What follows belongs to an exercise in optimizing a design on an open flow for small area and a short achievable clock period; a production flow would make more cautious choices. At most, simulation tests tie the RTL to the original design; equivalence was not proved. Not every run is shown, and edits may drop behaviour that the tests do not exercise. Function not checked in runs 2 to 6: the RTL went through the layout flow alone.

### flow/design.v
module m_addr (
        i_A,
        i_B,
        o_C
    );
    parameter N = 16;
    input [N-1:0] i_A, i_B;
    output [N-1:0] o_C;
    assign o_C = {1'b0,i_A} + {1'b0,i_B};
endmodule
module qtwosComp(
        a,
        b
    );
	parameter Q = 15;
	parameter N = 32;
    input [N-2:0] a;
    output [2*N-1:0] b;
	reg [2*N-1:0] data;
	reg [2*N-1:0] flip;
	reg [2*N-1:0] out;
	assign b = out;
	always @(*)
	begin
		data = a;		 
	end
	always @(*)
	begin
		flip = ~a;
	end
	always @(*)
	begin
		out = flip + 1;
	end
endmodule
module qmult(
        a,
        b,
        c
    );
	parameter Q = 15;
	parameter N = 32;
    input [N-1:0] a;
    input [N-1:0] b;
    output [N-1:0] c;
	wire [2*N-1:0] a_ext;
	wire [2*N-1:0] b_ext;
	wire [2*N-1:0] r_ext;
	reg [2*N-1:0] a_mult;
	reg [2*N-1:0] b_mult;
	reg [2*N-1:0] result;
	reg [N-1:0] retVal;
    qtwosComp #(Q,N) comp_a (a[(N-2):0], a_ext);
	qtwosComp #(Q,N) comp_b (b[(N-2):0], b_ext);
	qtwosComp #(Q,N) comp_r (result[N-2+Q:Q], r_ext);
	assign c = retVal;
	always @(*)
	begin
		if(a[N-1] == 1)
			a_mult = a_ext;
		else
			a_mult = a;
		if(b[N-1] == 1)
			b_mult = b_ext;
		else
			b_mult = b;		
	end 
	always @(*)
	begin
		result = a_mult * b_mult;
	end
	always @(*)
	begin		
		if((a[N-1] == 1 && b[N-1] == 0) || (a[N-1] == 0 && b[N-1] == 1)) begin
			retVal[N-1] = 1;
			retVal[N-2:0] = r_ext[N-2:0];
		end
		else begin
			retVal[N-1] = 0;
			retVal[N-2:0] = result[N-2+Q:Q];
		end
	end
endmodule
module m_mult (
        i_A,
        i_B,
        o_C
    );
    parameter N = 16;
    parameter Q = 10;
    input [N-1:0] i_A, i_B;
    output [N-1:0] o_C;
    qmult #(.Q(Q), .N(N)) MULT (
        i_A,
        i_B,
        o_C
    );
endmodule
module mult_piped (
        clk,
        a_in,
        b_in,
        y_out
    );
    parameter N = 16;
    parameter NUM_PIPE_REGS = 2;
    input           clk;     
    input [N-1:0]   a_in, b_in;
    output [N-1:0]  y_out;
    wire [N-1:0]    mult_out;
    assign y_out = mult_out;
    m_mult MULT (
        a_in,
        b_in,
        mult_out
    );
endmodule
module neuron_Tn_mult (
        clk,
        i_input,
        i_synapses,
        o_mult_out
    );
    parameter N = 16;
    parameter Tn = 16;
    input                   clk;
    input [((N*Tn) - 1):0]  i_input;
    input [((N*Tn) - 1):0]  i_synapses;
    output [((N*Tn) - 1):0] o_mult_out;
    genvar i;
    generate
        for(i=0; i<Tn; i=i+1) begin : mult
            mult_piped MULT_PIPE (
                clk,
                i_input[ ((i+1)*N) - 1 : (i*N) ],
                i_synapses[ ((i+1)*N) - 1 : (i*N) ],
                o_mult_out[ ((i+1)*N) - 1 : (i*N) ]
            );
        end
    endgenerate
endmodule  
module nfu_1_pipe_slice (
        clk,
        i_inputs,
        i_synapses,
        o_results    
    );
    parameter N = 16;
    parameter Tn = 1;
    parameter Ti = 16;
    input clk;
    input [((N*Ti) - 1):0] i_inputs;
    input [((N*Ti*Tn) - 1):0] i_synapses;
    output [((N*Ti*Tn) - 1):0] o_results;
    reg [N*Ti - 1:0] i_reg [1:0];
    reg [N*Tn*Ti - 1:0] s_reg [1:0];
    always @(posedge clk) begin
        i_reg[0] <= i_inputs;
        i_reg[1] <= i_reg[0];
        s_reg[0] <= i_synapses;
        s_reg[1] <= s_reg[0];
    end
    genvar i;
    generate
        for(i=0; i<Tn; i=i+1) begin : Tnmult
            neuron_Tn_mult #(.N(N), .Tn(Ti)) M (
                clk,
                i_reg[1],
                s_reg[1][ (i+1)*Tn*Ti*N - 1 : (i*Tn*Ti*N) ],
                o_results [ (i+1)*Tn*Ti*N - 1 : (i*Tn*Ti*N) ]
            );
        end
    endgenerate
endmodule  
module Tn_adder_max_tree_pipe (
        clk,
        i_nfu1,          
        i_nbout,         
        i_op,
        o_results
    );
    parameter N     = 16;
    parameter Tn    = 1;
    parameter Ti    = 16;
    parameter N_OPS = 1;
    input                           clk;
    input [N_OPS-1:0]               i_op;
    input [(N*Ti)-1:0]           i_nfu1;    
    input [N-1:0]                   i_nbout;      
    output [N-1:0]                  o_results;
    wire [ (Ti*N/2)-1 : 0 ]        level_0_addr_out;     
    wire [ (Ti*N/4)-1 : 0 ]        level_1_addr_out;     
    wire [ (Ti*N/8)-1 : 0 ]        level_2_addr_out;     
    wire [ (Ti*N/16)-1 : 0 ]       level_3_addr_out;     
    wire [ (Ti*N/2)-1 : 0 ]        level_0_max_out;     
    wire [ (Ti*N/4)-1 : 0 ]        level_1_max_out;     
    wire [ (Ti*N/8)-1 : 0 ]        level_2_max_out;     
    wire [ (Ti*N/16)-1 : 0 ]       level_3_max_out;     
    wire [ (N-1) : 0 ]              partial_sum_out;  
    wire [ (N-1) : 0 ]              partial_max_out;  
    reg [ (Ti*N/4)-1 : 0 ]         level_1_reg;     
    wire [ (Ti*N/4)-1 : 0 ]        op_to_reg;
    assign o_results = (i_op) ? (partial_max_out) : (partial_sum_out);
    assign op_to_reg = (i_op) ? (level_1_max_out) : (level_1_addr_out);
    always @(posedge clk) begin
        level_1_reg <= op_to_reg;
    end
    adder_array #(.W(8), .N(16)) L0_A (i_nfu1, level_0_addr_out);
    adder_array #(.W(4), .N(16)) L1_A (level_0_addr_out, level_1_addr_out);  
    adder_array #(.W(2), .N(16)) L2_A (level_1_reg, level_2_addr_out);  
    adder_array #(.W(1), .N(16)) L3_A (level_2_addr_out, level_3_addr_out); 
    m_addr L4_A (level_3_addr_out, i_nbout, partial_sum_out);
    max_array #(.W(8), .N(16)) L0_M (i_nfu1, level_0_max_out);
    max_array #(.W(4), .N(16)) L1_M (level_0_max_out, level_1_max_out);  
    max_array #(.W(2), .N(16)) L2_M (level_1_reg, level_2_max_out);  
    max_array #(.W(1), .N(16)) L3_M (level_2_max_out, level_3_max_out); 
    max_op L4_M (level_3_max_out, i_nbout, partial_max_out);
endmodule 
module adder_array (
        i_vals,
        o_res
    );
    parameter W = 8;
    parameter N = 16;
    input   [(2*W*N) - 1 : 0] i_vals;
    output  [(W*N) - 1 : 0]   o_res;
    genvar j;
    generate
        for(j=0; j<W; j=j+1) begin : adder_array
            m_addr ADD_ARRAY (
                    i_vals  [ ((2*j)+1)*N - 1 : (2*j)*N       ],
                    i_vals  [ ((2*j)+2)*N - 1 : ((2*j)+1)*N   ],
                    o_res   [ (j+1)*N - 1     : j*N           ]
            );
        end
    endgenerate
endmodule
module max_array(
        i_vals,
        o_res
    );
    parameter W = 8;
    parameter N = 16;
    input   [(2*W*N) - 1 : 0] i_vals;
    output  [(W*N) - 1 : 0]   o_res;
    genvar j;
    generate
        for(j=0; j<W; j=j+1) begin : adder_array
            max_op MAX_ARRAY (
                    i_vals  [ ((2*j)+1)*N - 1 : (2*j)*N     ],
                    i_vals  [ ((2*j)+2)*N - 1 : ((2*j)+1)*N ],
                    o_res   [ (j+1)*N - 1     : j*N         ]
            ); 
        end
    endgenerate
endmodule
module max_op (
        i_A,
        i_B,
        o_C
    );
    parameter N = 16;
    input   [N-1:0]     i_A, i_B;
    output  [N-1:0]     o_C;
    assign o_C = (i_A > i_B) ? (i_A) : (i_B);
endmodule    
module nfu_2_pipe_vMAX_slice (
        clk,
        i_nfu1_out,
        i_nbout,
        i_op,
        o_nfu2_out
    );
    parameter N     = 16;
    parameter Tn    = 1;
    parameter Ti    = 16;
    parameter N_OPS = 1;
    input clk;
    input [N_OPS-1:0]               i_op;
    input [ ((N*Tn*Ti) - 1) : 0 ]   i_nfu1_out;
    input [ ((N*Tn) - 1) : 0 ]      i_nbout;
    output [ ((N*Tn) - 1) : 0 ]     o_nfu2_out;
    genvar i;
    generate
        for(i=0; i<Tn; i=i+1) begin : ADDER_MAX_TREES
            Tn_adder_max_tree_pipe T (
                clk,
                i_nfu1_out[ ((i+1)*Ti*N) - 1 : (i*Ti*N) ],
                i_nbout   [ ((i+1)*N) - 1    : (i*N) ],
                i_op,
                o_nfu2_out[ ((i+1)*N) - 1    : (i*N) ]
            );
        end
    endgenerate
endmodule  
module top_diannao_node_vMAX (
        clk,                     
        i_inputs,                
        i_synapses,              
        i_op,                    
        i_nbout,                 
        i_load,
        o_to_edram
    );
    parameter N             = 16;
    parameter Tn            = 1;
    parameter Ti            = 16;
    parameter ADDR_WIDTH    = 6;
    parameter N_OPS         = 1;
    input                       clk;
    input [((N*Ti) - 1):0]      i_inputs;
    input [((N*Tn*Ti) - 1):0]   i_synapses;
    input                       i_load;
    input [N_OPS-1:0]           i_op;                    
    input [((N*Tn) - 1):0]     i_nbout;
    output [((N*Tn) - 1):0]     o_to_edram;
    wire [((N*Tn*Ti) - 1):0]    nfu1_out;
    wire [ (N*Tn) - 1 : 0 ]     nfu2_out;
    reg [((N*Ti*Tn) - 1):0]     nfu1_nfu2_pipe_reg;
    reg [ (N*Tn) - 1 : 0 ]      nfu2_nfu3_pipe_reg;
    assign o_to_edram       = nfu2_nfu3_pipe_reg;
    nfu_1_pipe_slice n1( 
        clk, 
        i_inputs,   
        i_synapses,  
        nfu1_out     
    );
    nfu_2_pipe_vMAX_slice n2(
        clk, 
        nfu1_nfu2_pipe_reg,  
        nfu2_nfu3_pipe_reg,  
        i_op,
        nfu2_out  
    );
    always @(posedge clk) begin
        nfu1_nfu2_pipe_reg      <= nfu1_out;
        if (i_load) 
          nfu2_nfu3_pipe_reg      <= nfu2_out;
        else
          nfu2_nfu3_pipe_reg      <= i_nbout;
    end
endmodule
### flow/run.sh
#!/bin/bash
# synth_recipe.tcl (not shown) runs the flow's synth.tcl, then flattens the netlist and writes it again
# the make line also repeats each setting of config.mk as NAME=value (left out here)
make -C /OpenROAD-flow-scripts/flow DESIGN_CONFIG=/design/flow/config.mk WORK_HOME=/design/flow/orfs CLKGATE_MAP_FILE= SYNTH_SCRIPT=/design/flow/synth_recipe.tcl finish
### flow/config.mk
export PLATFORM = sky130hd
export DESIGN_NAME = top_diannao_node_vMAX
export DESIGN_NICKNAME = top_diannao_node_vMAX
export VERILOG_FILES = /design/flow/design.v
export SDC_FILE = /design/flow/constraint.sdc
export NUM_CORES = 8
export LEC_CHECK = 0
export CAP_MARGIN = 20
export CORE_MARGIN = 2
export CORE_UTILIZATION = 40
export SLEW_MARGIN = 20
### flow/constraint.sdc
create_clock -name core_clock -period 12.0 [get_ports {clk}]
set_input_delay 2.4000 -clock core_clock [delete_from_list [all_inputs] [get_ports {clk}]]
set_output_delay 2.4000 -clock core_clock [all_outputs]
set_load 0.01 [all_outputs]
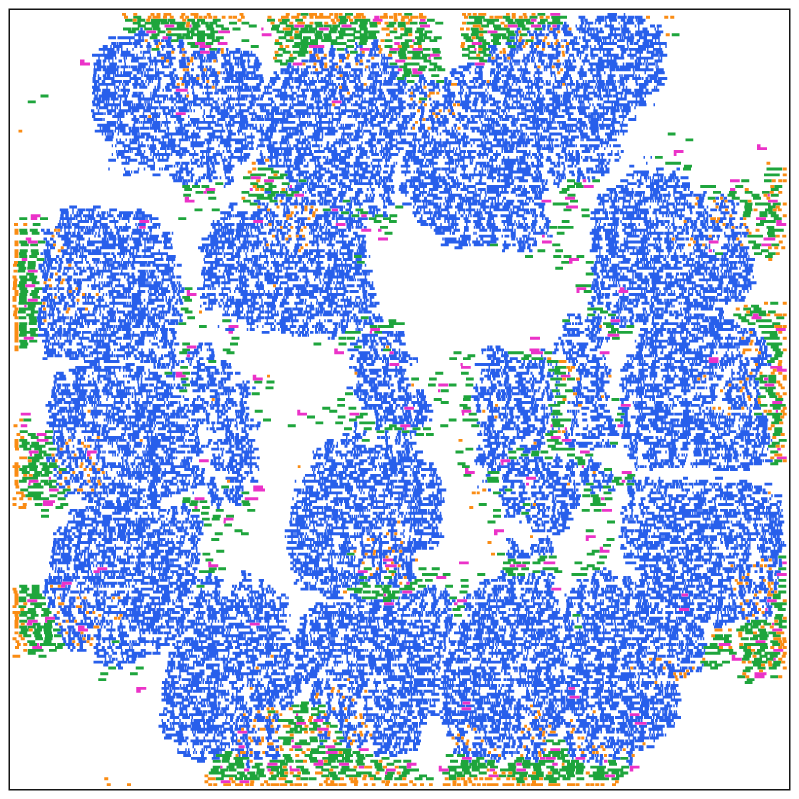
Fig. 1. Placed cells, one color a class (run 1).
Magenta stands for clock drivers and dummy loads, cells 297, share of their area 2.6%. Orange stands for other buffers and delay cells, cells 1,040, share of their area 4.1%. Blue stands for all other logic, cells 21,491, share of their area 81%. Green stands for flip-flops, cells 1,360, share of their area 12%.
final core utilization: 44.3%
Core Region: 520,000 µm²
Final Cell Area: 231,000 µm²

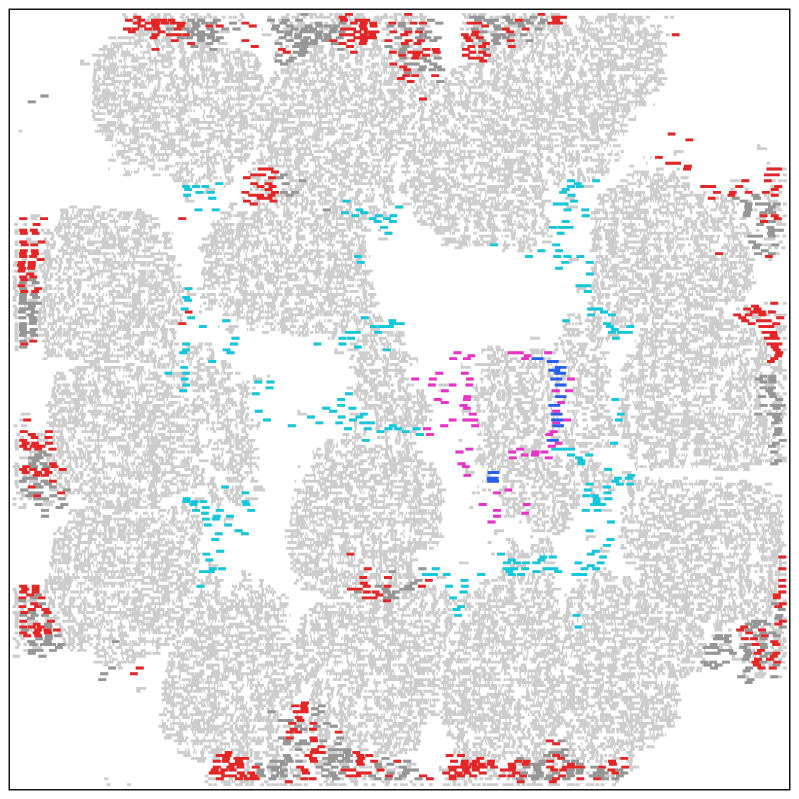
Fig. 2. Sequential cells grouped by signal name (run 1).
Magenta stands for n2.ADDER_MAX_TREES.T.level_1_reg, flops 64, where center. Blue stands for nfu2_nfu3_pipe_reg, flops 16. Cyan stands for nfu1_nfu2_pipe_reg, flops 256. Red stands for n1.s_reg, flops 512, where widely spread.
FF+latch area: 27,400 µm²
Seq/total area: 11.9%

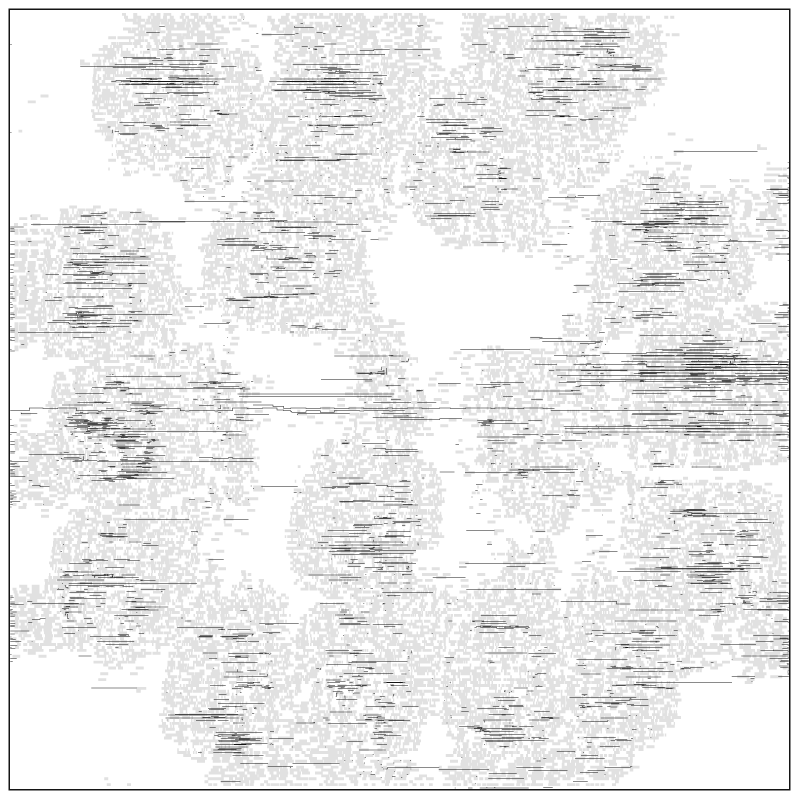
Fig. 3. Met3 routing (run 1).
Cells faint in the background.
The wires run mostly horizontal. The layer holds 6.1% of the routed length. The layer carries 35.7 mm of wire. 1,595 nets have wire on it.
final WL: 587,000 µm
met3 usage: 2.80%

run 1: Yosys cell counts, types with 19 or more instances:
master,number,area [µm²]
nor3b_1,29,218
nand2b_1,130,813
a211oi_1,27,203
nand3_1,128,641
mux2_2,64,721
o211ai_1,20,150
or3_1,99,619
nor3_1,116,581
o21ai_0,387,1940
o21a_1,138,1040
nand2_1,2729,10200
mux2i_1,192,1920
or4_1,65,488
o31ai_1,149,1120
nor2_1,2212,8300
dfxtp_1,1344,26900
a21boi_0,23,173
ha_1,1788,22400
o31a_1,38,333
clkbuf_1,591,2220
xnor2_1,1380,12100
o22ai_1,27,169
fa_1,3876,77600
or2_2,68,425
a31oi_1,55,344
xor2_1,526,4610
nand4_1,74,463
and4_1,19,166
and2_1,388,2430
a41oi_1,19,166
o21ai_1,44,220
nor2b_1,85,532
a21o_1,150,1130
o221ai_1,19,166
nor4_1,43,269
o41ai_1,53,464
and3_1,38,238
a21oi_1,333,1670
inv_1,5697,21400
==> key figures, run 1 <==
Status
  – Status: timing/DRC/antenna clean

Drt
  – 1st-iter DRT viols: 9,409
  – DR vias: 154k
  – WL met3: 35,700 µm
  – Met2 routed wirelength: 281,000 µm
  – Residual DRC: 0
  – Metal-1 WL: 242,000 µm
  – Highest metal used: met5
  – DR pass1 iterations: 6
  – Via density: 4.94
  – Antenna violation net count after detailed routing: 0
  – Wire per inst: 18.8 µm

Placement
  – Global placement routability congestion: 0.957
  – Post-placement cell area: 225,000 µm²
  – Dpl hpwl: 489,000 µm
  – I/O Buffers: 546
  – Post-Place Setup Slack: 2.31 ns
  – Inst Count DP: 30.8k

Worst setup path
  – Critical path startpoint category: register
  – Setup crit start: n1.s_reg[1][32]$_DFF_P_
  – R2R depth: 27
  – Crit Path Class: reg2reg
  – Max incr delay on CP: 0.85 ns
  – R2R setup slack: 2.18 ns
  – R2R Path Start: n1.s_reg[1][32]$_DFF_P_
  – Critical path's slowest cell: dfxtp_1
  – Critical path depth: 27
  – Crit Path Max Fanout: 15
  – Crit path top cell by count: fa_1
  – WP buf/inv: 4
  – CP delay by family, top: adder cells
  – Crit path capture: nfu1_nfu2_pipe_reg[46]$_DFF_P_
  – Crit end category: register
  – Reg-to-reg endpoint: nfu1_nfu2_pipe_reg[46]$_DFF_P_
  – Critical Path RT: 12.79 ns
  – Worst EP arrival: 10.61 ns

Synth
  – Synth Flop Type: dfxtp_1
  – Post-Synth Simple-Gate Area: 13.0%
  – Post-synth cell types: 105
  – Main combinational cell family by area after synthesis: adder cells
  – Average size of a mapped cell: 8.89 µm²
  – Xor-xnor portion of the synthesized cell area: 8.16%
  – Mux share of post-synthesis cell area: 1.28%
  – Post-Syn Area: 209,000 µm²
  – Share of synthesized registers carrying an async set or reset: 0%
  – Synthesis-stage register bit count: 1,360
  – EDFF count, synth: 16
  – Seq/Total Area, Yosys: 13.1%
  – Synth Area in Adders: 47.9%
  – Syn Inst Count: 23.5k
  – Synth Warn #: 9
  – Syn_nets: 29.7k
  – Compound-Gate Fraction of Synth Area: 5.20%

Worst hold path
  – Sink of the worst hold path: n1.i_reg[1][71]$_DFF_P_
  – Worst Min Path Start: n1.i_reg[0][71]$_DFF_P_
  – Hold WC Path Type: reg2reg
  – Hold path cells: 0

Global routing
  – GRT busiest layer: met2
  – Routing usage on met1: 29.0%
  – First-pass GRT wire length: 931,000 µm
  – Number of global-route vias before repair: 164k
  – Antenna violations before repair: 29
  – Met2 usage: 38.2%
  – Total GRT Usage: 22.5%
  – Largest net degree at the start of global routing: 51
  – Grt total ovfl: 0

Cells and area
  – CLK BUF: 206
  – Fraction of layout cells with a size suffix above 1: 4.38%
  – Non-CTS inverters: 5,708
  – Fraction of area in multi-input gates: 68.6%
  – Multi-input comb cells: 15.8k
  – Area Growth Syn to Fin: 10.5%
  – ANT cells: 19
  – Final clock-cell share: 2.47%
  – Filler cells: 50.8k
  – Most frequent cells in the layout: inv_1, fa_1, nand2_1
  – Non-filler instance count after layout: 31.1k
  – Sequential cell count: 1,360
  – Multi-input combinational cell area: 158,000 µm²
  – Final nets: 30.3k
  – Non-clock buffer count: 1,040
  – Commonest non-fill, non-tap cell in the layout: inv_1
  – Top cell category: multi-input combinational cells
  – Signal buf overhead: 3.98%

CTS
  – TritonCTS clock tree: done
  – Longest Clk Path Bufs: 4
  – Worst skew pair latency: 0.92 ns
  – CTS clk-pin slew, worst paths: 0.06 ns
  – CTS buffer count: 165
  – Clock Sink Count: 1,360
  – Post-CTS Resized: 0
  – Clock root buffer: clkbuf_16
  – Post-CTS Hold Buffers: 0
  – H-Tree Depth: 4
  – Setup bufs post-CTS: 0

Timing
  – PnR worst setup slack: 2.18 ns
  – Fin crit share: 81.8%
  – Max-slew violations: 0
  – Final Skew: 0.0517 ns
  – Setup-failing EPs final: 0
  – Least-Margin Pin Slew: 1.23 ns
  – Sum of negative setup slack: 0 ns
  – WHS: 0.302 ns
  – Post-layout min period: 9.82 ns
  – RSZ-0062 raised after global routing: no
  – Final hold vios: 0
  – Max-slew headroom: 17.4%
  – Max Clock Freq: 102 MHz

Floorplan
  – Tap cells: 6,942
  – Die Y: 726 µm
  – Total die area: 527,000 µm²
  – Initial core utilization: 40.1%
  – Die width: 726 µm
  – Row cnt: 265
  – IO Pins: 547

Flow run
  – Max-cap violations: 0
Fig. 4: run 1, nets reached from selected ports
Bar = 200 µm.
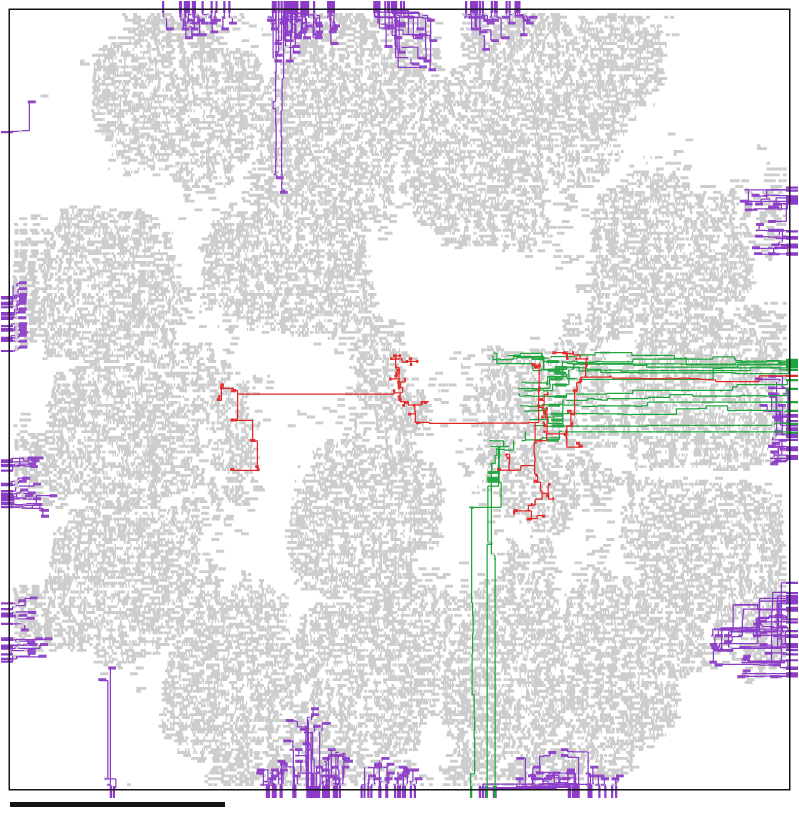

==> run 2: a larger rewrite; changed files in full <==
==> flow/design.v <==
module nfu_mul_cs (
    input  [14:0] A,
    input  [14:0] B,
    input         s,
    output [14:0] h0,
    output [14:0] h1
);
    wire one0;
    wire two0;
    wire neg0;
    wire pp1;
    wire pp2;
    wire pp3;
    wire pp4;
    wire pp5;
    wire pp6;
    wire pp7;
    wire pp8;
    wire pp9;
    wire pp10;
    wire pp11;
    wire pp12;
    wire pp13;
    wire pp14;
    wire pp15;
    wire pp16;
    wire sn17;
    wire one1;
    wire two1;
    wire neg1;
    wire pp18;
    wire pp19;
    wire pp20;
    wire pp21;
    wire pp22;
    wire pp23;
    wire pp24;
    wire pp25;
    wire pp26;
    wire pp27;
    wire pp28;
    wire pp29;
    wire pp30;
    wire pp31;
    wire pp32;
    wire pp33;
    wire sn34;
    wire one2;
    wire two2;
    wire neg2;
    wire pp35;
    wire pp36;
    wire pp37;
    wire pp38;
    wire pp39;
    wire pp40;
    wire pp41;
    wire pp42;
    wire pp43;
    wire pp44;
    wire pp45;
    wire pp46;
    wire pp47;
    wire pp48;
    wire pp49;
    wire pp50;
    wire sn51;
    wire one3;
    wire two3;
    wire neg3;
    wire pp52;
    wire pp53;
    wire pp54;
    wire pp55;
    wire pp56;
    wire pp57;
    wire pp58;
    wire pp59;
    wire pp60;
    wire pp61;
    wire pp62;
    wire pp63;
    wire pp64;
    wire pp65;
    wire pp66;
    wire pp67;
    wire sn68;
    wire one4;
    wire two4;
    wire neg4;
    wire pp69;
    wire pp70;
    wire pp71;
    wire pp72;
    wire pp73;
    wire pp74;
    wire pp75;
    wire pp76;
    wire pp77;
    wire pp78;
    wire pp79;
    wire pp80;
    wire pp81;
    wire pp82;
    wire pp83;
    wire pp84;
    wire sn85;
    wire one5;
    wire two5;
    wire neg5;
    wire pp86;
    wire pp87;
    wire pp88;
    wire pp89;
    wire pp90;
    wire pp91;
    wire pp92;
    wire pp93;
    wire pp94;
    wire pp95;
    wire pp96;
    wire pp97;
    wire pp98;
    wire pp99;
    wire pp100;
    wire one6;
    wire two6;
    wire neg6;
    wire pp101;
    wire pp102;
    wire pp103;
    wire pp104;
    wire pp105;
    wire pp106;
    wire pp107;
    wire pp108;
    wire pp109;
    wire pp110;
    wire pp111;
    wire pp112;
    wire pp113;
    wire one7;
    wire two7;
    wire neg7;
    wire pp114;
    wire pp115;
    wire pp116;
    wire pp117;
    wire pp118;
    wire pp119;
    wire pp120;
    wire pp121;
    wire pp122;
    wire pp123;
    wire pp124;
    wire s125;
    wire c126;
    wire s127;
    wire c128;
    wire s129;
    wire c130;
    wire s131;
    wire c132;
    wire s133;
    wire c134;
    wire s135;
    wire c136;
    wire s137;
    wire c138;
    wire s139;
    wire c140;
    wire s141;
    wire c142;
    wire s143;
    wire c144;
    wire s145;
    wire c146;
    wire s147;
    wire c148;
    wire s149;
    wire c150;
    wire s151;
    wire c152;
    wire s153;
    wire c154;
    wire s155;
    wire c156;
    wire s157;
    wire c158;
    wire s159;
    wire c160;
    wire s161;
    wire c162;
    wire s163;
    wire c164;
    wire s165;
    wire c166;
    wire s167;
    wire c168;
    wire s169;
    wire c170;
    wire s171;
    wire c172;
    wire s173;
    wire c174;
    wire s175;
    wire c176;
    wire s177;
    wire c178;
    wire s179;
    wire c180;
    wire s181;
    wire c182;
    wire s183;
    wire c184;
    wire s185;
    wire c186;
    wire s187;
    wire c188;
    wire s189;
    wire c190;
    wire s191;
    wire c192;
    wire s193;
    wire c194;
    wire s195;
    wire c196;
    wire s197;
    wire c198;
    wire s199;
    wire c200;
    wire s201;
    wire c202;
    wire s203;
    wire c204;
    wire s205;
    wire c206;
    wire s207;
    wire c208;
    wire s209;
    wire c210;
    wire s211;
    wire c212;
    wire s213;
    wire c214;
    wire s215;
    wire c216;
    wire s217;
    wire c218;
    wire s219;
    wire c220;
    wire s221;
    wire c222;
    wire s223;
    wire c224;
    wire s225;
    wire c226;
    wire s227;
    wire c228;
    wire s229;
    wire c230;
    wire s231;
    wire c232;
    wire s233;
    wire c234;
    wire s235;
    wire c236;
    wire s237;
    wire c238;
    wire s239;
    wire c240;
    wire s241;
    wire c242;
    wire s243;
    wire c244;
    wire s245;
    wire c246;
    wire s247;
    wire c248;
    wire s249;
    wire c250;
    wire s251;
    wire c252;
    wire s253;
    wire c254;
    wire s255;
    wire c256;
    wire s257;
    wire c258;
    wire k259;
    wire s260;
    wire c261;
    wire s262;
    wire c263;
    wire s264;
    wire c265;
    wire s266;
    wire c267;
    wire s268;
    wire c269;
    wire s270;
    wire c271;
    wire s272;
    wire c273;
    wire k274;
    wire s275;
    wire c276;
    wire s277;
    wire c278;
    wire s279;
    wire c280;
    wire s281;
    wire c282;
    wire s283;
    wire c284;
    wire s285;
    wire c286;
    wire s287;
    wire c288;
    wire s289;
    wire c290;
    wire s291;
    wire c292;
    wire s293;
    wire c294;
    wire s295;
    wire c296;
    wire s297;
    wire c298;
    wire s299;
    wire c300;
    wire s301;
    wire c302;
    wire k303;
    wire s304;
    wire c305;
    wire s306;
    wire c307;
    wire s308;
    wire c309;
    wire s310;
    wire c311;
    wire s312;
    wire c313;
    wire s314;
    wire c315;
    wire s316;
    wire c317;
    wire s318;
    wire c319;
    wire s320;
    wire c321;
    wire s322;
    wire c323;
    wire s324;
    wire c325;
    wire s326;
    wire c327;
    wire k328;
    wire s329;
    wire c330;
    wire s331;
    wire c332;
    wire s333;
    wire c334;
    wire s335;
    wire c336;
    wire s337;
    wire c338;
    wire s339;
    wire c340;
    wire s341;
    wire c342;
    wire s343;
    wire c344;
    wire s345;
    wire c346;
    wire s347;
    wire c348;
    wire k349;
    wire s350;
    wire c351;
    wire s352;
    wire c353;
    wire s354;
    wire c355;
    wire s356;
    wire c357;
    wire s358;
    wire c359;
    wire s360;
    wire c361;
    wire s362;
    wire c363;
    wire s364;
    wire c365;
    wire lowc;
    assign one0 = B[0] ^ 1'b0;
    assign two0 = (B[1] & ~B[0] & ~1'b0) | (~B[1] & B[0] & 1'b0);
    assign neg0 = B[1];
    assign pp1 = ((one0 & A[0])) ^ neg0;
    assign pp2 = ((one0 & A[1]) | (two0 & A[0])) ^ neg0;
    assign pp3 = ((one0 & A[2]) | (two0 & A[1])) ^ neg0;
    assign pp4 = ((one0 & A[3]) | (two0 & A[2])) ^ neg0;
    assign pp5 = ((one0 & A[4]) | (two0 & A[3])) ^ neg0;
    assign pp6 = ((one0 & A[5]) | (two0 & A[4])) ^ neg0;
    assign pp7 = ((one0 & A[6]) | (two0 & A[5])) ^ neg0;
    assign pp8 = ((one0 & A[7]) | (two0 & A[6])) ^ neg0;
    assign pp9 = ((one0 & A[8]) | (two0 & A[7])) ^ neg0;
    assign pp10 = ((one0 & A[9]) | (two0 & A[8])) ^ neg0;
    assign pp11 = ((one0 & A[10]) | (two0 & A[9])) ^ neg0;
    assign pp12 = ((one0 & A[11]) | (two0 & A[10])) ^ neg0;
    assign pp13 = ((one0 & A[12]) | (two0 & A[11])) ^ neg0;
    assign pp14 = ((one0 & A[13]) | (two0 & A[12])) ^ neg0;
    assign pp15 = ((one0 & A[14]) | (two0 & A[13])) ^ neg0;
    assign pp16 = ((two0 & A[14])) ^ neg0;
    assign sn17 = ~neg0;
    assign one1 = B[2] ^ B[1];
    assign two1 = (B[3] & ~B[2] & ~B[1]) | (~B[3] & B[2] & B[1]);
    assign neg1 = B[3];
    assign pp18 = ((one1 & A[0])) ^ neg1;
    assign pp19 = ((one1 & A[1]) | (two1 & A[0])) ^ neg1;
    assign pp20 = ((one1 & A[2]) | (two1 & A[1])) ^ neg1;
    assign pp21 = ((one1 & A[3]) | (two1 & A[2])) ^ neg1;
    assign pp22 = ((one1 & A[4]) | (two1 & A[3])) ^ neg1;
    assign pp23 = ((one1 & A[5]) | (two1 & A[4])) ^ neg1;
    assign pp24 = ((one1 & A[6]) | (two1 & A[5])) ^ neg1;
    assign pp25 = ((one1 & A[7]) | (two1 & A[6])) ^ neg1;
    assign pp26 = ((one1 & A[8]) | (two1 & A[7])) ^ neg1;
    assign pp27 = ((one1 & A[9]) | (two1 & A[8])) ^ neg1;
    assign pp28 = ((one1 & A[10]) | (two1 & A[9])) ^ neg1;
    assign pp29 = ((one1 & A[11]) | (two1 & A[10])) ^ neg1;
    assign pp30 = ((one1 & A[12]) | (two1 & A[11])) ^ neg1;
    assign pp31 = ((one1 & A[13]) | (two1 & A[12])) ^ neg1;
    assign pp32 = ((one1 & A[14]) | (two1 & A[13])) ^ neg1;
    assign pp33 = ((two1 & A[14])) ^ neg1;
    assign sn34 = ~neg1;
    assign one2 = B[4] ^ B[3];
    assign two2 = (B[5] & ~B[4] & ~B[3]) | (~B[5] & B[4] & B[3]);
    assign neg2 = B[5];
    assign pp35 = ((one2 & A[0])) ^ neg2;
    assign pp36 = ((one2 & A[1]) | (two2 & A[0])) ^ neg2;
    assign pp37 = ((one2 & A[2]) | (two2 & A[1])) ^ neg2;
    assign pp38 = ((one2 & A[3]) | (two2 & A[2])) ^ neg2;
    assign pp39 = ((one2 & A[4]) | (two2 & A[3])) ^ neg2;
    assign pp40 = ((one2 & A[5]) | (two2 & A[4])) ^ neg2;
    assign pp41 = ((one2 & A[6]) | (two2 & A[5])) ^ neg2;
    assign pp42 = ((one2 & A[7]) | (two2 & A[6])) ^ neg2;
    assign pp43 = ((one2 & A[8]) | (two2 & A[7])) ^ neg2;
    assign pp44 = ((one2 & A[9]) | (two2 & A[8])) ^ neg2;
    assign pp45 = ((one2 & A[10]) | (two2 & A[9])) ^ neg2;
    assign pp46 = ((one2 & A[11]) | (two2 & A[10])) ^ neg2;
    assign pp47 = ((one2 & A[12]) | (two2 & A[11])) ^ neg2;
    assign pp48 = ((one2 & A[13]) | (two2 & A[12])) ^ neg2;
    assign pp49 = ((one2 & A[14]) | (two2 & A[13])) ^ neg2;
    assign pp50 = ((two2 & A[14])) ^ neg2;
    assign sn51 = ~neg2;
    assign one3 = B[6] ^ B[5];
    assign two3 = (B[7] & ~B[6] & ~B[5]) | (~B[7] & B[6] & B[5]);
    assign neg3 = B[7];
    assign pp52 = ((one3 & A[0])) ^ neg3;
    assign pp53 = ((one3 & A[1]) | (two3 & A[0])) ^ neg3;
    assign pp54 = ((one3 & A[2]) | (two3 & A[1])) ^ neg3;
    assign pp55 = ((one3 & A[3]) | (two3 & A[2])) ^ neg3;
    assign pp56 = ((one3 & A[4]) | (two3 & A[3])) ^ neg3;
    assign pp57 = ((one3 & A[5]) | (two3 & A[4])) ^ neg3;
    assign pp58 = ((one3 & A[6]) | (two3 & A[5])) ^ neg3;
    assign pp59 = ((one3 & A[7]) | (two3 & A[6])) ^ neg3;
    assign pp60 = ((one3 & A[8]) | (two3 & A[7])) ^ neg3;
    assign pp61 = ((one3 & A[9]) | (two3 & A[8])) ^ neg3;
    assign pp62 = ((one3 & A[10]) | (two3 & A[9])) ^ neg3;
    assign pp63 = ((one3 & A[11]) | (two3 & A[10])) ^ neg3;
    assign pp64 = ((one3 & A[12]) | (two3 & A[11])) ^ neg3;
    assign pp65 = ((one3 & A[13]) | (two3 & A[12])) ^ neg3;
    assign pp66 = ((one3 & A[14]) | (two3 & A[13])) ^ neg3;
    assign pp67 = ((two3 & A[14])) ^ neg3;
    assign sn68 = ~neg3;
    assign one4 = B[8] ^ B[7];
    assign two4 = (B[9] & ~B[8] & ~B[7]) | (~B[9] & B[8] & B[7]);
    assign neg4 = B[9];
    assign pp69 = ((one4 & A[0])) ^ neg4;
    assign pp70 = ((one4 & A[1]) | (two4 & A[0])) ^ neg4;
    assign pp71 = ((one4 & A[2]) | (two4 & A[1])) ^ neg4;
    assign pp72 = ((one4 & A[3]) | (two4 & A[2])) ^ neg4;
    assign pp73 = ((one4 & A[4]) | (two4 & A[3])) ^ neg4;
    assign pp74 = ((one4 & A[5]) | (two4 & A[4])) ^ neg4;
    assign pp75 = ((one4 & A[6]) | (two4 & A[5])) ^ neg4;
    assign pp76 = ((one4 & A[7]) | (two4 & A[6])) ^ neg4;
    assign pp77 = ((one4 & A[8]) | (two4 & A[7])) ^ neg4;
    assign pp78 = ((one4 & A[9]) | (two4 & A[8])) ^ neg4;
    assign pp79 = ((one4 & A[10]) | (two4 & A[9])) ^ neg4;
    assign pp80 = ((one4 & A[11]) | (two4 & A[10])) ^ neg4;
    assign pp81 = ((one4 & A[12]) | (two4 & A[11])) ^ neg4;
    assign pp82 = ((one4 & A[13]) | (two4 & A[12])) ^ neg4;
    assign pp83 = ((one4 & A[14]) | (two4 & A[13])) ^ neg4;
    assign pp84 = ((two4 & A[14])) ^ neg4;
    assign sn85 = ~neg4;
    assign one5 = B[10] ^ B[9];
    assign two5 = (B[11] & ~B[10] & ~B[9]) | (~B[11] & B[10] & B[9]);
    assign neg5 = B[11];
    assign pp86 = ((one5 & A[0])) ^ neg5;
    assign pp87 = ((one5 & A[1]) | (two5 & A[0])) ^ neg5;
    assign pp88 = ((one5 & A[2]) | (two5 & A[1])) ^ neg5;
    assign pp89 = ((one5 & A[3]) | (two5 & A[2])) ^ neg5;
    assign pp90 = ((one5 & A[4]) | (two5 & A[3])) ^ neg5;
    assign pp91 = ((one5 & A[5]) | (two5 & A[4])) ^ neg5;
    assign pp92 = ((one5 & A[6]) | (two5 & A[5])) ^ neg5;
    assign pp93 = ((one5 & A[7]) | (two5 & A[6])) ^ neg5;
    assign pp94 = ((one5 & A[8]) | (two5 & A[7])) ^ neg5;
    assign pp95 = ((one5 & A[9]) | (two5 & A[8])) ^ neg5;
    assign pp96 = ((one5 & A[10]) | (two5 & A[9])) ^ neg5;
    assign pp97 = ((one5 & A[11]) | (two5 & A[10])) ^ neg5;
    assign pp98 = ((one5 & A[12]) | (two5 & A[11])) ^ neg5;
    assign pp99 = ((one5 & A[13]) | (two5 & A[12])) ^ neg5;
    assign pp100 = ((one5 & A[14]) | (two5 & A[13])) ^ neg5;
    assign one6 = B[12] ^ B[11];
    assign two6 = (B[13] & ~B[12] & ~B[11]) | (~B[13] & B[12] & B[11]);
    assign neg6 = B[13];
    assign pp101 = ((one6 & A[0])) ^ neg6;
    assign pp102 = ((one6 & A[1]) | (two6 & A[0])) ^ neg6;
    assign pp103 = ((one6 & A[2]) | (two6 & A[1])) ^ neg6;
    assign pp104 = ((one6 & A[3]) | (two6 & A[2])) ^ neg6;
    assign pp105 = ((one6 & A[4]) | (two6 & A[3])) ^ neg6;
    assign pp106 = ((one6 & A[5]) | (two6 & A[4])) ^ neg6;
    assign pp107 = ((one6 & A[6]) | (two6 & A[5])) ^ neg6;
    assign pp108 = ((one6 & A[7]) | (two6 & A[6])) ^ neg6;
    assign pp109 = ((one6 & A[8]) | (two6 & A[7])) ^ neg6;
    assign pp110 = ((one6 & A[9]) | (two6 & A[8])) ^ neg6;
    assign pp111 = ((one6 & A[10]) | (two6 & A[9])) ^ neg6;
    assign pp112 = ((one6 & A[11]) | (two6 & A[10])) ^ neg6;
    assign pp113 = ((one6 & A[12]) | (two6 & A[11])) ^ neg6;
    assign one7 = B[14] ^ B[13];
    assign two7 = (1'b0 & ~B[14] & ~B[13]) | (~1'b0 & B[14] & B[13]);
    assign neg7 = 1'b0;
    assign pp114 = ((one7 & A[0])) ^ neg7;
    assign pp115 = ((one7 & A[1]) | (two7 & A[0])) ^ neg7;
    assign pp116 = ((one7 & A[2]) | (two7 & A[1])) ^ neg7;
    assign pp117 = ((one7 & A[3]) | (two7 & A[2])) ^ neg7;
    assign pp118 = ((one7 & A[4]) | (two7 & A[3])) ^ neg7;
    assign pp119 = ((one7 & A[5]) | (two7 & A[4])) ^ neg7;
    assign pp120 = ((one7 & A[6]) | (two7 & A[5])) ^ neg7;
    assign pp121 = ((one7 & A[7]) | (two7 & A[6])) ^ neg7;
    assign pp122 = ((one7 & A[8]) | (two7 & A[7])) ^ neg7;
    assign pp123 = ((one7 & A[9]) | (two7 & A[8])) ^ neg7;
    assign pp124 = ((one7 & A[10]) | (two7 & A[9])) ^ neg7;
    assign s125 = s ^ neg0;
    assign c126 = s & neg0;
    assign s127 = s ^ c126;
    assign c128 = s & c126;
    assign s129 = s ^ neg1 ^ pp3;
    assign c130 = (s & neg1) | (s & pp3) | (neg1 & pp3);
    assign s131 = pp18 ^ c128;
    assign c132 = pp18 & c128;
    assign s133 = s ^ pp4 ^ pp19;
    assign c134 = (s & pp4) | (s & pp19) | (pp4 & pp19);
    assign s135 = c130 ^ c132;
    assign c136 = c130 & c132;
    assign s137 = s ^ neg2 ^ pp5;
    assign c138 = (s & neg2) | (s & pp5) | (neg2 & pp5);
    assign s139 = pp20 ^ pp35 ^ c134;
    assign c140 = (pp20 & pp35) | (pp20 & c134) | (pp35 & c134);
    assign s141 = s137 ^ c136;
    assign c142 = s137 & c136;
    assign s143 = s ^ pp6 ^ pp21;
    assign c144 = (s & pp6) | (s & pp21) | (pp6 & pp21);
    assign s145 = pp36 ^ c138 ^ s143;
    assign c146 = (pp36 & c138) | (pp36 & s143) | (c138 & s143);
    assign s147 = c140 ^ c142;
    assign c148 = c140 & c142;
    assign s149 = s ^ neg3 ^ pp7;
    assign c150 = (s & neg3) | (s & pp7) | (neg3 & pp7);
    assign s151 = pp22 ^ pp37 ^ pp52;
    assign c152 = (pp22 & pp37) | (pp22 & pp52) | (pp37 & pp52);
    assign s153 = c144 ^ s149 ^ s151;
    assign c154 = (c144 & s149) | (c144 & s151) | (s149 & s151);
    assign s155 = c146 ^ s153;
    assign c156 = c146 & s153;
    assign s157 = s ^ pp8 ^ pp23;
    assign c158 = (s & pp8) | (s & pp23) | (pp8 & pp23);
    assign s159 = pp38 ^ pp53 ^ c150;
    assign c160 = (pp38 & pp53) | (pp38 & c150) | (pp53 & c150);
    assign s161 = c152 ^ s157 ^ c154;
    assign c162 = (c152 & s157) | (c152 & c154) | (s157 & c154);
    assign s163 = s159 ^ c156;
    assign c164 = s159 & c156;
    assign s165 = s ^ neg4 ^ pp9;
    assign c166 = (s & neg4) | (s & pp9) | (neg4 & pp9);
    assign s167 = pp24 ^ pp39 ^ pp54;
    assign c168 = (pp24 & pp39) | (pp24 & pp54) | (pp39 & pp54);
    assign s169 = pp69 ^ c158 ^ s165;
    assign c170 = (pp69 & c158) | (pp69 & s165) | (c158 & s165);
    assign s171 = s167 ^ c160 ^ s169;
    assign c172 = (s167 & c160) | (s167 & s169) | (c160 & s169);
    assign s173 = c162 ^ c164;
    assign c174 = c162 & c164;
    assign s175 = s ^ pp10 ^ pp25;
    assign c176 = (s & pp10) | (s & pp25) | (pp10 & pp25);
    assign s177 = pp40 ^ pp55 ^ pp70;
    assign c178 = (pp40 & pp55) | (pp40 & pp70) | (pp55 & pp70);
    assign s179 = c166 ^ c168 ^ s175;
    assign c180 = (c166 & c168) | (c166 & s175) | (c168 & s175);
    assign s181 = s177 ^ c170 ^ s179;
    assign c182 = (s177 & c170) | (s177 & s179) | (c170 & s179);
    assign s183 = c172 ^ s181;
    assign c184 = c172 & s181;
    assign s185 = neg5 ^ pp11 ^ pp26;
    assign c186 = (neg5 & pp11) | (neg5 & pp26) | (pp11 & pp26);
    assign s187 = pp41 ^ pp56 ^ pp71;
    assign c188 = (pp41 & pp56) | (pp41 & pp71) | (pp56 & pp71);
    assign s189 = pp86 ^ c176 ^ c178;
    assign c190 = (pp86 & c176) | (pp86 & c178) | (c176 & c178);
    assign s191 = s185 ^ s187 ^ c180;
    assign c192 = (s185 & s187) | (s185 & c180) | (s187 & c180);
    assign s193 = s189 ^ c182 ^ s191;
    assign c194 = (s189 & c182) | (s189 & s191) | (c182 & s191);
    assign s195 = c184 ^ s193;
    assign c196 = c184 & s193;
    assign s197 = pp12 ^ pp27 ^ pp42;
    assign c198 = (pp12 & pp27) | (pp12 & pp42) | (pp27 & pp42);
    assign s199 = pp57 ^ pp72 ^ pp87;
    assign c200 = (pp57 & pp72) | (pp57 & pp87) | (pp72 & pp87);
    assign s201 = c186 ^ c188 ^ s197;
    assign c202 = (c186 & c188) | (c186 & s197) | (c188 & s197);
    assign s203 = s199 ^ c190 ^ s201;
    assign c204 = (s199 & c190) | (s199 & s201) | (c190 & s201);
    assign s205 = c192 ^ s203 ^ c194;
    assign c206 = (c192 & s203) | (c192 & c194) | (s203 & c194);
    assign s207 = neg6 ^ pp13 ^ pp28;
    assign c208 = (neg6 & pp13) | (neg6 & pp28) | (pp13 & pp28);
    assign s209 = pp43 ^ pp58 ^ pp73;
    assign c210 = (pp43 & pp58) | (pp43 & pp73) | (pp58 & pp73);
    assign s211 = pp88 ^ pp101 ^ c198;
    assign c212 = (pp88 & pp101) | (pp88 & c198) | (pp101 & c198);
    assign s213 = c200 ^ s207 ^ s209;
    assign c214 = (c200 & s207) | (c200 & s209) | (s207 & s209);
    assign s215 = c202 ^ s211 ^ s213;
    assign c216 = (c202 & s211) | (c202 & s213) | (s211 & s213);
    assign s217 = c204 ^ s215;
    assign c218 = c204 & s215;
    assign s219 = pp14 ^ pp29 ^ pp44;
    assign c220 = (pp14 & pp29) | (pp14 & pp44) | (pp29 & pp44);
    assign s221 = pp59 ^ pp74 ^ pp89;
    assign c222 = (pp59 & pp74) | (pp59 & pp89) | (pp74 & pp89);
    assign s223 = pp102 ^ c208 ^ c210;
    assign c224 = (pp102 & c208) | (pp102 & c210) | (c208 & c210);
    assign s225 = s219 ^ s221 ^ c212;
    assign c226 = (s219 & s221) | (s219 & c212) | (s221 & c212);
    assign s227 = c214 ^ s223 ^ s225;
    assign c228 = (c214 & s223) | (c214 & s225) | (s223 & s225);
    assign s229 = c216 ^ c218;
    assign c230 = c216 & c218;
    assign s231 = neg7 ^ pp15 ^ pp30;
    assign c232 = (neg7 & pp15) | (neg7 & pp30) | (pp15 & pp30);
    assign s233 = pp45 ^ pp60 ^ pp75;
    assign c234 = (pp45 & pp60) | (pp45 & pp75) | (pp60 & pp75);
    assign s235 = pp90 ^ pp103 ^ pp114;
    assign c236 = (pp90 & pp103) | (pp90 & pp114) | (pp103 & pp114);
    assign s237 = c220 ^ c222 ^ s231;
    assign c238 = (c220 & c222) | (c220 & s231) | (c222 & s231);
    assign s239 = s233 ^ s235 ^ c224;
    assign c240 = (s233 & s235) | (s233 & c224) | (s235 & c224);
    assign s241 = s237 ^ c226 ^ s239;
    assign c242 = (s237 & c226) | (s237 & s239) | (c226 & s239);
    assign s243 = c228 ^ s241;
    assign c244 = c228 & s241;
    assign s245 = pp16 ^ pp31 ^ pp46;
    assign c246 = (pp16 & pp31) | (pp16 & pp46) | (pp31 & pp46);
    assign s247 = pp61 ^ pp76 ^ pp91;
    assign c248 = (pp61 & pp76) | (pp61 & pp91) | (pp76 & pp91);
    assign s249 = pp104 ^ pp115 ^ c232;
    assign c250 = (pp104 & pp115) | (pp104 & c232) | (pp115 & c232);
    assign s251 = c234 ^ c236 ^ s245;
    assign c252 = (c234 & c236) | (c234 & s245) | (c236 & s245);
    assign s253 = s247 ^ c238 ^ s249;
    assign c254 = (s247 & c238) | (s247 & s249) | (c238 & s249);
    assign s255 = s251 ^ c240 ^ s253;
    assign c256 = (s251 & c240) | (s251 & s253) | (c240 & s253);
    assign s257 = c242 ^ s255;
    assign c258 = c242 & s255;
    assign k259 = ~sn17;
    assign s260 = k259 ^ pp32 ^ pp47;
    assign c261 = (k259 & pp32) | (k259 & pp47) | (pp32 & pp47);
    assign s262 = pp62 ^ pp77 ^ pp92;
    assign c263 = (pp62 & pp77) | (pp62 & pp92) | (pp77 & pp92);
    assign s264 = pp105 ^ pp116 ^ c246;
    assign c265 = (pp105 & pp116) | (pp105 & c246) | (pp116 & c246);
    assign s266 = c248 ^ s260 ^ s262;
    assign c267 = (c248 & s260) | (c248 & s262) | (s260 & s262);
    assign s268 = c250 ^ c252 ^ s264;
    assign c269 = (c250 & c252) | (c250 & s264) | (c252 & s264);
    assign s270 = s266 ^ c254 ^ s268;
    assign c271 = (s266 & c254) | (s266 & s268) | (c254 & s268);
    assign s272 = c256 ^ s270;
    assign c273 = c256 & s270;
    assign k274 = ~sn17;
    assign s275 = k274 ^ pp33 ^ pp48;
    assign c276 = (k274 & pp33) | (k274 & pp48) | (pp33 & pp48);
    assign s277 = pp63 ^ pp78 ^ pp93;
    assign c278 = (pp63 & pp78) | (pp63 & pp93) | (pp78 & pp93);
    assign s279 = pp106 ^ pp117 ^ c261;
    assign c280 = (pp106 & pp117) | (pp106 & c261) | (pp117 & c261);
    assign s281 = c263 ^ s275 ^ s277;
    assign c282 = (c263 & s275) | (c263 & s277) | (s275 & s277);
    assign s283 = c265 ^ c267 ^ s279;
    assign c284 = (c265 & c267) | (c265 & s279) | (c267 & s279);
    assign s285 = s281 ^ c269 ^ s283;
    assign c286 = (s281 & c269) | (s281 & s283) | (c269 & s283);
    assign s287 = c271 ^ s285;
    assign c288 = c271 & s285;
    assign s289 = sn34 ^ sn17 ^ pp49;
    assign c290 = (sn34 & sn17) | (sn34 & pp49) | (sn17 & pp49);
    assign s291 = pp64 ^ pp79 ^ pp94;
    assign c292 = (pp64 & pp79) | (pp64 & pp94) | (pp79 & pp94);
    assign s293 = pp107 ^ pp118 ^ c276;
    assign c294 = (pp107 & pp118) | (pp107 & c276) | (pp118 & c276);
    assign s295 = c278 ^ s289 ^ s291;
    assign c296 = (c278 & s289) | (c278 & s291) | (s289 & s291);
    assign s297 = c280 ^ c282 ^ s293;
    assign c298 = (c280 & c282) | (c280 & s293) | (c282 & s293);
    assign s299 = s295 ^ c284 ^ s297;
    assign c300 = (s295 & c284) | (s295 & s297) | (c284 & s297);
    assign s301 = c286 ^ s299;
    assign c302 = c286 & s299;
    assign k303 = ~pp50;
    assign s304 = pp65 ^ pp80 ^ pp95;
    assign c305 = (pp65 & pp80) | (pp65 & pp95) | (pp80 & pp95);
    assign s306 = pp108 ^ pp119 ^ k303;
    assign c307 = (pp108 & pp119) | (pp108 & k303) | (pp119 & k303);
    assign s308 = c290 ^ c292 ^ s304;
    assign c309 = (c290 & c292) | (c290 & s304) | (c292 & s304);
    assign s310 = s306 ^ c294 ^ c296;
    assign c311 = (s306 & c294) | (s306 & c296) | (c294 & c296);
    assign s312 = s308 ^ c298 ^ s310;
    assign c313 = (s308 & c298) | (s308 & s310) | (c298 & s310);
    assign s314 = c300 ^ s312;
    assign c315 = c300 & s312;
    assign s316 = sn51 ^ pp66 ^ pp81;
    assign c317 = (sn51 & pp66) | (sn51 & pp81) | (pp66 & pp81);
    assign s318 = pp96 ^ pp109 ^ pp120;
    assign c319 = (pp96 & pp109) | (pp96 & pp120) | (pp109 & pp120);
    assign s320 = pp50 ^ c305 ^ c307;
    assign c321 = (pp50 & c305) | (pp50 & c307) | (c305 & c307);
    assign s322 = s316 ^ s318 ^ c309;
    assign c323 = (s316 & s318) | (s316 & c309) | (s318 & c309);
    assign s324 = s320 ^ c311 ^ s322;
    assign c325 = (s320 & c311) | (s320 & s322) | (c311 & s322);
    assign s326 = c313 ^ s324;
    assign c327 = c313 & s324;
    assign k328 = ~pp67;
    assign s329 = pp82 ^ pp97 ^ pp110;
    assign c330 = (pp82 & pp97) | (pp82 & pp110) | (pp97 & pp110);
    assign s331 = pp121 ^ k328 ^ c317;
    assign c332 = (pp121 & k328) | (pp121 & c317) | (k328 & c317);
    assign s333 = c319 ^ s329 ^ c321;
    assign c334 = (c319 & s329) | (c319 & c321) | (s329 & c321);
    assign s335 = s331 ^ c323 ^ s333;
    assign c336 = (s331 & c323) | (s331 & s333) | (c323 & s333);
    assign s337 = c325 ^ s335;
    assign c338 = c325 & s335;
    assign s339 = sn68 ^ pp83 ^ pp98;
    assign c340 = (sn68 & pp83) | (sn68 & pp98) | (pp83 & pp98);
    assign s341 = pp111 ^ pp122 ^ pp67;
    assign c342 = (pp111 & pp122) | (pp111 & pp67) | (pp122 & pp67);
    assign s343 = c330 ^ s339 ^ s341;
    assign c344 = (c330 & s339) | (c330 & s341) | (s339 & s341);
    assign s345 = c332 ^ s343 ^ c334;
    assign c346 = (c332 & s343) | (c332 & c334) | (s343 & c334);
    assign s347 = c336 ^ s345;
    assign c348 = c336 & s345;
    assign k349 = ~pp84;
    assign s350 = pp99 ^ pp112 ^ pp123;
    assign c351 = (pp99 & pp112) | (pp99 & pp123) | (pp112 & pp123);
    assign s352 = k349 ^ c340 ^ c342;
    assign c353 = (k349 & c340) | (k349 & c342) | (c340 & c342);
    assign s354 = s350 ^ c344 ^ s352;
    assign c355 = (s350 & c344) | (s350 & s352) | (c344 & s352);
    assign s356 = s354 ^ c346;
    assign c357 = s354 & c346;
    assign s358 = sn85 ^ pp100 ^ pp113;
    assign c359 = (sn85 & pp100) | (sn85 & pp113) | (pp100 & pp113);
    assign s360 = pp124 ^ pp84 ^ c351;
    assign c361 = (pp124 & pp84) | (pp124 & c351) | (pp84 & c351);
    assign s362 = s358 ^ c353 ^ s360;
    assign c363 = (s358 & c353) | (s358 & s360) | (c353 & s360);
    assign s364 = c355 ^ s362;
    assign c365 = c355 & s362;
    wire [10:0] lowsum = {c174, s171, s161, c148, s145, s139, s133, s129, pp2, pp1} + {s183, s173, s163, s155, s147, s141, s135, s131, s127, s125};
    assign lowc = lowsum[10];
    assign h0 = {c357, c348, c338, c327, c315, c302, c288, c273, c258, c244, c230, s227, c206, c196, s195};
    assign h1 = {s364, s356, s347, s337, s326, s314, s301, s287, s272, s257, s243, s229, s217, s205, lowc};
endmodule
module nfu_sum4 (
    input  [15:0] a,
    input  [15:0] b,
    input  [15:0] c,
    input  [15:0] d,
    output [15:0] y
);
    wire [15:0] s1 = a ^ b ^ c;
    wire [15:0] c1 = {(a[14:0] & b[14:0]) | (a[14:0] & c[14:0]) | (b[14:0] & c[14:0]), 1'b0};
    wire [15:0] s2 = s1 ^ c1 ^ d;
    wire [15:0] c2 = {(s1[14:0] & c1[14:0]) | (s1[14:0] & d[14:0]) | (c1[14:0] & d[14:0]), 1'b0};
    assign y = s2 + c2;
endmodule
module nfu_max4 (
    input  [15:0] a,
    input  [15:0] b,
    input  [15:0] c,
    input  [15:0] d,
    output [15:0] y
);
    wire ab = a > b;
    wire ac = a > c;
    wire ad = a > d;
    wire bc = b > c;
    wire bd = b > d;
    wire cd = c > d;
    wire sa = ab & ac & ad;
    wire sb = ~ab & bc & bd;
    wire sc = ~ac & ~bc & cd;
    wire sd = ~ad & ~bd & ~cd;
    assign y = ({16{sa}} & a) | ({16{sb}} & b) | ({16{sc}} & c) | ({16{sd}} & d);
endmodule
module top_diannao_node_vMAX (
        clk,
        i_inputs,
        i_synapses,
        i_op,
        i_nbout,
        i_load,
        o_to_edram
    );
    input           clk;
    input  [255:0]  i_inputs;
    input  [255:0]  i_synapses;
    input  [0:0]    i_op;
    input  [15:0]   i_nbout;
    input           i_load;
    output [15:0]   o_to_edram;
    reg [239:0] mag_a, mag_b;
    reg [15:0]  sgn1;
    reg [239:0] cs0, cs1;
    reg [15:0]  sgn2;
    reg [63:0]  grp_sum, grp_max;
    reg [15:0]  red_sum, red_max;
    reg [15:0]  out_reg;
    assign o_to_edram = out_reg;
    wire [239:0] h0, h1;
    wire [63:0] grp_sum_d, grp_max_d;
    wire [255:0] prod;
    genvar j, k;
    generate
        for (j = 0; j < 16; j = j + 1) begin : lane
            always @(posedge clk) begin
                mag_a[15*j +: 15] <= i_inputs[16*j +: 15];
                mag_b[15*j +: 15] <= i_synapses[16*j +: 15];
                sgn1[j]           <= i_inputs[16*j+15] ^ i_synapses[16*j+15];
            end
            nfu_mul_cs MUL (
                .A  (mag_a[15*j +: 15]),
                .B  (mag_b[15*j +: 15]),
                .s  (sgn1[j]),
                .h0 (h0[15*j +: 15]),
                .h1 (h1[15*j +: 15])
            );
            assign prod[16*j +: 16] = {sgn2[j], cs0[15*j +: 15] + cs1[15*j +: 15]};
        end
        for (k = 0; k < 4; k = k + 1) begin : grp
            nfu_sum4 GS (prod[64*k +: 16], prod[64*k+16 +: 16], prod[64*k+32 +: 16], prod[64*k+48 +: 16], grp_sum_d[16*k +: 16]);
            nfu_max4 GM (prod[64*k +: 16], prod[64*k+16 +: 16], prod[64*k+32 +: 16], prod[64*k+48 +: 16], grp_max_d[16*k +: 16]);
        end
    endgenerate
    wire [15:0] ss, sm, ms, mm;
    nfu_sum4 SS (grp_sum[15:0], grp_sum[31:16], grp_sum[47:32], grp_sum[63:48], ss);
    nfu_max4 SM (grp_sum[15:0], grp_sum[31:16], grp_sum[47:32], grp_sum[63:48], sm);
    nfu_sum4 MS (grp_max[15:0], grp_max[31:16], grp_max[47:32], grp_max[63:48], ms);
    nfu_max4 MM (grp_max[15:0], grp_max[31:16], grp_max[47:32], grp_max[63:48], mm);
    wire [15:0] fin_sum = red_sum + out_reg;
    wire [15:0] fin_max = (red_max > out_reg) ? red_max : out_reg;
    wire [15:0] fin     = i_op[0] ? fin_max : fin_sum;
    always @(posedge clk) begin
        cs0     <= h0;
        cs1     <= h1;
        sgn2    <= sgn1;
        grp_sum <= grp_sum_d;
        grp_max <= grp_max_d;
        red_sum <= i_op[0] ? ms : ss;
        red_max <= i_op[0] ? mm : sm;
        out_reg <= i_load ? fin : i_nbout;
    end
endmodule
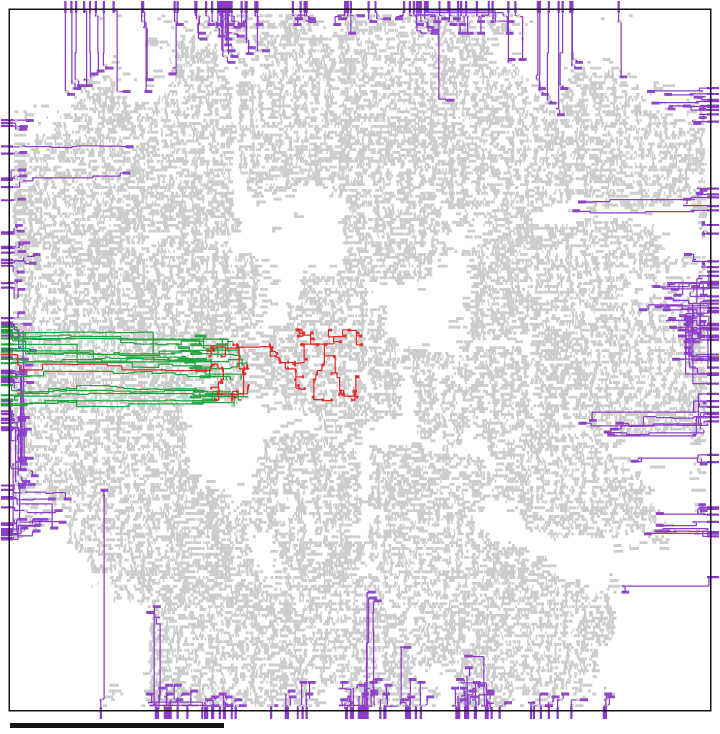
Fig. 5. Nets reached from selected ports (run 2).
Bar = 200 µm.
Red stands for i_op, direction input, end cells 81, buffers 2, wire 961 µm. Green stands for o_to_edram, direction output, end cells 16, buffers 16, wire 3,820 µm. Purple stands for i_inputs, direction input, end cells 256, buffers 256, wire 10,000 µm.
I/O Buffers: 546
IO Pins: 547

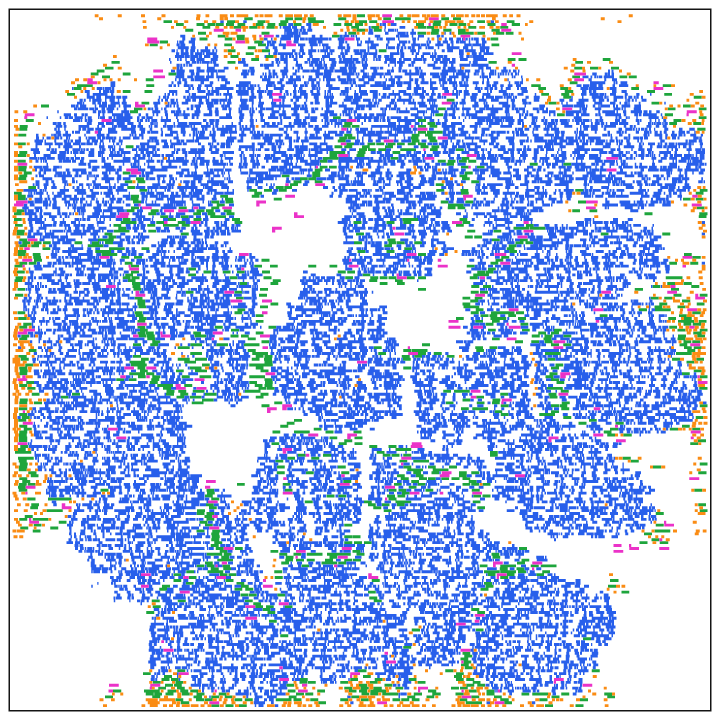
Fig. 6. Placed cells, one color a class (run 2).
Green stands for flip-flops, cells 1,168, share of their area 13%. Magenta stands for clock drivers and dummy loads, cells 291, share of their area 3.2%. Blue stands for all other logic, cells 18,725, share of their area 78%. Orange stands for other buffers and delay cells, cells 970, share of their area 4.9%.
row cnt: 238
Core Region: 420,000 µm²
final core utilization: 43.5%

==> key figures, run 2 <==
CTS
  – TritonCTS clock tree: done
  – CTS clk-pin slew, worst paths: 0.06 ns (about the same)
  – Worst skew pair latency: 0.91 ns (about the same)
  – Clock root buffer: clkbuf_16
  – Setup bufs post-CTS: 0 (unchanged)
  – CTS buffer count: 161 (-2.4%)
  – H-Tree Depth: 4 (unchanged)
  – Clock Sink Count: 1,168 (-14%)
  – Longest Clk Path Bufs: 4 (unchanged)
  – Post-CTS Hold Buffers: 0 (unchanged)

Global routing
  – Grt total ovfl: 0 (unchanged)
  – Total GRT Usage: 23.9% (+1.4 points)
  – Largest net degree at the start of global routing: 90 (+76%)
  – Number of global-route vias before repair: 140k (-15%)
  – Antenna violations before repair: 23 (-21%)

Status
  – Status: timing/DRC/antenna clean

Worst setup path
  – Max incr delay on CP: 0.90 ns (+0.05 ns)
  – WP buf/inv: 1 (-3)
  – Crit Path Class: reg2reg
  – Crit Path Max Fanout: 16 (+1)
  – Critical Path RT: 12.77 ns (-0.02 ns)
  – CP delay by family, top: compound AO/OA/AOI/OAI gates
  – Setup crit start: cs0[135]$_DFF_P_
  – Critical path depth: 23 (-15%)
  – R2R depth: 23 (-15%)
  – Reg-to-reg endpoint: grp_max[43]$_DFF_P_

Floorplan
  – Tap cells: 5,640 (-19%)
  – Die width: 654 µm (-9.9%)
  – Initial core utilization: 40.2% (+0.098 points)
  – Total die area: 428,000 µm² (-19%)
  – Die Y: 654 µm (-9.9%)

Drt
  – Residual DRC: 0 (unchanged)
  – 1st-iter DRT viols: 15.7k (+67%)
  – Via density: 5.68 (+15%)
  – DR pass1 iterations: 6 (unchanged)
  – Wire per inst: 19.7 µm (+4.8%)

Cells and area
  – Commonest non-fill, non-tap cell in the layout: nand2_1
  – Multi-input comb cells: 16.5k (+4.5%)
  – Signal buf overhead: 4.72% (+0.74 points)
  – Final Cell Area: 183,000 µm² (-21%)
  – Final clock-cell share: 3.05% (+0.57 points)
  – CLK BUF: 208 (+0.97%)
  – Non-CTS inverters: 2,227 (-61%)
  – Seq/total area: 12.9% (+1.0 points)
  – Fraction of area in multi-input gates: 70.9% (+2.3 points)
  – Top cell category: multi-input combinational cells
  – Non-clock buffer count: 970 (-6.7%)
  – Final nets: 24.7k (-18%)
  – Filler cells: 42.3k (-17%)

Synth
  – Top post-synthesis cells by count: nand2_1, inv_1, a21oi_1
  – Synthesis-stage register bit count: 1,168 (-14%)
  – Top cells by area, synth: fa_1, dfxtp_1, ha_1
  – Syn Inst Count: 21.9k (-6.7%)
  – EDFF count, synth: 16 (unchanged)
  – Seq/Total Area, Yosys: 13.9% (+0.80 points)
  – Share of synthesized registers carrying an async set or reset: 0% (unchanged)
  – Syn_nets: 25.6k (-14%)
  – Top-count cell post-synth: nand2_1
  – Synth Warn #: 1 (-8)
  – Post-synth top area cell: fa_1
  – Post-Syn Area: 169,000 µm² (-19%)

Timing
  – RSZ-0062 raised after global routing: no
  – Final hold vios: 0 (unchanged)
  – WHS: 0.569 ns (+0.267 ns)
  – Max-slew headroom: 21.3% (+3.8 points)
  – Fin crit share: 50.3% (-32 points)
  – PnR worst setup slack: 5.96 ns (+3.78 ns)
  – Final Skew: 0.0457 ns (-0.00600 ns)
  – Post-layout min period: 6.04 ns (-3.78 ns)
  – Setup-failing EPs final: 0 (unchanged)
  – Max-slew violations: 0 (unchanged)
  – Least-Margin Pin Slew: 1.18 ns (-0.0549 ns)

Placement
  – Post-placement cell area: 177,000 µm² (-21%)
  – Global placement routability congestion: 0.930 (-2.9%)
  – Inst Count DP: 26.5k (-14%)

Worst hold path
  – Sink of the worst hold path: sgn2[15]$_DFF_P_
  – Hold WC Path Type: reg2reg
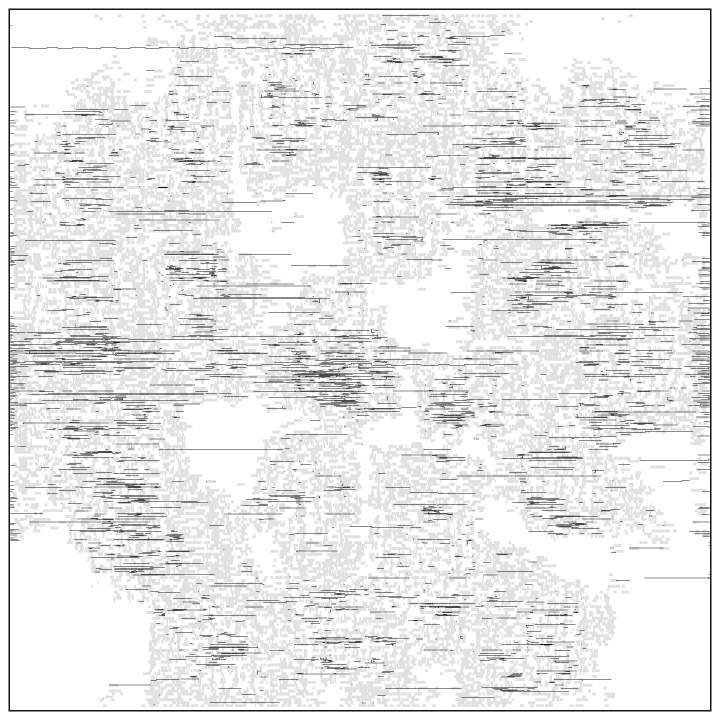
Fig. 7. Met3 routing (run 2).
Cells faint in the background.
The wires run mostly horizontal. The longest straight run is 208 µm.
met3 usage: 2.86%
final WL: 529,000 µm
DR vias: 152k

-- run 2: cell count changes after synthesis, moves of 887 or more --
cell / previous run / this run
a21oi_1: 333 / 1970
clkbuf_1: 591 / 1584
fa_1: 3876 / 1625
inv_1: 5697 / 2174
o21ai_0: 387 / 1532
xnor2_1: 1380 / 493
-- run 2: cells by family (layout without fill, tap and decap cells) --
logic type / after synthesis / after routing / synth area share (%)
flip-flops: 1168 / 1168 / 13.9
AO/OA/AOI/OAI: 6628 / 6628 / 24.5
buffers and inverters: 4216 / 3488 / 9.40
XOR/XNOR: 826 / 826 / 4.30
AND/OR/NAND/NOR: 5307 / 5307 / 13.8
other: 0 / 6 / 0
multiplexers: 31 / 31 / 0.187
adder cells (fa/ha/maj): 3706 / 3706 / 33.9
-- run 2: layer usage --
| layer | GRT usage [%] | routed length [µm] |
|---|---|---|
| met5 | 0 | 23 |
| met2 | 38.2 | 240000 |
| met3 | 2.86 | 36700 |
| met1 | 34.0 | 237000 |
| met4 | 6.34 | 14700 |
==> inputs of run 3 (changes only) <==
--- a/flow/config.mk
+++ b/flow/config.mk
@@ -5,7 +5,9 @@
 export SDC_FILE = /design/flow/constraint.sdc
 export NUM_CORES = 8
 export LEC_CHECK = 0
+export ABC_CLOCK_PERIOD_IN_PS = 3000
 export CAP_MARGIN = 20
 export CORE_MARGIN = 2
 export CORE_UTILIZATION = 40
+export SETUP_SLACK_MARGIN = 5
 export SLEW_MARGIN = 20
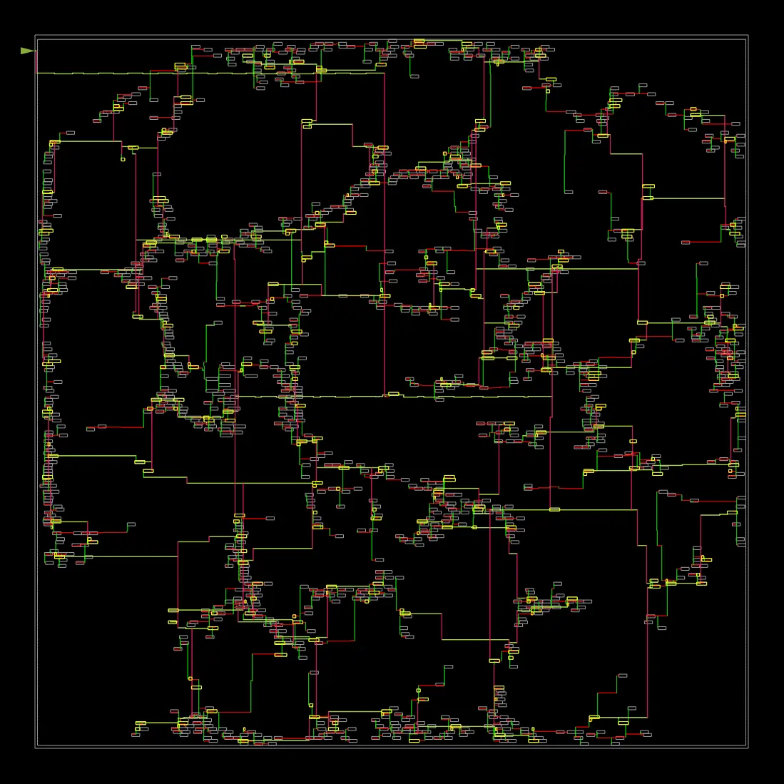
Fig. 8. Clock nets (run 3).
CLK BUF: 208
CTS buffer count: 161
Final Skew: 0.0457 ns

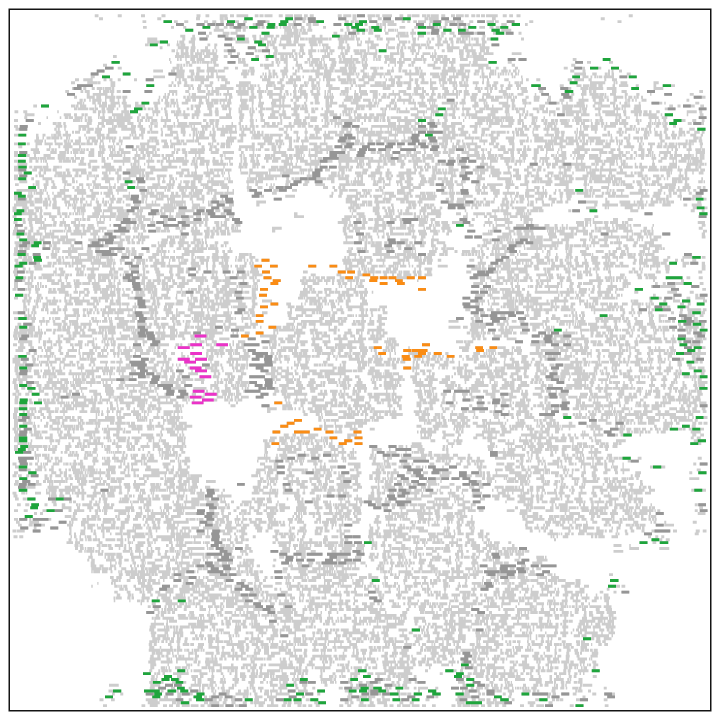
Fig. 9. Sequential cells grouped by signal name (run 3).
Orange stands for grp_sum, flops 64, where center. Green stands for mag_b, flops 240, where widely spread. Magenta stands for out_reg, flops 16, where middle left.
Another 848 sequential cells are not colored.
FF+latch area: 23,600 µm²
Seq/total area: 12.9%

==> key figures, run 3 <==
Status
  – Status: timing/DRC/antenna clean

Drt
  – Met2 routed wirelength: 240,000 µm (unchanged)
  – DR pass1 iterations: 6 (unchanged)
  – Antenna violation net count after detailed routing: 0
  – Final WL: 529,000 µm (unchanged)
  – Metal-1 WL: 237,000 µm (unchanged)
  – DR vias: 152k (unchanged)
  – 1st-iter DRT viols: 15.7k (unchanged)
  – WL met3: 36,700 µm (unchanged)
  – Residual DRC: 0 (unchanged)
  – Highest metal used: met5
  – Via density: 5.68 (unchanged)
  – Wire per inst: 19.7 µm (unchanged)

Worst setup path
  – Crit Path Class: reg2reg
  – Max incr delay on CP: 0.90 ns (about the same)
  – R2R setup slack: 5.96 ns
  – Crit-path cells: ha_1, fa_1, a21o_1, a221oi_1, a21oi_1, a21o_1, a21oi_1, o21bai_1, a21o_1, a21o_1, a21oi_1, xnor2_1, inv_1, ha_1, nor4bb_1, nand2_1, nor2_1, o21ai_0, o211ai_1, o21ai_1, nor3_2, a22oi_1, o211ai_1
  – Crit path capture: grp_max[43]$_DFF_P_
  – Reg-to-reg endpoint: grp_max[43]$_DFF_P_
  – WP buf/inv: 1 (unchanged)
  – Critical path startpoint category: register
  – Critical path's slowest cell: nor3_2
  – R2R depth: 23 (unchanged)
  – Worst EP arrival: 6.81 ns
  – R2R Path Start: cs0[135]$_DFF_P_
  – Critical Path RT: 12.77 ns (about the same)
  – Crit path top cell by count: a21o_1
  – Setup crit start: cs0[135]$_DFF_P_
  – CP delay by family, top: compound AO/OA/AOI/OAI gates
  – Crit end category: register
  – Crit Path Max Fanout: 16 (unchanged)
  – Critical path depth: 23 (unchanged)

Synth
  – Mux share of post-synthesis cell area: 0.187% (unchanged)
  – Top-count cell post-synth: nand2_1
  – Post-Synth Simple-Gate Area: 13.8% (unchanged)
  – Post-synth top area share: 19.2%
  – Synthesis-stage register bit count: 1,168 (unchanged)
  – Average size of a mapped cell: 7.73 µm²
  – Synth Warn #: 1 (unchanged)
  – Post-synth top area cell: fa_1
  – Top post-synthesis cells by count: nand2_1, inv_1, a21oi_1
  – Share of synthesized registers carrying an async set or reset: 0% (unchanged)
  – Syn Inst Count: 21.9k (unchanged)
  – Synth Flop Type: dfxtp_1
  – Post-synth cell types: 116
  – Xor-xnor portion of the synthesized cell area: 4.30% (unchanged)
  – Compound-Gate Fraction of Synth Area: 24.5% (unchanged)
  – Post-Syn Area: 169,000 µm² (unchanged)
  – EDFF count, synth: 16 (unchanged)
  – Main combinational cell family by area after synthesis: adder cells
  – Seq/Total Area, Yosys: 13.9% (unchanged)
  – Syn_nets: 25.6k (unchanged)
  – Synth Area in Adders: 33.9% (unchanged)
  – Top cells by area, synth: fa_1, dfxtp_1, ha_1

Floorplan
  – Core Region: 420,000 µm² (unchanged)
  – Initial core utilization: 40.2% (unchanged)
  – Die Y: 654 µm (unchanged)
  – Total die area: 428,000 µm² (unchanged)
  – IO Pins: 547 (unchanged)
  – Row cnt: 238 (unchanged)
  – Die width: 654 µm (unchanged)

CTS
  – Post-CTS Resized: 0
  – TritonCTS clock tree: done
  – CTS clk-pin slew, worst paths: 0.06 ns (about the same)
  – Clock Sink Count: 1,168 (unchanged)
  – Longest Clk Path Bufs: 4 (unchanged)
  – H-Tree Depth: 4 (unchanged)
  – Setup bufs post-CTS: 0 (unchanged)
  – Post-CTS Hold Buffers: 0 (unchanged)
  – Clock root buffer: clkbuf_16
  – Worst skew pair latency: 0.91 ns (about the same)

Timing
  – Setup-failing EPs final: 0 (unchanged)
  – Post-layout min period: 6.04 ns (unchanged)
  – Least-Margin Pin Slew: 1.18 ns (unchanged)
  – Max-slew headroom: 21.3% (unchanged)
  – Fin crit share: 50.3% (unchanged)
  – Max Clock Freq: 166 MHz
  – Max-slew violations: 0 (unchanged)
  – RSZ-0062 raised after global routing: no
  – Final hold vios: 0 (unchanged)
  – Sum of negative setup slack: 0 ns

Global routing
  – Routing usage on met1: 34.0% (unchanged)
  – Total GRT Usage: 23.9% (unchanged)
  – Number of global-route vias before repair: 140k (unchanged)
  – Largest net degree at the start of global routing: 90 (unchanged)
  – Met3 usage: 2.86% (unchanged)
  – Grt total ovfl: 0 (unchanged)
  – Met2 usage: 38.2% (unchanged)
  – Antenna violations before repair: 23 (unchanged)
  – GRT busiest layer: met2
  – First-pass GRT wire length: 824,000 µm

Cells and area
  – Most frequent cells in the layout: nand2_1, inv_1, a21oi_1
  – Non-filler instance count after layout: 26.8k
  – Final core utilization: 43.5% (unchanged)
  – Final nets: 24.7k (unchanged)
  – Final Cell Area: 183,000 µm² (unchanged)
  – Fraction of layout cells with a size suffix above 1: 4.12%
  – Commonest non-fill, non-tap cell in the layout: nand2_1
  – Filler cells: 42.3k (unchanged)
  – Area Growth Syn to Fin: 8.24%

Placement
  – Inst Count DP: 26.5k (unchanged)
  – Post-placement cell area: 177,000 µm² (unchanged)
  – I/O Buffers: 546 (unchanged)
  – Dpl hpwl: 393,000 µm
  – Global placement routability congestion: 0.930 (unchanged)

Flow run
  – Max-cap violations: 0

Worst hold path
  – Hold path cells: 0
  – Worst Min Path Start: sgn1[15]$_DFF_P_
  – Hold WC Path Type: reg2reg
  – Sink of the worst hold path: sgn2[15]$_DFF_P_
-- run 3: cell counts after synthesis --
Identical to the previous run, type by type.
-- run 3: through the flow --
step                worst slack, ns  hold WS [ns]
floorplan                      7.04         0.464
global placement               6.12         0.566
detailed placement             5.99         0.568
CTS                            5.94         0.577
global route                   5.47         0.593
finish                         5.96         0.569
-- run 3: cell type report --
cell class,instances,area [µm²],area share (%)
multi-input combinational,16500,130000,70.9
inverter,2227,8360,4.57
clock inverter,83,1040,0.571
tap,5640,7060,3.86
sequential,1168,23600,12.9
timing repair buffer,970,8640,4.72
clock buffer,208,4530,2.48
antenna,6,15.0,0.00821
==> inputs of run 4 (changes only) <==
--- a/flow/config.mk
+++ b/flow/config.mk
@@ -5,9 +5,8 @@
 export SDC_FILE = /design/flow/constraint.sdc
 export NUM_CORES = 8
 export LEC_CHECK = 0
-export ABC_CLOCK_PERIOD_IN_PS = 3000
-export CAP_MARGIN = 20
+export CAP_MARGIN = 80
 export CORE_MARGIN = 2
 export CORE_UTILIZATION = 40
 export SETUP_SLACK_MARGIN = 5
-export SLEW_MARGIN = 20
+export SLEW_MARGIN = 80
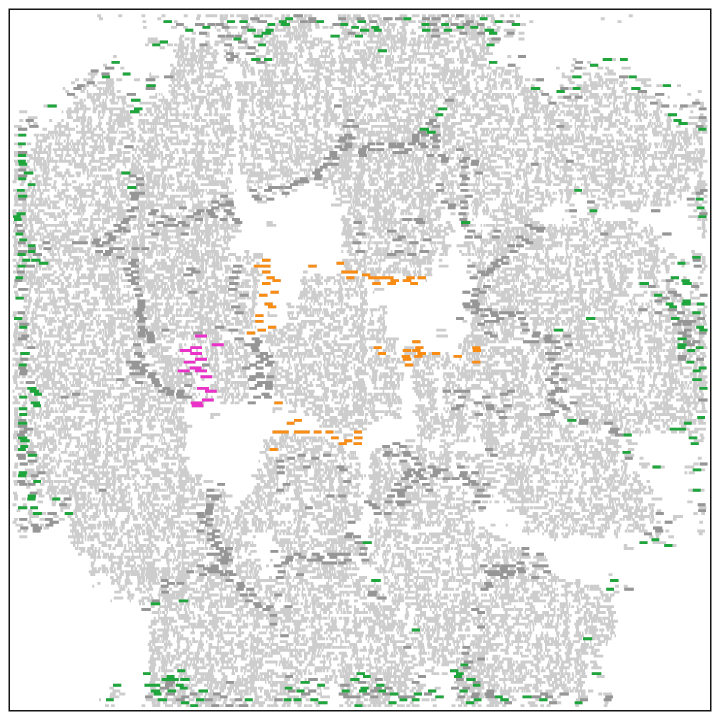
Fig. 10. Sequential cells grouped by signal name (run 4).
Orange stands for grp_sum, flops 64, where center. Green stands for mag_b, flops 240, where widely spread. Magenta stands for out_reg, flops 16, where middle left.
Seq/total area: 12.1%
final core utilization: 47.9%
FF+latch area: 24,400 µm²

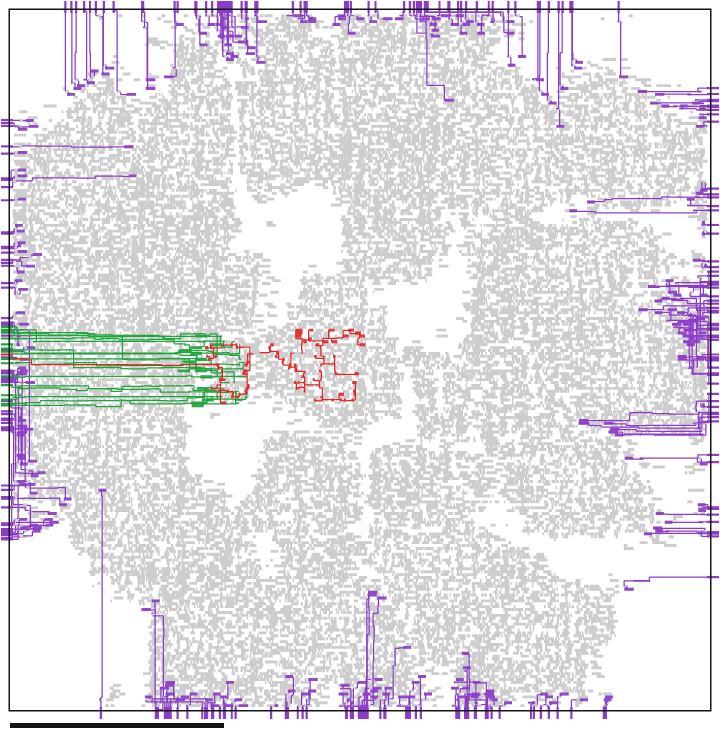
Fig. 11. Nets reached from selected ports (run 4).
Bar = 200 µm.
Green stands for o_to_edram, direction output, end cells 16, buffers 27, wire 3,810 µm. Purple stands for i_inputs, direction input, end cells 256, buffers 256, wire 10,200 µm. Red stands for i_op, direction input, end cells 81, buffers 4, wire 933 µm.

==> key figures, run 4 <==
Flow run
  – Max-cap violations: 0 (unchanged)

Timing
  – Max Clock Freq: 160 MHz (-3.3%)
  – Max-slew headroom: 76.1% (+55 points)
  – Fin crit share: 52.1% (+1.7 points)
  – Least-Margin Pin Slew: 0.355 ns (-0.824 ns)
  – PnR worst setup slack: 5.75 ns (-0.208 ns)
  – Sum of negative setup slack: 0 ns (unchanged)
  – Final hold vios: 0 (unchanged)
  – Max-slew violations: 0 (unchanged)
  – Setup-failing EPs final: 0 (unchanged)
  – WHS: 0.457 ns (-0.112 ns)
  – Final Skew: 0.0512 ns (+0.00546 ns)
  – RSZ-0062 raised after global routing: no
  – Post-layout min period: 6.25 ns (+0.208 ns)

Global routing
  – Antenna violations before repair: 22 (-4.3%)
  – Largest net degree at the start of global routing: 52 (-42%)
  – First-pass GRT wire length: 844,000 µm (+2.5%)
  – Total GRT Usage: 24.5% (+0.53 points)
  – Number of global-route vias before repair: 145k (+3.6%)
  – Grt total ovfl: 0 (unchanged)

Synth
  – Post-synth top area cell: fa_1
  – Share of synthesized registers carrying an async set or reset: 0% (unchanged)
  – Synth Warn #: 1 (unchanged)
  – Syn_nets: 25.6k (unchanged)
  – Xor-xnor portion of the synthesized cell area: 4.30% (unchanged)
  – Compound-Gate Fraction of Synth Area: 24.5% (unchanged)
  – Top-count cell post-synth: nand2_1
  – Synth Flop Type: dfxtp_1
  – Synth Area in Adders: 33.9% (unchanged)
  – Mux share of post-synthesis cell area: 0.187% (unchanged)
  – Top cells by area, synth: fa_1, dfxtp_1, ha_1
  – Syn Inst Count: 21.9k (unchanged)
  – Post-Syn Area: 169,000 µm² (unchanged)
  – Seq/Total Area, Yosys: 13.9% (unchanged)
  – Post-synth top area share: 19.2% (unchanged)
  – Post-synth cell types: 116 (unchanged)
  – EDFF count, synth: 16 (unchanged)
  – Top post-synthesis cells by count: nand2_1, inv_1, a21oi_1
  – Synthesis-stage register bit count: 1,168 (unchanged)
  – Post-Synth Simple-Gate Area: 13.8% (unchanged)
  – Average size of a mapped cell: 7.73 µm² (unchanged)
  – Main combinational cell family by area after synthesis: adder cells

Worst hold path
  – Hold path cells: 0 (unchanged)
  – Worst Min Path Start: sgn1[15]$_DFF_P_
  – Sink of the worst hold path: sgn2[15]$_DFF_P_
  – Hold WC Path Type: reg2reg

CTS
  – Worst skew pair latency: 0.91 ns (about the same)
  – Clock Sink Count: 1,168 (unchanged)
  – Post-CTS Hold Buffers: 0 (unchanged)
  – Post-CTS Resized: 0 (unchanged)
  – Clock root buffer: clkbuf_16
  – TritonCTS clock tree: done
  – Setup bufs post-CTS: 0 (unchanged)
  – Longest Clk Path Bufs: 4 (unchanged)
  – CTS clk-pin slew, worst paths: 0.06 ns (about the same)
  – CTS buffer count: 160 (-0.62%)
  – H-Tree Depth: 4 (unchanged)

Worst setup path
  – CP delay by family, top: compound AO/OA/AOI/OAI gates
  – R2R depth: 29 (+26%)
  – Reg-to-reg endpoint: grp_max[1]$_DFF_P_
  – Critical path's slowest cell: or3b_1
  – WP buf/inv: 7 (+6)
  – R2R setup slack: 5.75 ns (-0.21 ns)
  – Max incr delay on CP: 0.44 ns (-0.46 ns)
  – Crit end category: register
  – Critical Path RT: 12.80 ns (+0.03 ns)
  – Crit Path Max Fanout: 4 (-12)
  – Critical path startpoint category: register
  – R2R Path Start: cs0[15]$_DFF_P_
  – Crit path top cell by count: buf_1
  – Crit Path Class: reg2reg
  – Worst EP arrival: 7.05 ns (+0.24 ns)

Placement
  – Dpl hpwl: 411,000 µm (+4.7%)
  – Post-placement cell area: 193,000 µm² (+8.6%)
  – Inst Count DP: 27.1k (+2.2%)
  – I/O Buffers: 546 (unchanged)
  – Post-Place Setup Slack: 5.89 ns (-0.0989 ns)
  – Global placement routability congestion: 0.930 (unchanged)

Status
  – Status: timing/DRC/antenna clean

Drt
  – Wire per inst: 19.6 µm (-0.41%)
  – DR vias: 156k (+2.8%)
  – 1st-iter DRT viols: 14.6k (-7.1%)
  – DR pass1 iterations: 8 (+2)
  – Via density: 5.69 (+0.16%)
  – Final WL: 540,000 µm (+2.2%)
  – Residual DRC: 0 (unchanged)
  – Antenna violation net count after detailed routing: 0 (unchanged)

Cells and area
  – Area Growth Syn to Fin: 19.1%
  – Commonest non-fill, non-tap cell in the layout: nand2_1
  – Most frequent cells in the layout: nand2_1, inv_1, a21oi_1
  – Fraction of layout cells with a size suffix above 1: 13.2% (+9.1 points)
  – Multi-input combinational cell area: 138,000 µm² (+6.2%)
  – Non-filler instance count after layout: 27.5k (+2.6%)
  – Filler cells: 40.2k (-4.9%)
  – Final nets: 25.4k (+2.8%)

Floorplan
  – Initial core utilization: 40.2% (unchanged)
  – IO Pins: 547 (unchanged)
  – Die width: 654 µm (unchanged)
  – Total die area: 428,000 µm² (unchanged)
  – Row cnt: 238 (unchanged)
  – Die Y: 654 µm (unchanged)
  – Core Region: 420,000 µm² (unchanged)
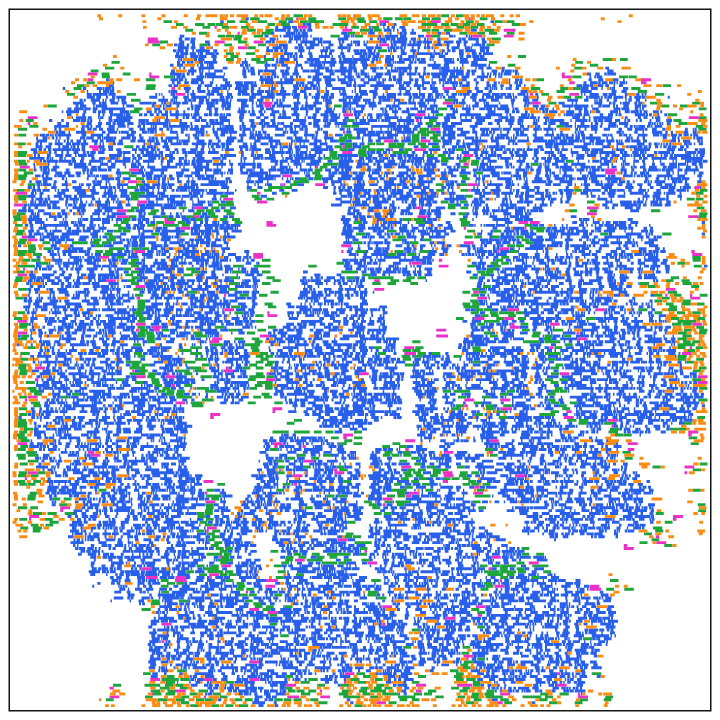
Fig. 12. Placed cells, one color a class (run 4).
Orange stands for other buffers and delay cells, cells 1,660, share of their area 9.2%. Blue stands for all other logic, cells 18,725, share of their area 75%. Green stands for flip-flops, cells 1,168, share of their area 13%. Magenta stands for clock drivers and dummy loads, cells 294, share of their area 2.9%.
Final Cell Area: 201,000 µm²

==> run 4: final cells by class <==
type / instances / area share [%]
antenna: 9 / 0.0112
clock buffer: 201 / 2.25
clock inverter: 93 / 0.526
inverter: 2227 / 4.27
multi-input combinational: 16500 / 68.4
sequential: 1168 / 12.1
tap: 5640 / 3.50
timing repair buffer: 1660 / 8.92
==> run 4: how the worst max path moves through the flow <==
stage / cells after the start / end / startpoint / slack [ns]
finish: 29 / grp_max[1]$_DFF_P_ / cs0[15]$_DFF_P_ / 5.75
global route: 26 / grp_max[1]$_DFF_P_ / cs0[30]$_DFF_P_ / 5.47
CTS: 27 / grp_max[1]$_DFF_P_ / cs0[15]$_DFF_P_ / 5.86
floorplan: 21 / grp_max[5]$_DFF_P_ / cs0[30]$_DFF_P_ / 7.04
global placement: 21 / grp_max[1]$_DFF_P_ / cs0[46]$_DFF_P_ / 6.12
detailed placement: 27 / grp_max[1]$_DFF_P_ / cs0[15]$_DFF_P_ / 5.89
==> run 4: per-layer routing <==
layer | wire (µm) | GRT usage (%)
met2 | 246000 | 39.2
met4 | 17600 | 7.20
met5 | 70 | 0
met1 | 239000 | 34.3
met3 | 36900 | 3.06
Fig. 13: run 4, met3 routing
Cells faint in the background.
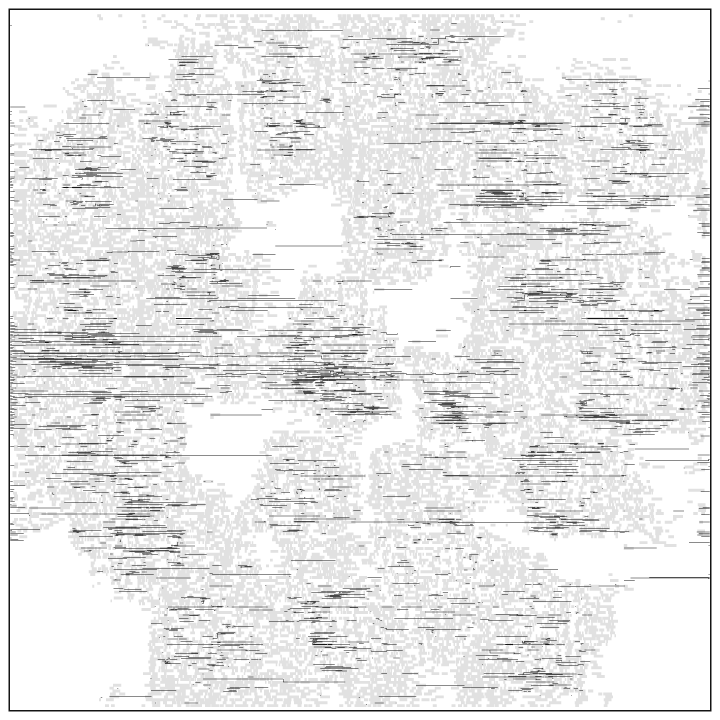

==> inputs of run 5 (changes only) <==
--- a/flow/config.mk
+++ b/flow/config.mk
@@ -5,6 +5,7 @@
 export SDC_FILE = /design/flow/constraint.sdc
 export NUM_CORES = 8
 export LEC_CHECK = 0
+export ABC_AREA = 1
 export CAP_MARGIN = 80
 export CORE_MARGIN = 2
 export CORE_UTILIZATION = 40
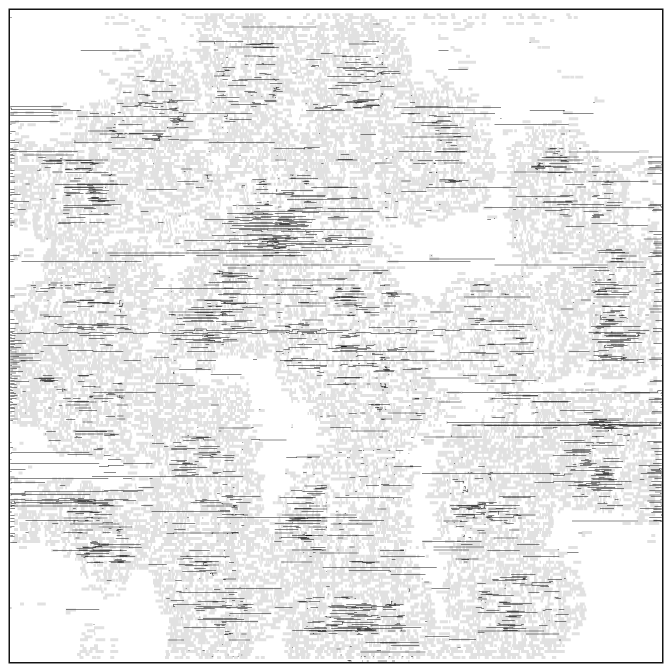
Fig. 14. Met3 routing (run 5).
Cells faint in the background.
1,556 nets have wire on it. The layer carries 29.0 mm of wire.
met3 usage: 3.54%
final WL: 415,000 µm

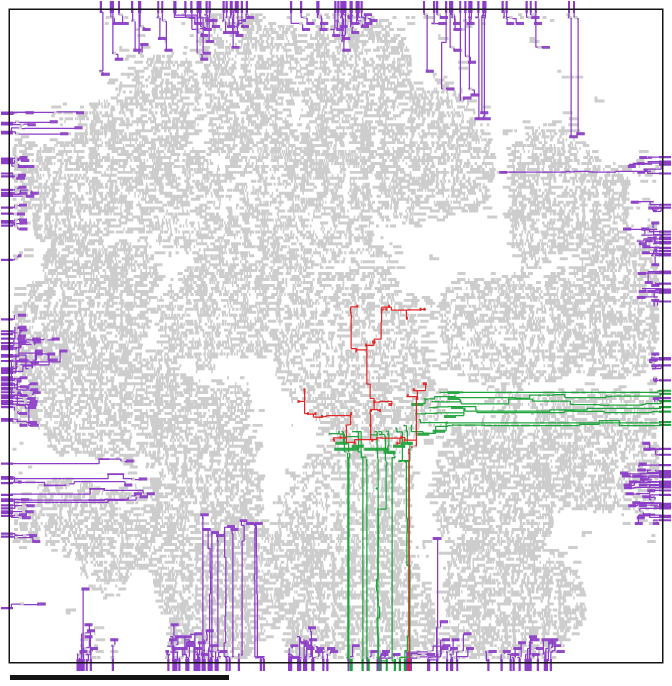
Fig. 15. Nets reached from selected ports (run 5).
Bar = 200 µm.
Green stands for o_to_edram, direction output, end cells 16, buffers 16, wire 3,710 µm. Purple stands for i_inputs, direction input, end cells 256, buffers 256, wire 8,170 µm. Red stands for i_op, direction input, end cells 31, buffers 2, wire 768 µm.

==> key figures, run 5 <==
Synth
  – Synth Flop Type: dfxtp_1
  – Post-Syn Area: 140,000 µm² (-17%)
  – Synth Warn #: 1 (unchanged)
  – Post-Synth Simple-Gate Area: 9.76% (-4.0 points)
  – Post-synth top area cell: fa_1
  – Syn_nets: 20.3k (-21%)
  – Xor-xnor portion of the synthesized cell area: 12.7% (+8.4 points)
  – Syn Inst Count: 16.6k (-24%)
  – Compound-Gate Fraction of Synth Area: 12.9% (-12 points)
  – Top cells by area, synth: fa_1, dfxtp_1, ha_1
  – Synth Area in Adders: 37.1% (+3.2 points)
  – Average size of a mapped cell: 8.46 µm² (+9.5%)
  – EDFF count, synth: 16 (unchanged)
  – Top-count cell post-synth: inv_1
  – Post-synth cell types: 60 (-48%)

Floorplan
  – IO Pins: 547 (unchanged)
  – Core Region: 349,000 µm² (-17%)
  – Total die area: 355,000 µm² (-17%)
  – Die width: 596 µm (-8.9%)
  – Tap cells: 4,599 (-18%)
  – Row cnt: 217 (-8.8%)
  – Initial core utilization: 40.2% (-0.049 points)

Worst setup path
  – R2R setup slack: 7.04 ns (+1.29 ns)
  – Critical path's slowest cell: clkdlybuf4s50_1
  – Critical path startpoint category: register
  – Crit path top cell by count: nand2_1
  – Crit end category: register
  – Max incr delay on CP: 0.55 ns (+0.11 ns)

Global routing
  – Routing usage on met1: 31.6% (-2.8 points)
  – Number of global-route vias before repair: 114k (-21%)
  – GRT busiest layer: met2
  – Largest net degree at the start of global routing: 32 (-38%)
  – Antenna violations before repair: 21 (-4.5%)
  – First-pass GRT wire length: 655,000 µm (-22%)
  – Grt total ovfl: 0 (unchanged)
  – Total GRT Usage: 23.2% (-1.3 points)

Cells and area
  – Non-filler instance count after layout: 21.7k (-21%)
  – Filler cells: 33.7k (-16%)
  – ANT cells: 7 (-2)
  – Multi-input combinational cell area: 107,000 µm² (-22%)
  – Multi-input comb cells: 11.4k (-31%)
  – Top cell category: multi-input combinational cells
  – Most frequent cells in the layout: inv_1, xor2_1, o22ai_1
  – FF+latch area: 24,200 µm² (-0.77%)
  – Final clock-cell share: 3.38% (+0.60 points)
  – Final core utilization: 46.7% (-1.2 points)
  – Final Cell Area: 163,000 µm² (-19%)
  – Signal buf overhead: 4.61% (-4.3 points)
  – Final nets: 20.6k (-19%)
  – Non-CTS inverters: 3,286 (+48%)

Timing
  – WHS: 0.445 ns (-0.0124 ns)
  – Max Clock Freq: 202 MHz (+26%)
  – Final hold vios: 0 (unchanged)
  – Sum of negative setup slack: 0 ns (unchanged)
  – Setup-failing EPs final: 0 (unchanged)

CTS
  – CTS clk-pin slew, worst paths: 0.07 ns (about the same)
  – Clock root buffer: clkbuf_16
  – Worst skew pair latency: 0.93 ns (+0.02 ns)
  – CTS buffer count: 161 (+0.63%)

Placement
  – Global placement routability congestion: 0.952 (+2.4%)
  – Post-Place Setup Slack: 7.04 ns (+1.15 ns)
  – Post-placement cell area: 156,000 µm² (-19%)
  – I/O Buffers: 546 (unchanged)

Drt
  – 1st-iter DRT viols: 9,023 (-38%)
  – Antenna violation net count after detailed routing: 0 (unchanged)
  – Residual DRC: 0 (unchanged)
  – Met2 routed wirelength: 190,000 µm (-23%)

Worst hold path
  – Hold WC Path Type: reg2reg

Status
  – Status: timing/DRC/antenna clean
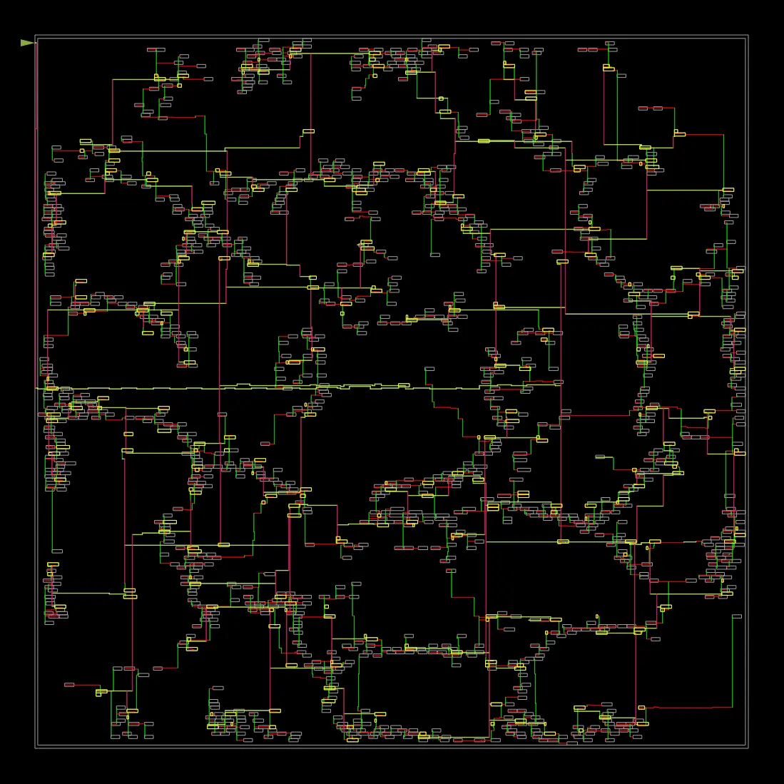
Fig. 16. Clock nets (run 5).
Clock Sink Count: 1,168
sequential cell count: 1,168
Final Skew: 0.0654 ns
CLK BUF: 205

## run 5: cell types whose count changed in the layout (fill, tap and decap cells not counted), moves of 523 or more
cell,change
maj3_1,-523
nand2_1,-913
xor2_1,+1485
o22ai_1,+1208
inv_1,+678
o21ai_0,-923
a21oi_1,-1253
a22oi_1,-625
## run 5: worst paths after layout
check,to,start
worst min register to register,sgn2[1]$_DFF_P_,sgn1[1]$_DFF_P_
worst max register to register,grp_max[16]$_DFF_P_,cs0[72]$_DFF_P_
worst min-delay path,sgn2[1]$_DFF_P_,sgn1[1]$_DFF_P_
worst max-delay path,grp_max[16]$_DFF_P_,cs0[72]$_DFF_P_
## run 5: worst max-delay path, delay by kind of cell, from the launching register on
kind	cells	cell delay (ns)
and+or+nand+nor	11	1.75
adders and majority gates	2	0.62
DFF	1	0.30
AOI/OAI and AO/OA	1	0.06
xor gates and xnor gates	1	0.14
buffers and inverters	7	2.03
Fig. 17: run 5, placed cells, one color a class
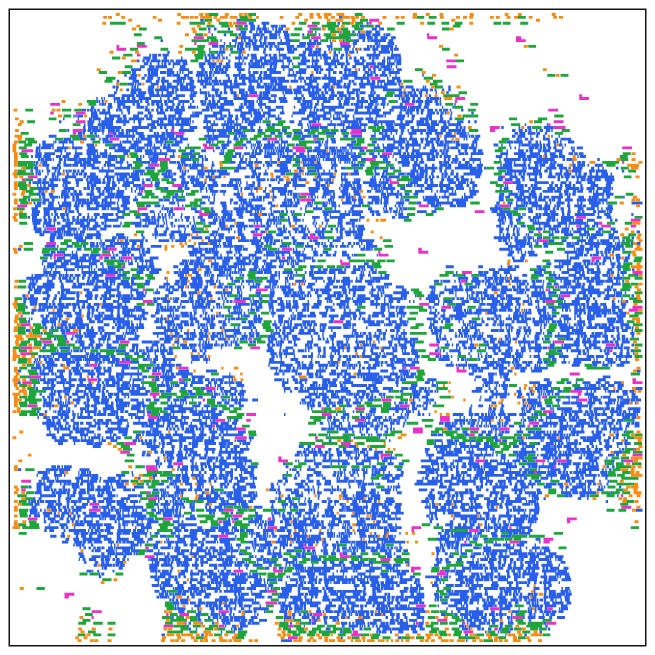

--- run 6: outline of the changes from run 5 ---
flow/design.v: 891 -> 1028 lines; modules unchanged: 0
  nfu_booth_enc: new, 19 lines
  nfu_mul_cs: edited, 791 -> 896 lines
  nfu_sum4: edited, 13 -> 15 lines
  nfu_max4: edited, 19 -> 11 lines
  top_diannao_node_vMAX: edited, 68 -> 87 lines
==> module nfu_max4 as of run 6 <==
module nfu_max4 (
    input  [15:0] a,
    input  [15:0] b,
    input  [15:0] c,
    input  [15:0] d,
    output [15:0] y
);
    wire [15:0] m0 = (a > b) ? a : b;
    wire [15:0] m1 = (c > d) ? c : d;
    assign y = (m0 > m1) ? m0 : m1;
endmodule
==> module nfu_booth_enc as of run 6 <==
module nfu_booth_enc (
    input  [14:0] B,
    output [7:0]  one,
    output [7:0]  two,
    output [7:0]  neg,
    output [8:0]  ext
);
    wire [17:0] b = {2'b00, B, 1'b0};
    genvar i;
    generate
        for (i = 0; i < 8; i = i + 1) begin : dig
            assign one[i] = b[2*i+1] ^ b[2*i];
            assign two[i] = (b[2*i+2] & ~b[2*i+1] & ~b[2*i]) | (~b[2*i+2] & b[2*i+1] & b[2*i]);
            assign neg[i] = b[2*i+2];
        end
    endgenerate
    wire [8:0] negs = {neg[4], 1'b0, neg[3], 1'b0, neg[2], 1'b0, neg[1], 1'b0, neg[0]};
    assign ext = -negs;
endmodule
==> module nfu_sum4 as of run 6 <==
module nfu_sum4 (
    input  [15:0] a,
    input  [15:0] b,
    input  [15:0] c,
    input  [15:0] d,
    output [15:0] y
);
    wire [15:0] x1 = a ^ b;
    wire [15:0] s1 = x1 ^ c;
    wire [15:0] c1 = {(a[14:0] & b[14:0]) | (c[14:0] & x1[14:0]), 1'b0};
    wire [15:0] x2 = s1 ^ c1;
    wire [15:0] s2 = x2 ^ d;
    wire [15:0] c2 = {(s1[14:0] & c1[14:0]) | (d[14:0] & x2[14:0]), 1'b0};
    assign y = s2 + c2;
endmodule
==> module top_diannao_node_vMAX as of run 6 <==
module top_diannao_node_vMAX (
        clk,
        i_inputs,
        i_synapses,
        i_op,
        i_nbout,
        i_load,
        o_to_edram
    );
    input           clk;
    input  [255:0]  i_inputs;
    input  [255:0]  i_synapses;
    input  [0:0]    i_op;
    input  [15:0]   i_nbout;
    input           i_load;
    output [15:0]   o_to_edram;
    reg  [239:0] mag_a;
    reg  [127:0] one1, two1, neg1;
    reg  [15:0]  sgn1;
    reg  [239:0] cs0, cs1;
    reg  [15:0]  sgn2;
    reg  [63:0]  grp_sum, grp_max;
    reg  [15:0]  red_sum, red_max;
    reg  [15:0]  out_reg;
    assign o_to_edram = out_reg;
    wire [239:0] h0, h1;
    wire [255:0] prod;
    wire [63:0]  grp_sum_d, grp_max_d;
    genvar j, k;
    generate
        for (j = 0; j < 16; j = j + 1) begin : lane
            wire [7:0] one0, two0, neg0;
            wire [8:0] ext0, ext1;
            nfu_booth_enc ENC (
                .B   (i_synapses[16*j +: 15]),
                .one (one0),
                .two (two0),
                .neg (neg0),
                .ext (ext0)
            );
            always @(posedge clk) begin
                one1[8*j +: 8] <= one0;
                two1[8*j +: 8] <= two0;
                neg1[8*j +: 8] <= neg0;
            end
            assign ext1 = -{neg1[8*j+4], 1'b0, neg1[8*j+3], 1'b0, neg1[8*j+2], 1'b0, neg1[8*j+1], 1'b0, neg1[8*j]};
            always @(posedge clk) begin
                mag_a[15*j +: 15] <= i_inputs[16*j +: 15];
                sgn1[j]           <= i_inputs[16*j+15] ^ i_synapses[16*j+15];
            end
            nfu_mul_cs MUL (
                .A   (mag_a[15*j +: 15]),
                .one (one1[8*j +: 8]),
                .two (two1[8*j +: 8]),
                .neg (neg1[8*j +: 8]),
                .ext (ext1),
                .s   (sgn1[j]),
                .h0  (h0[15*j +: 15]),
                .h1  (h1[15*j +: 15])
            );
            assign prod[16*j +: 16] = {sgn2[j], cs0[15*j +: 15] + cs1[15*j +: 15]};
        end
        for (k = 0; k < 4; k = k + 1) begin : grp
            nfu_sum4 GS (prod[64*k +: 16], prod[64*k+16 +: 16], prod[64*k+32 +: 16], prod[64*k+48 +: 16], grp_sum_d[16*k +: 16]);
            nfu_max4 GM (prod[64*k +: 16], prod[64*k+16 +: 16], prod[64*k+32 +: 16], prod[64*k+48 +: 16], grp_max_d[16*k +: 16]);
        end
    endgenerate
    wire [15:0] ss, sm, ms, mm;
    nfu_sum4 SS (grp_sum[15:0], grp_sum[31:16], grp_sum[47:32], grp_sum[63:48], ss);
    nfu_max4 SM (grp_sum[15:0], grp_sum[31:16], grp_sum[47:32], grp_sum[63:48], sm);
    nfu_sum4 MS (grp_max[15:0], grp_max[31:16], grp_max[47:32], grp_max[63:48], ms);
    nfu_max4 MM (grp_max[15:0], grp_max[31:16], grp_max[47:32], grp_max[63:48], mm);
    wire        take = red_max > out_reg;
    wire [15:0] fin_sum = red_sum + out_reg;
    wire [15:0] fin_max = ({16{take}} & red_max) | ({16{~take}} & out_reg);
    wire [15:0] fin     = i_op[0] ? fin_max : fin_sum;
    always @(posedge clk) begin
        cs0     <= h0;
        cs1     <= h1;
        sgn2    <= sgn1;
        grp_sum <= grp_sum_d;
        grp_max <= grp_max_d;
        red_sum <= i_op[0] ? ms : ss;
        red_max <= i_op[0] ? mm : sm;
        out_reg <= i_load ? fin : i_nbout;
    end
endmodule
==> flow/flow/run.sh (new file) <==
#!/bin/bash
set -euo pipefail
bash standard.sh SETUP_SLACK_MARGIN=8 finish > standard.log 2>&1
==> flow/standard.sh (new file) <==
#!/bin/bash
# synth_recipe.tcl (not shown) runs the flow's synth.tcl, then flattens the netlist and writes it again
# the make line also repeats each setting of config.mk as NAME=value (left out here)
make -C /OpenROAD-flow-scripts/flow DESIGN_CONFIG=/design/flow/config.mk WORK_HOME=/design/flow/orfs CLKGATE_MAP_FILE= SYNTH_SCRIPT=/design/flow/synth_recipe.tcl "${@:-finish}"
removed: flow/run.sh
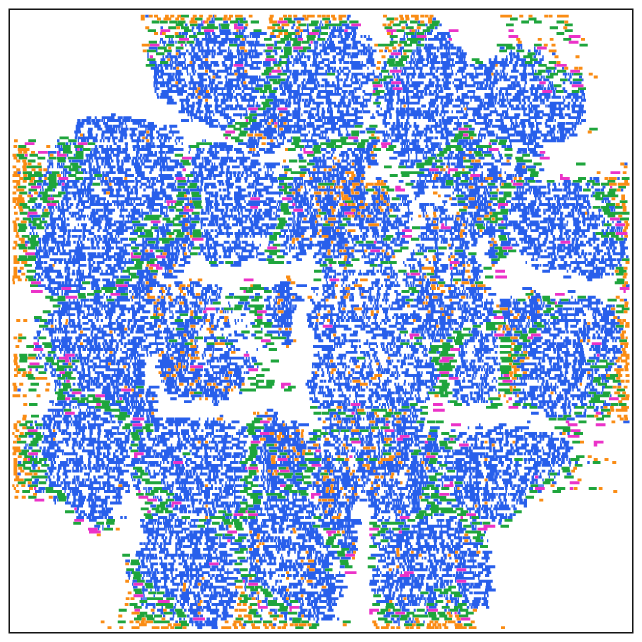
Fig. 18. Placed cells, one color a class (run 6).
Blue stands for all other logic, cells 13,229, share of their area 73%. Magenta stands for clock drivers and dummy loads, cells 302, share of their area 3.5%. Orange stands for other buffers and delay cells, cells 1,228, share of their area 6.8%. Green stands for flip-flops, cells 1,296, share of their area 17%.
final core utilization: 49.6%
Seq/total area: 16.2%
Core Region: 334,000 µm²
Final Cell Area: 166,000 µm²

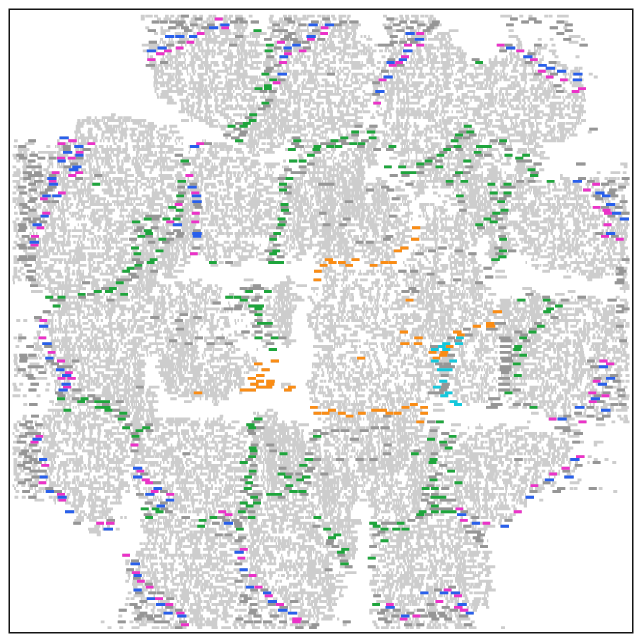
Fig. 19. Sequential cells grouped by signal name (run 6).
Orange stands for grp_sum, flops 64, where center. Blue stands for lane.MUL.neg, flops 112, where widely spread. Cyan stands for red_sum, flops 16. Magenta stands for one1, flops 128, where widely spread. Green stands for cs1, flops 240.
FF+latch area: 26,800 µm²

==> key figures, run 6 <==
CTS
  – CTS clk-pin slew, worst paths: 0.07 ns (about the same)
  – TritonCTS clock tree: done
  – Post-CTS Hold Buffers: 0
  – Clock root buffer: clkbuf_16
  – Worst skew pair latency: 0.91 ns (-0.02 ns)
  – Clock Sink Count: 1,296 (+11%)
  – H-Tree Depth: 4
  – Longest Clk Path Bufs: 4

Placement
  – Inst Count DP: 19.6k
  – Dpl hpwl: 317,000 µm
  – Global placement routability congestion: 0.936 (-1.7%)
  – I/O Buffers: 546 (unchanged)

Synth
  – Compound-Gate Fraction of Synth Area: 12.2% (-0.62 points)
  – Post-synth cell types: 63 (+5.0%)
  – Post-Synth Simple-Gate Area: 7.90% (-1.9 points)
  – Synth Flop Type: dfxtp_1
  – Synth Warn #: 1 (unchanged)
  – Post-Syn Area: 134,000 µm² (-4.0%)
  – Syn_nets: 18.5k (-8.6%)
  – Syn Inst Count: 15.2k (-8.4%)
  – Post-synth top area cell: fa_1
  – Top post-synthesis cells by count: inv_1, xor2_1, o22ai_1
  – Xor-xnor portion of the synthesized cell area: 14.1% (+1.4 points)
  – Seq/Total Area, Yosys: 19.4%
  – Synthesis-stage register bit count: 1,296
  – EDFF count, synth: 16 (unchanged)
  – Post-synth top area share: 24.3%
  – Mux share of post-synthesis cell area: 0.811%
  – Share of synthesized registers carrying an async set or reset: 0%
  – Top-count cell post-synth: inv_1
  – Synth Area in Adders: 35.5% (-1.7 points)
  – Main combinational cell family by area after synthesis: adder cells
  – Top cells by area, synth: fa_1, dfxtp_1, xor2_1
  – Average size of a mapped cell: 8.86 µm² (+4.7%)

Global routing
  – Largest net degree at the start of global routing: 48 (+50%)
  – Number of global-route vias before repair: 109k (-4.6%)
  – Total GRT Usage: 23.7% (+0.49 points)
  – First-pass GRT wire length: 636,000 µm (-2.8%)
  – Antenna violations before repair: 11 (-48%)
  – Grt total ovfl: 0 (unchanged)

Floorplan
  – Total die area: 341,000 µm² (-4.0%)
  – Tap cells: 4,387 (-4.6%)
  – Die Y: 584 µm
  – IO Pins: 547 (unchanged)
  – Initial core utilization: 40.3% (+0.10 points)
  – Die width: 584 µm (-2.0%)
  – Row cnt: 212 (-2.3%)

Worst setup path
  – R2R depth: 31
  – R2R Path Start: cs0[75]$_DFF_P_
  – Crit end category: register
  – Max incr delay on CP: 0.55 ns (about the same)
  – Setup crit start: cs0[75]$_DFF_P_
  – Crit Path Class: reg2reg
  – Crit path capture: grp_max[24]$_DFF_P_
  – Worst EP arrival: 5.91 ns
  – CP delay by family, top: simple AND/OR/NAND/NOR gates
  – Critical Path RT: 12.79 ns
  – Critical path's slowest cell: or4_4
  – Crit Path Max Fanout: 8
  – Reg-to-reg endpoint: grp_max[24]$_DFF_P_
  – WP buf/inv: 8 (+1)
  – Critical path depth: 31 (+41%)
  – Critical path startpoint category: register
  – R2R setup slack: 6.88 ns (-0.16 ns)

Timing
  – Fin crit share: 42.7%
  – RSZ-0062 raised after global routing: yes
  – Post-layout min period: 5.12 ns
  – Final hold vios: 0 (unchanged)
  – Max Clock Freq: 195 MHz (-3.2%)
  – Sum of negative setup slack: 0 ns (unchanged)
  – Least-Margin Pin Slew: 0.377 ns
  – Max-slew violations: 0
  – Setup-failing EPs final: 0 (unchanged)
  – Max-slew headroom: 74.7%

Drt
  – Residual DRC: 0 (unchanged)
  – Via density: 5.31
  – Wire per inst: 20.2 µm
  – DR pass1 iterations: 8
  – 1st-iter DRT viols: 8,944 (-0.88%)
  – Antenna violation net count after detailed routing: 0 (unchanged)
  – DR vias: 108k
  – Final WL: 414,000 µm (-0.37%)

Cells and area
  – Final clock-cell share: 3.39% (+0.013 points)
  – Multi-input comb cells: 10.3k (-9.8%)
  – Signal buf overhead: 6.57% (+2.0 points)
  – Filler cells: 30.8k (-8.6%)
  – Top cell category: multi-input combinational cells
  – Non-clock buffer count: 1,228
  – CLK BUF: 212 (+3.4%)
  – Fraction of layout cells with a size suffix above 1: 21.2%
  – Most frequent cells in the layout: inv_1, xor2_1, o22ai_1
  – Non-CTS inverters: 2,911 (-11%)
  – Area Growth Syn to Fin: 23.3%
  – Commonest non-fill, non-tap cell in the layout: inv_1
  – ANT cells: 2 (-5)
  – Fraction of area in multi-input gates: 63.2%
  – Non-filler instance count after layout: 20.4k (-5.7%)
  – Sequential cell count: 1,296 (+11%)
  – Final nets: 19.3k (-6.6%)
  – Multi-input combinational cell area: 105,000 µm² (-2.0%)

Status
  – Status: timing/DRC/antenna clean

Worst hold path
  – Hold path cells: 0
  – Sink of the worst hold path: sgn2[13]$_DFF_P_
  – Hold WC Path Type: reg2reg
  – Worst Min Path Start: sgn1[13]$_DFF_P_

Flow run
  – Max-cap violations: 0
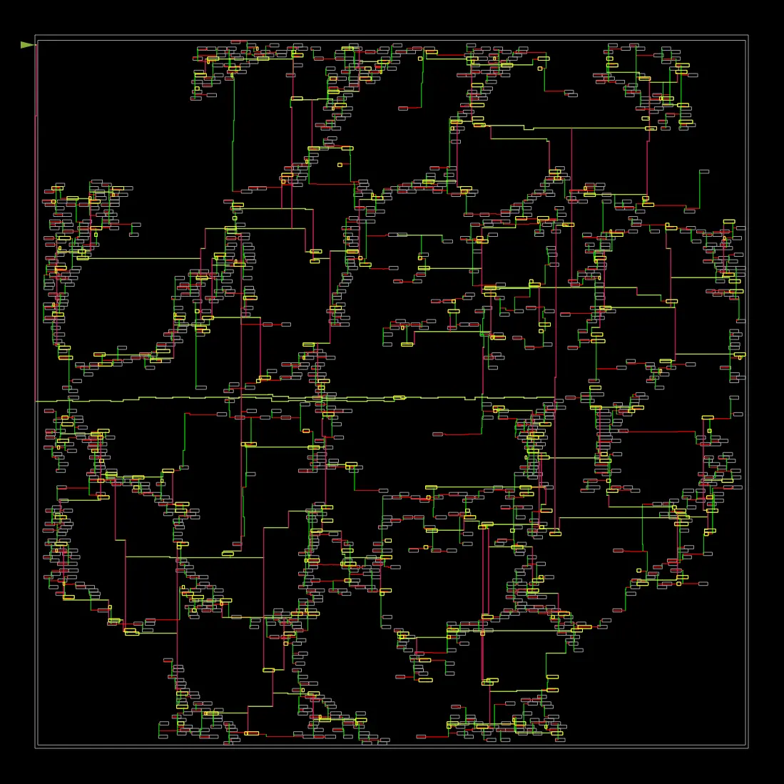
Fig. 20. Clock nets (run 6).
Final Skew: 0.0565 ns
CTS buffer count: 164

## run 6: layer usage
layer | GRT usage (%) | share of wire, % | vias up
met5 | 0 | 0.0058 | -
met2 | 37.5 | 45 | 4252
li1 | - | - | 50400
met3 | 3.83 | 7.8 | 696
met1 | 33.4 | 44 | 53100
met4 | 6.11 | 2.9 | 4
## run 6: repair_timing
item                       4_1_cts  5_1_grt
buffers inserted               298      216
pin swaps                      306      301
setup endpoints to repair      129      131
hold endpoints to repair         0        0
cloned                          17        6
gates resized for setup        738      742
## run 6: cell families after synthesis
family | count (synthesis)
compound gates | 2726
buf+inv | 3572
mux | 97
simple gates | 2484
flops | 1296
xor+xnor | 2171
fa+ha+maj | 2830
## run 6: stage by stage
stage	setup slack, ns	hold slack [ns]	util (%)	instance area [µm²]
detailed placement	5.77	0.462	44.7	149000
CTS	6.88	0.460	48.0	160000
finish	6.88	0.458	49.6	166000
global placement	5.92	0.585	42.9	143000
global route	6.64	0.468	49.6	166000
floorplan	7.28	0.508	-	135000
## run 6: worst register-to-register path, delay by kind of cell, from the launching register on
kind,cells,cell delay (ns)
flops,1,0.30
xor+xnor,1,0.18
fa+ha+maj,4,1.12
compound gates,4,0.51
simple gates,14,2.03
buf+inv,8,0.89

## static timing again, ports no longer ideal
Ports are ideal in the flow. The routed layouts listed here were re-timed in OpenROAD. Step 1 sets driving cells, clkbuf_16 on the clock port and buf_2 on the other inputs (assumed; they add their load-dependent delay and slew). Step 2 times the ports against the registers' clock, not the clock port: input delays grow and output delays shrink by t, the midpoint of the rising clock arrivals with the driver on. Three values: ideal, step 1, step 2; two values: the first two.
run | t (ns) | setup WS [ns] | worst data-port slew with drivers (ns)
run 1 | 1.012 | 2.178 / 2.178 / 2.178 | 0.26
run 2 | 1.002 | 5.960 / 5.960 / 5.960 | 0.13
run 3 | 1.002 | 5.960 / 5.960 / 5.960 | 0.13
run 4 | 1.012 | 5.752 / 5.752 / 5.752 | 0.13
run 5 | 0.996 | 7.043 / 7.043 / 7.043 | 0.22
run 6 | 0.987 | 6.879 / 6.879 / 6.879 | 0.15
After both steps every run listed still meets setup and hold.
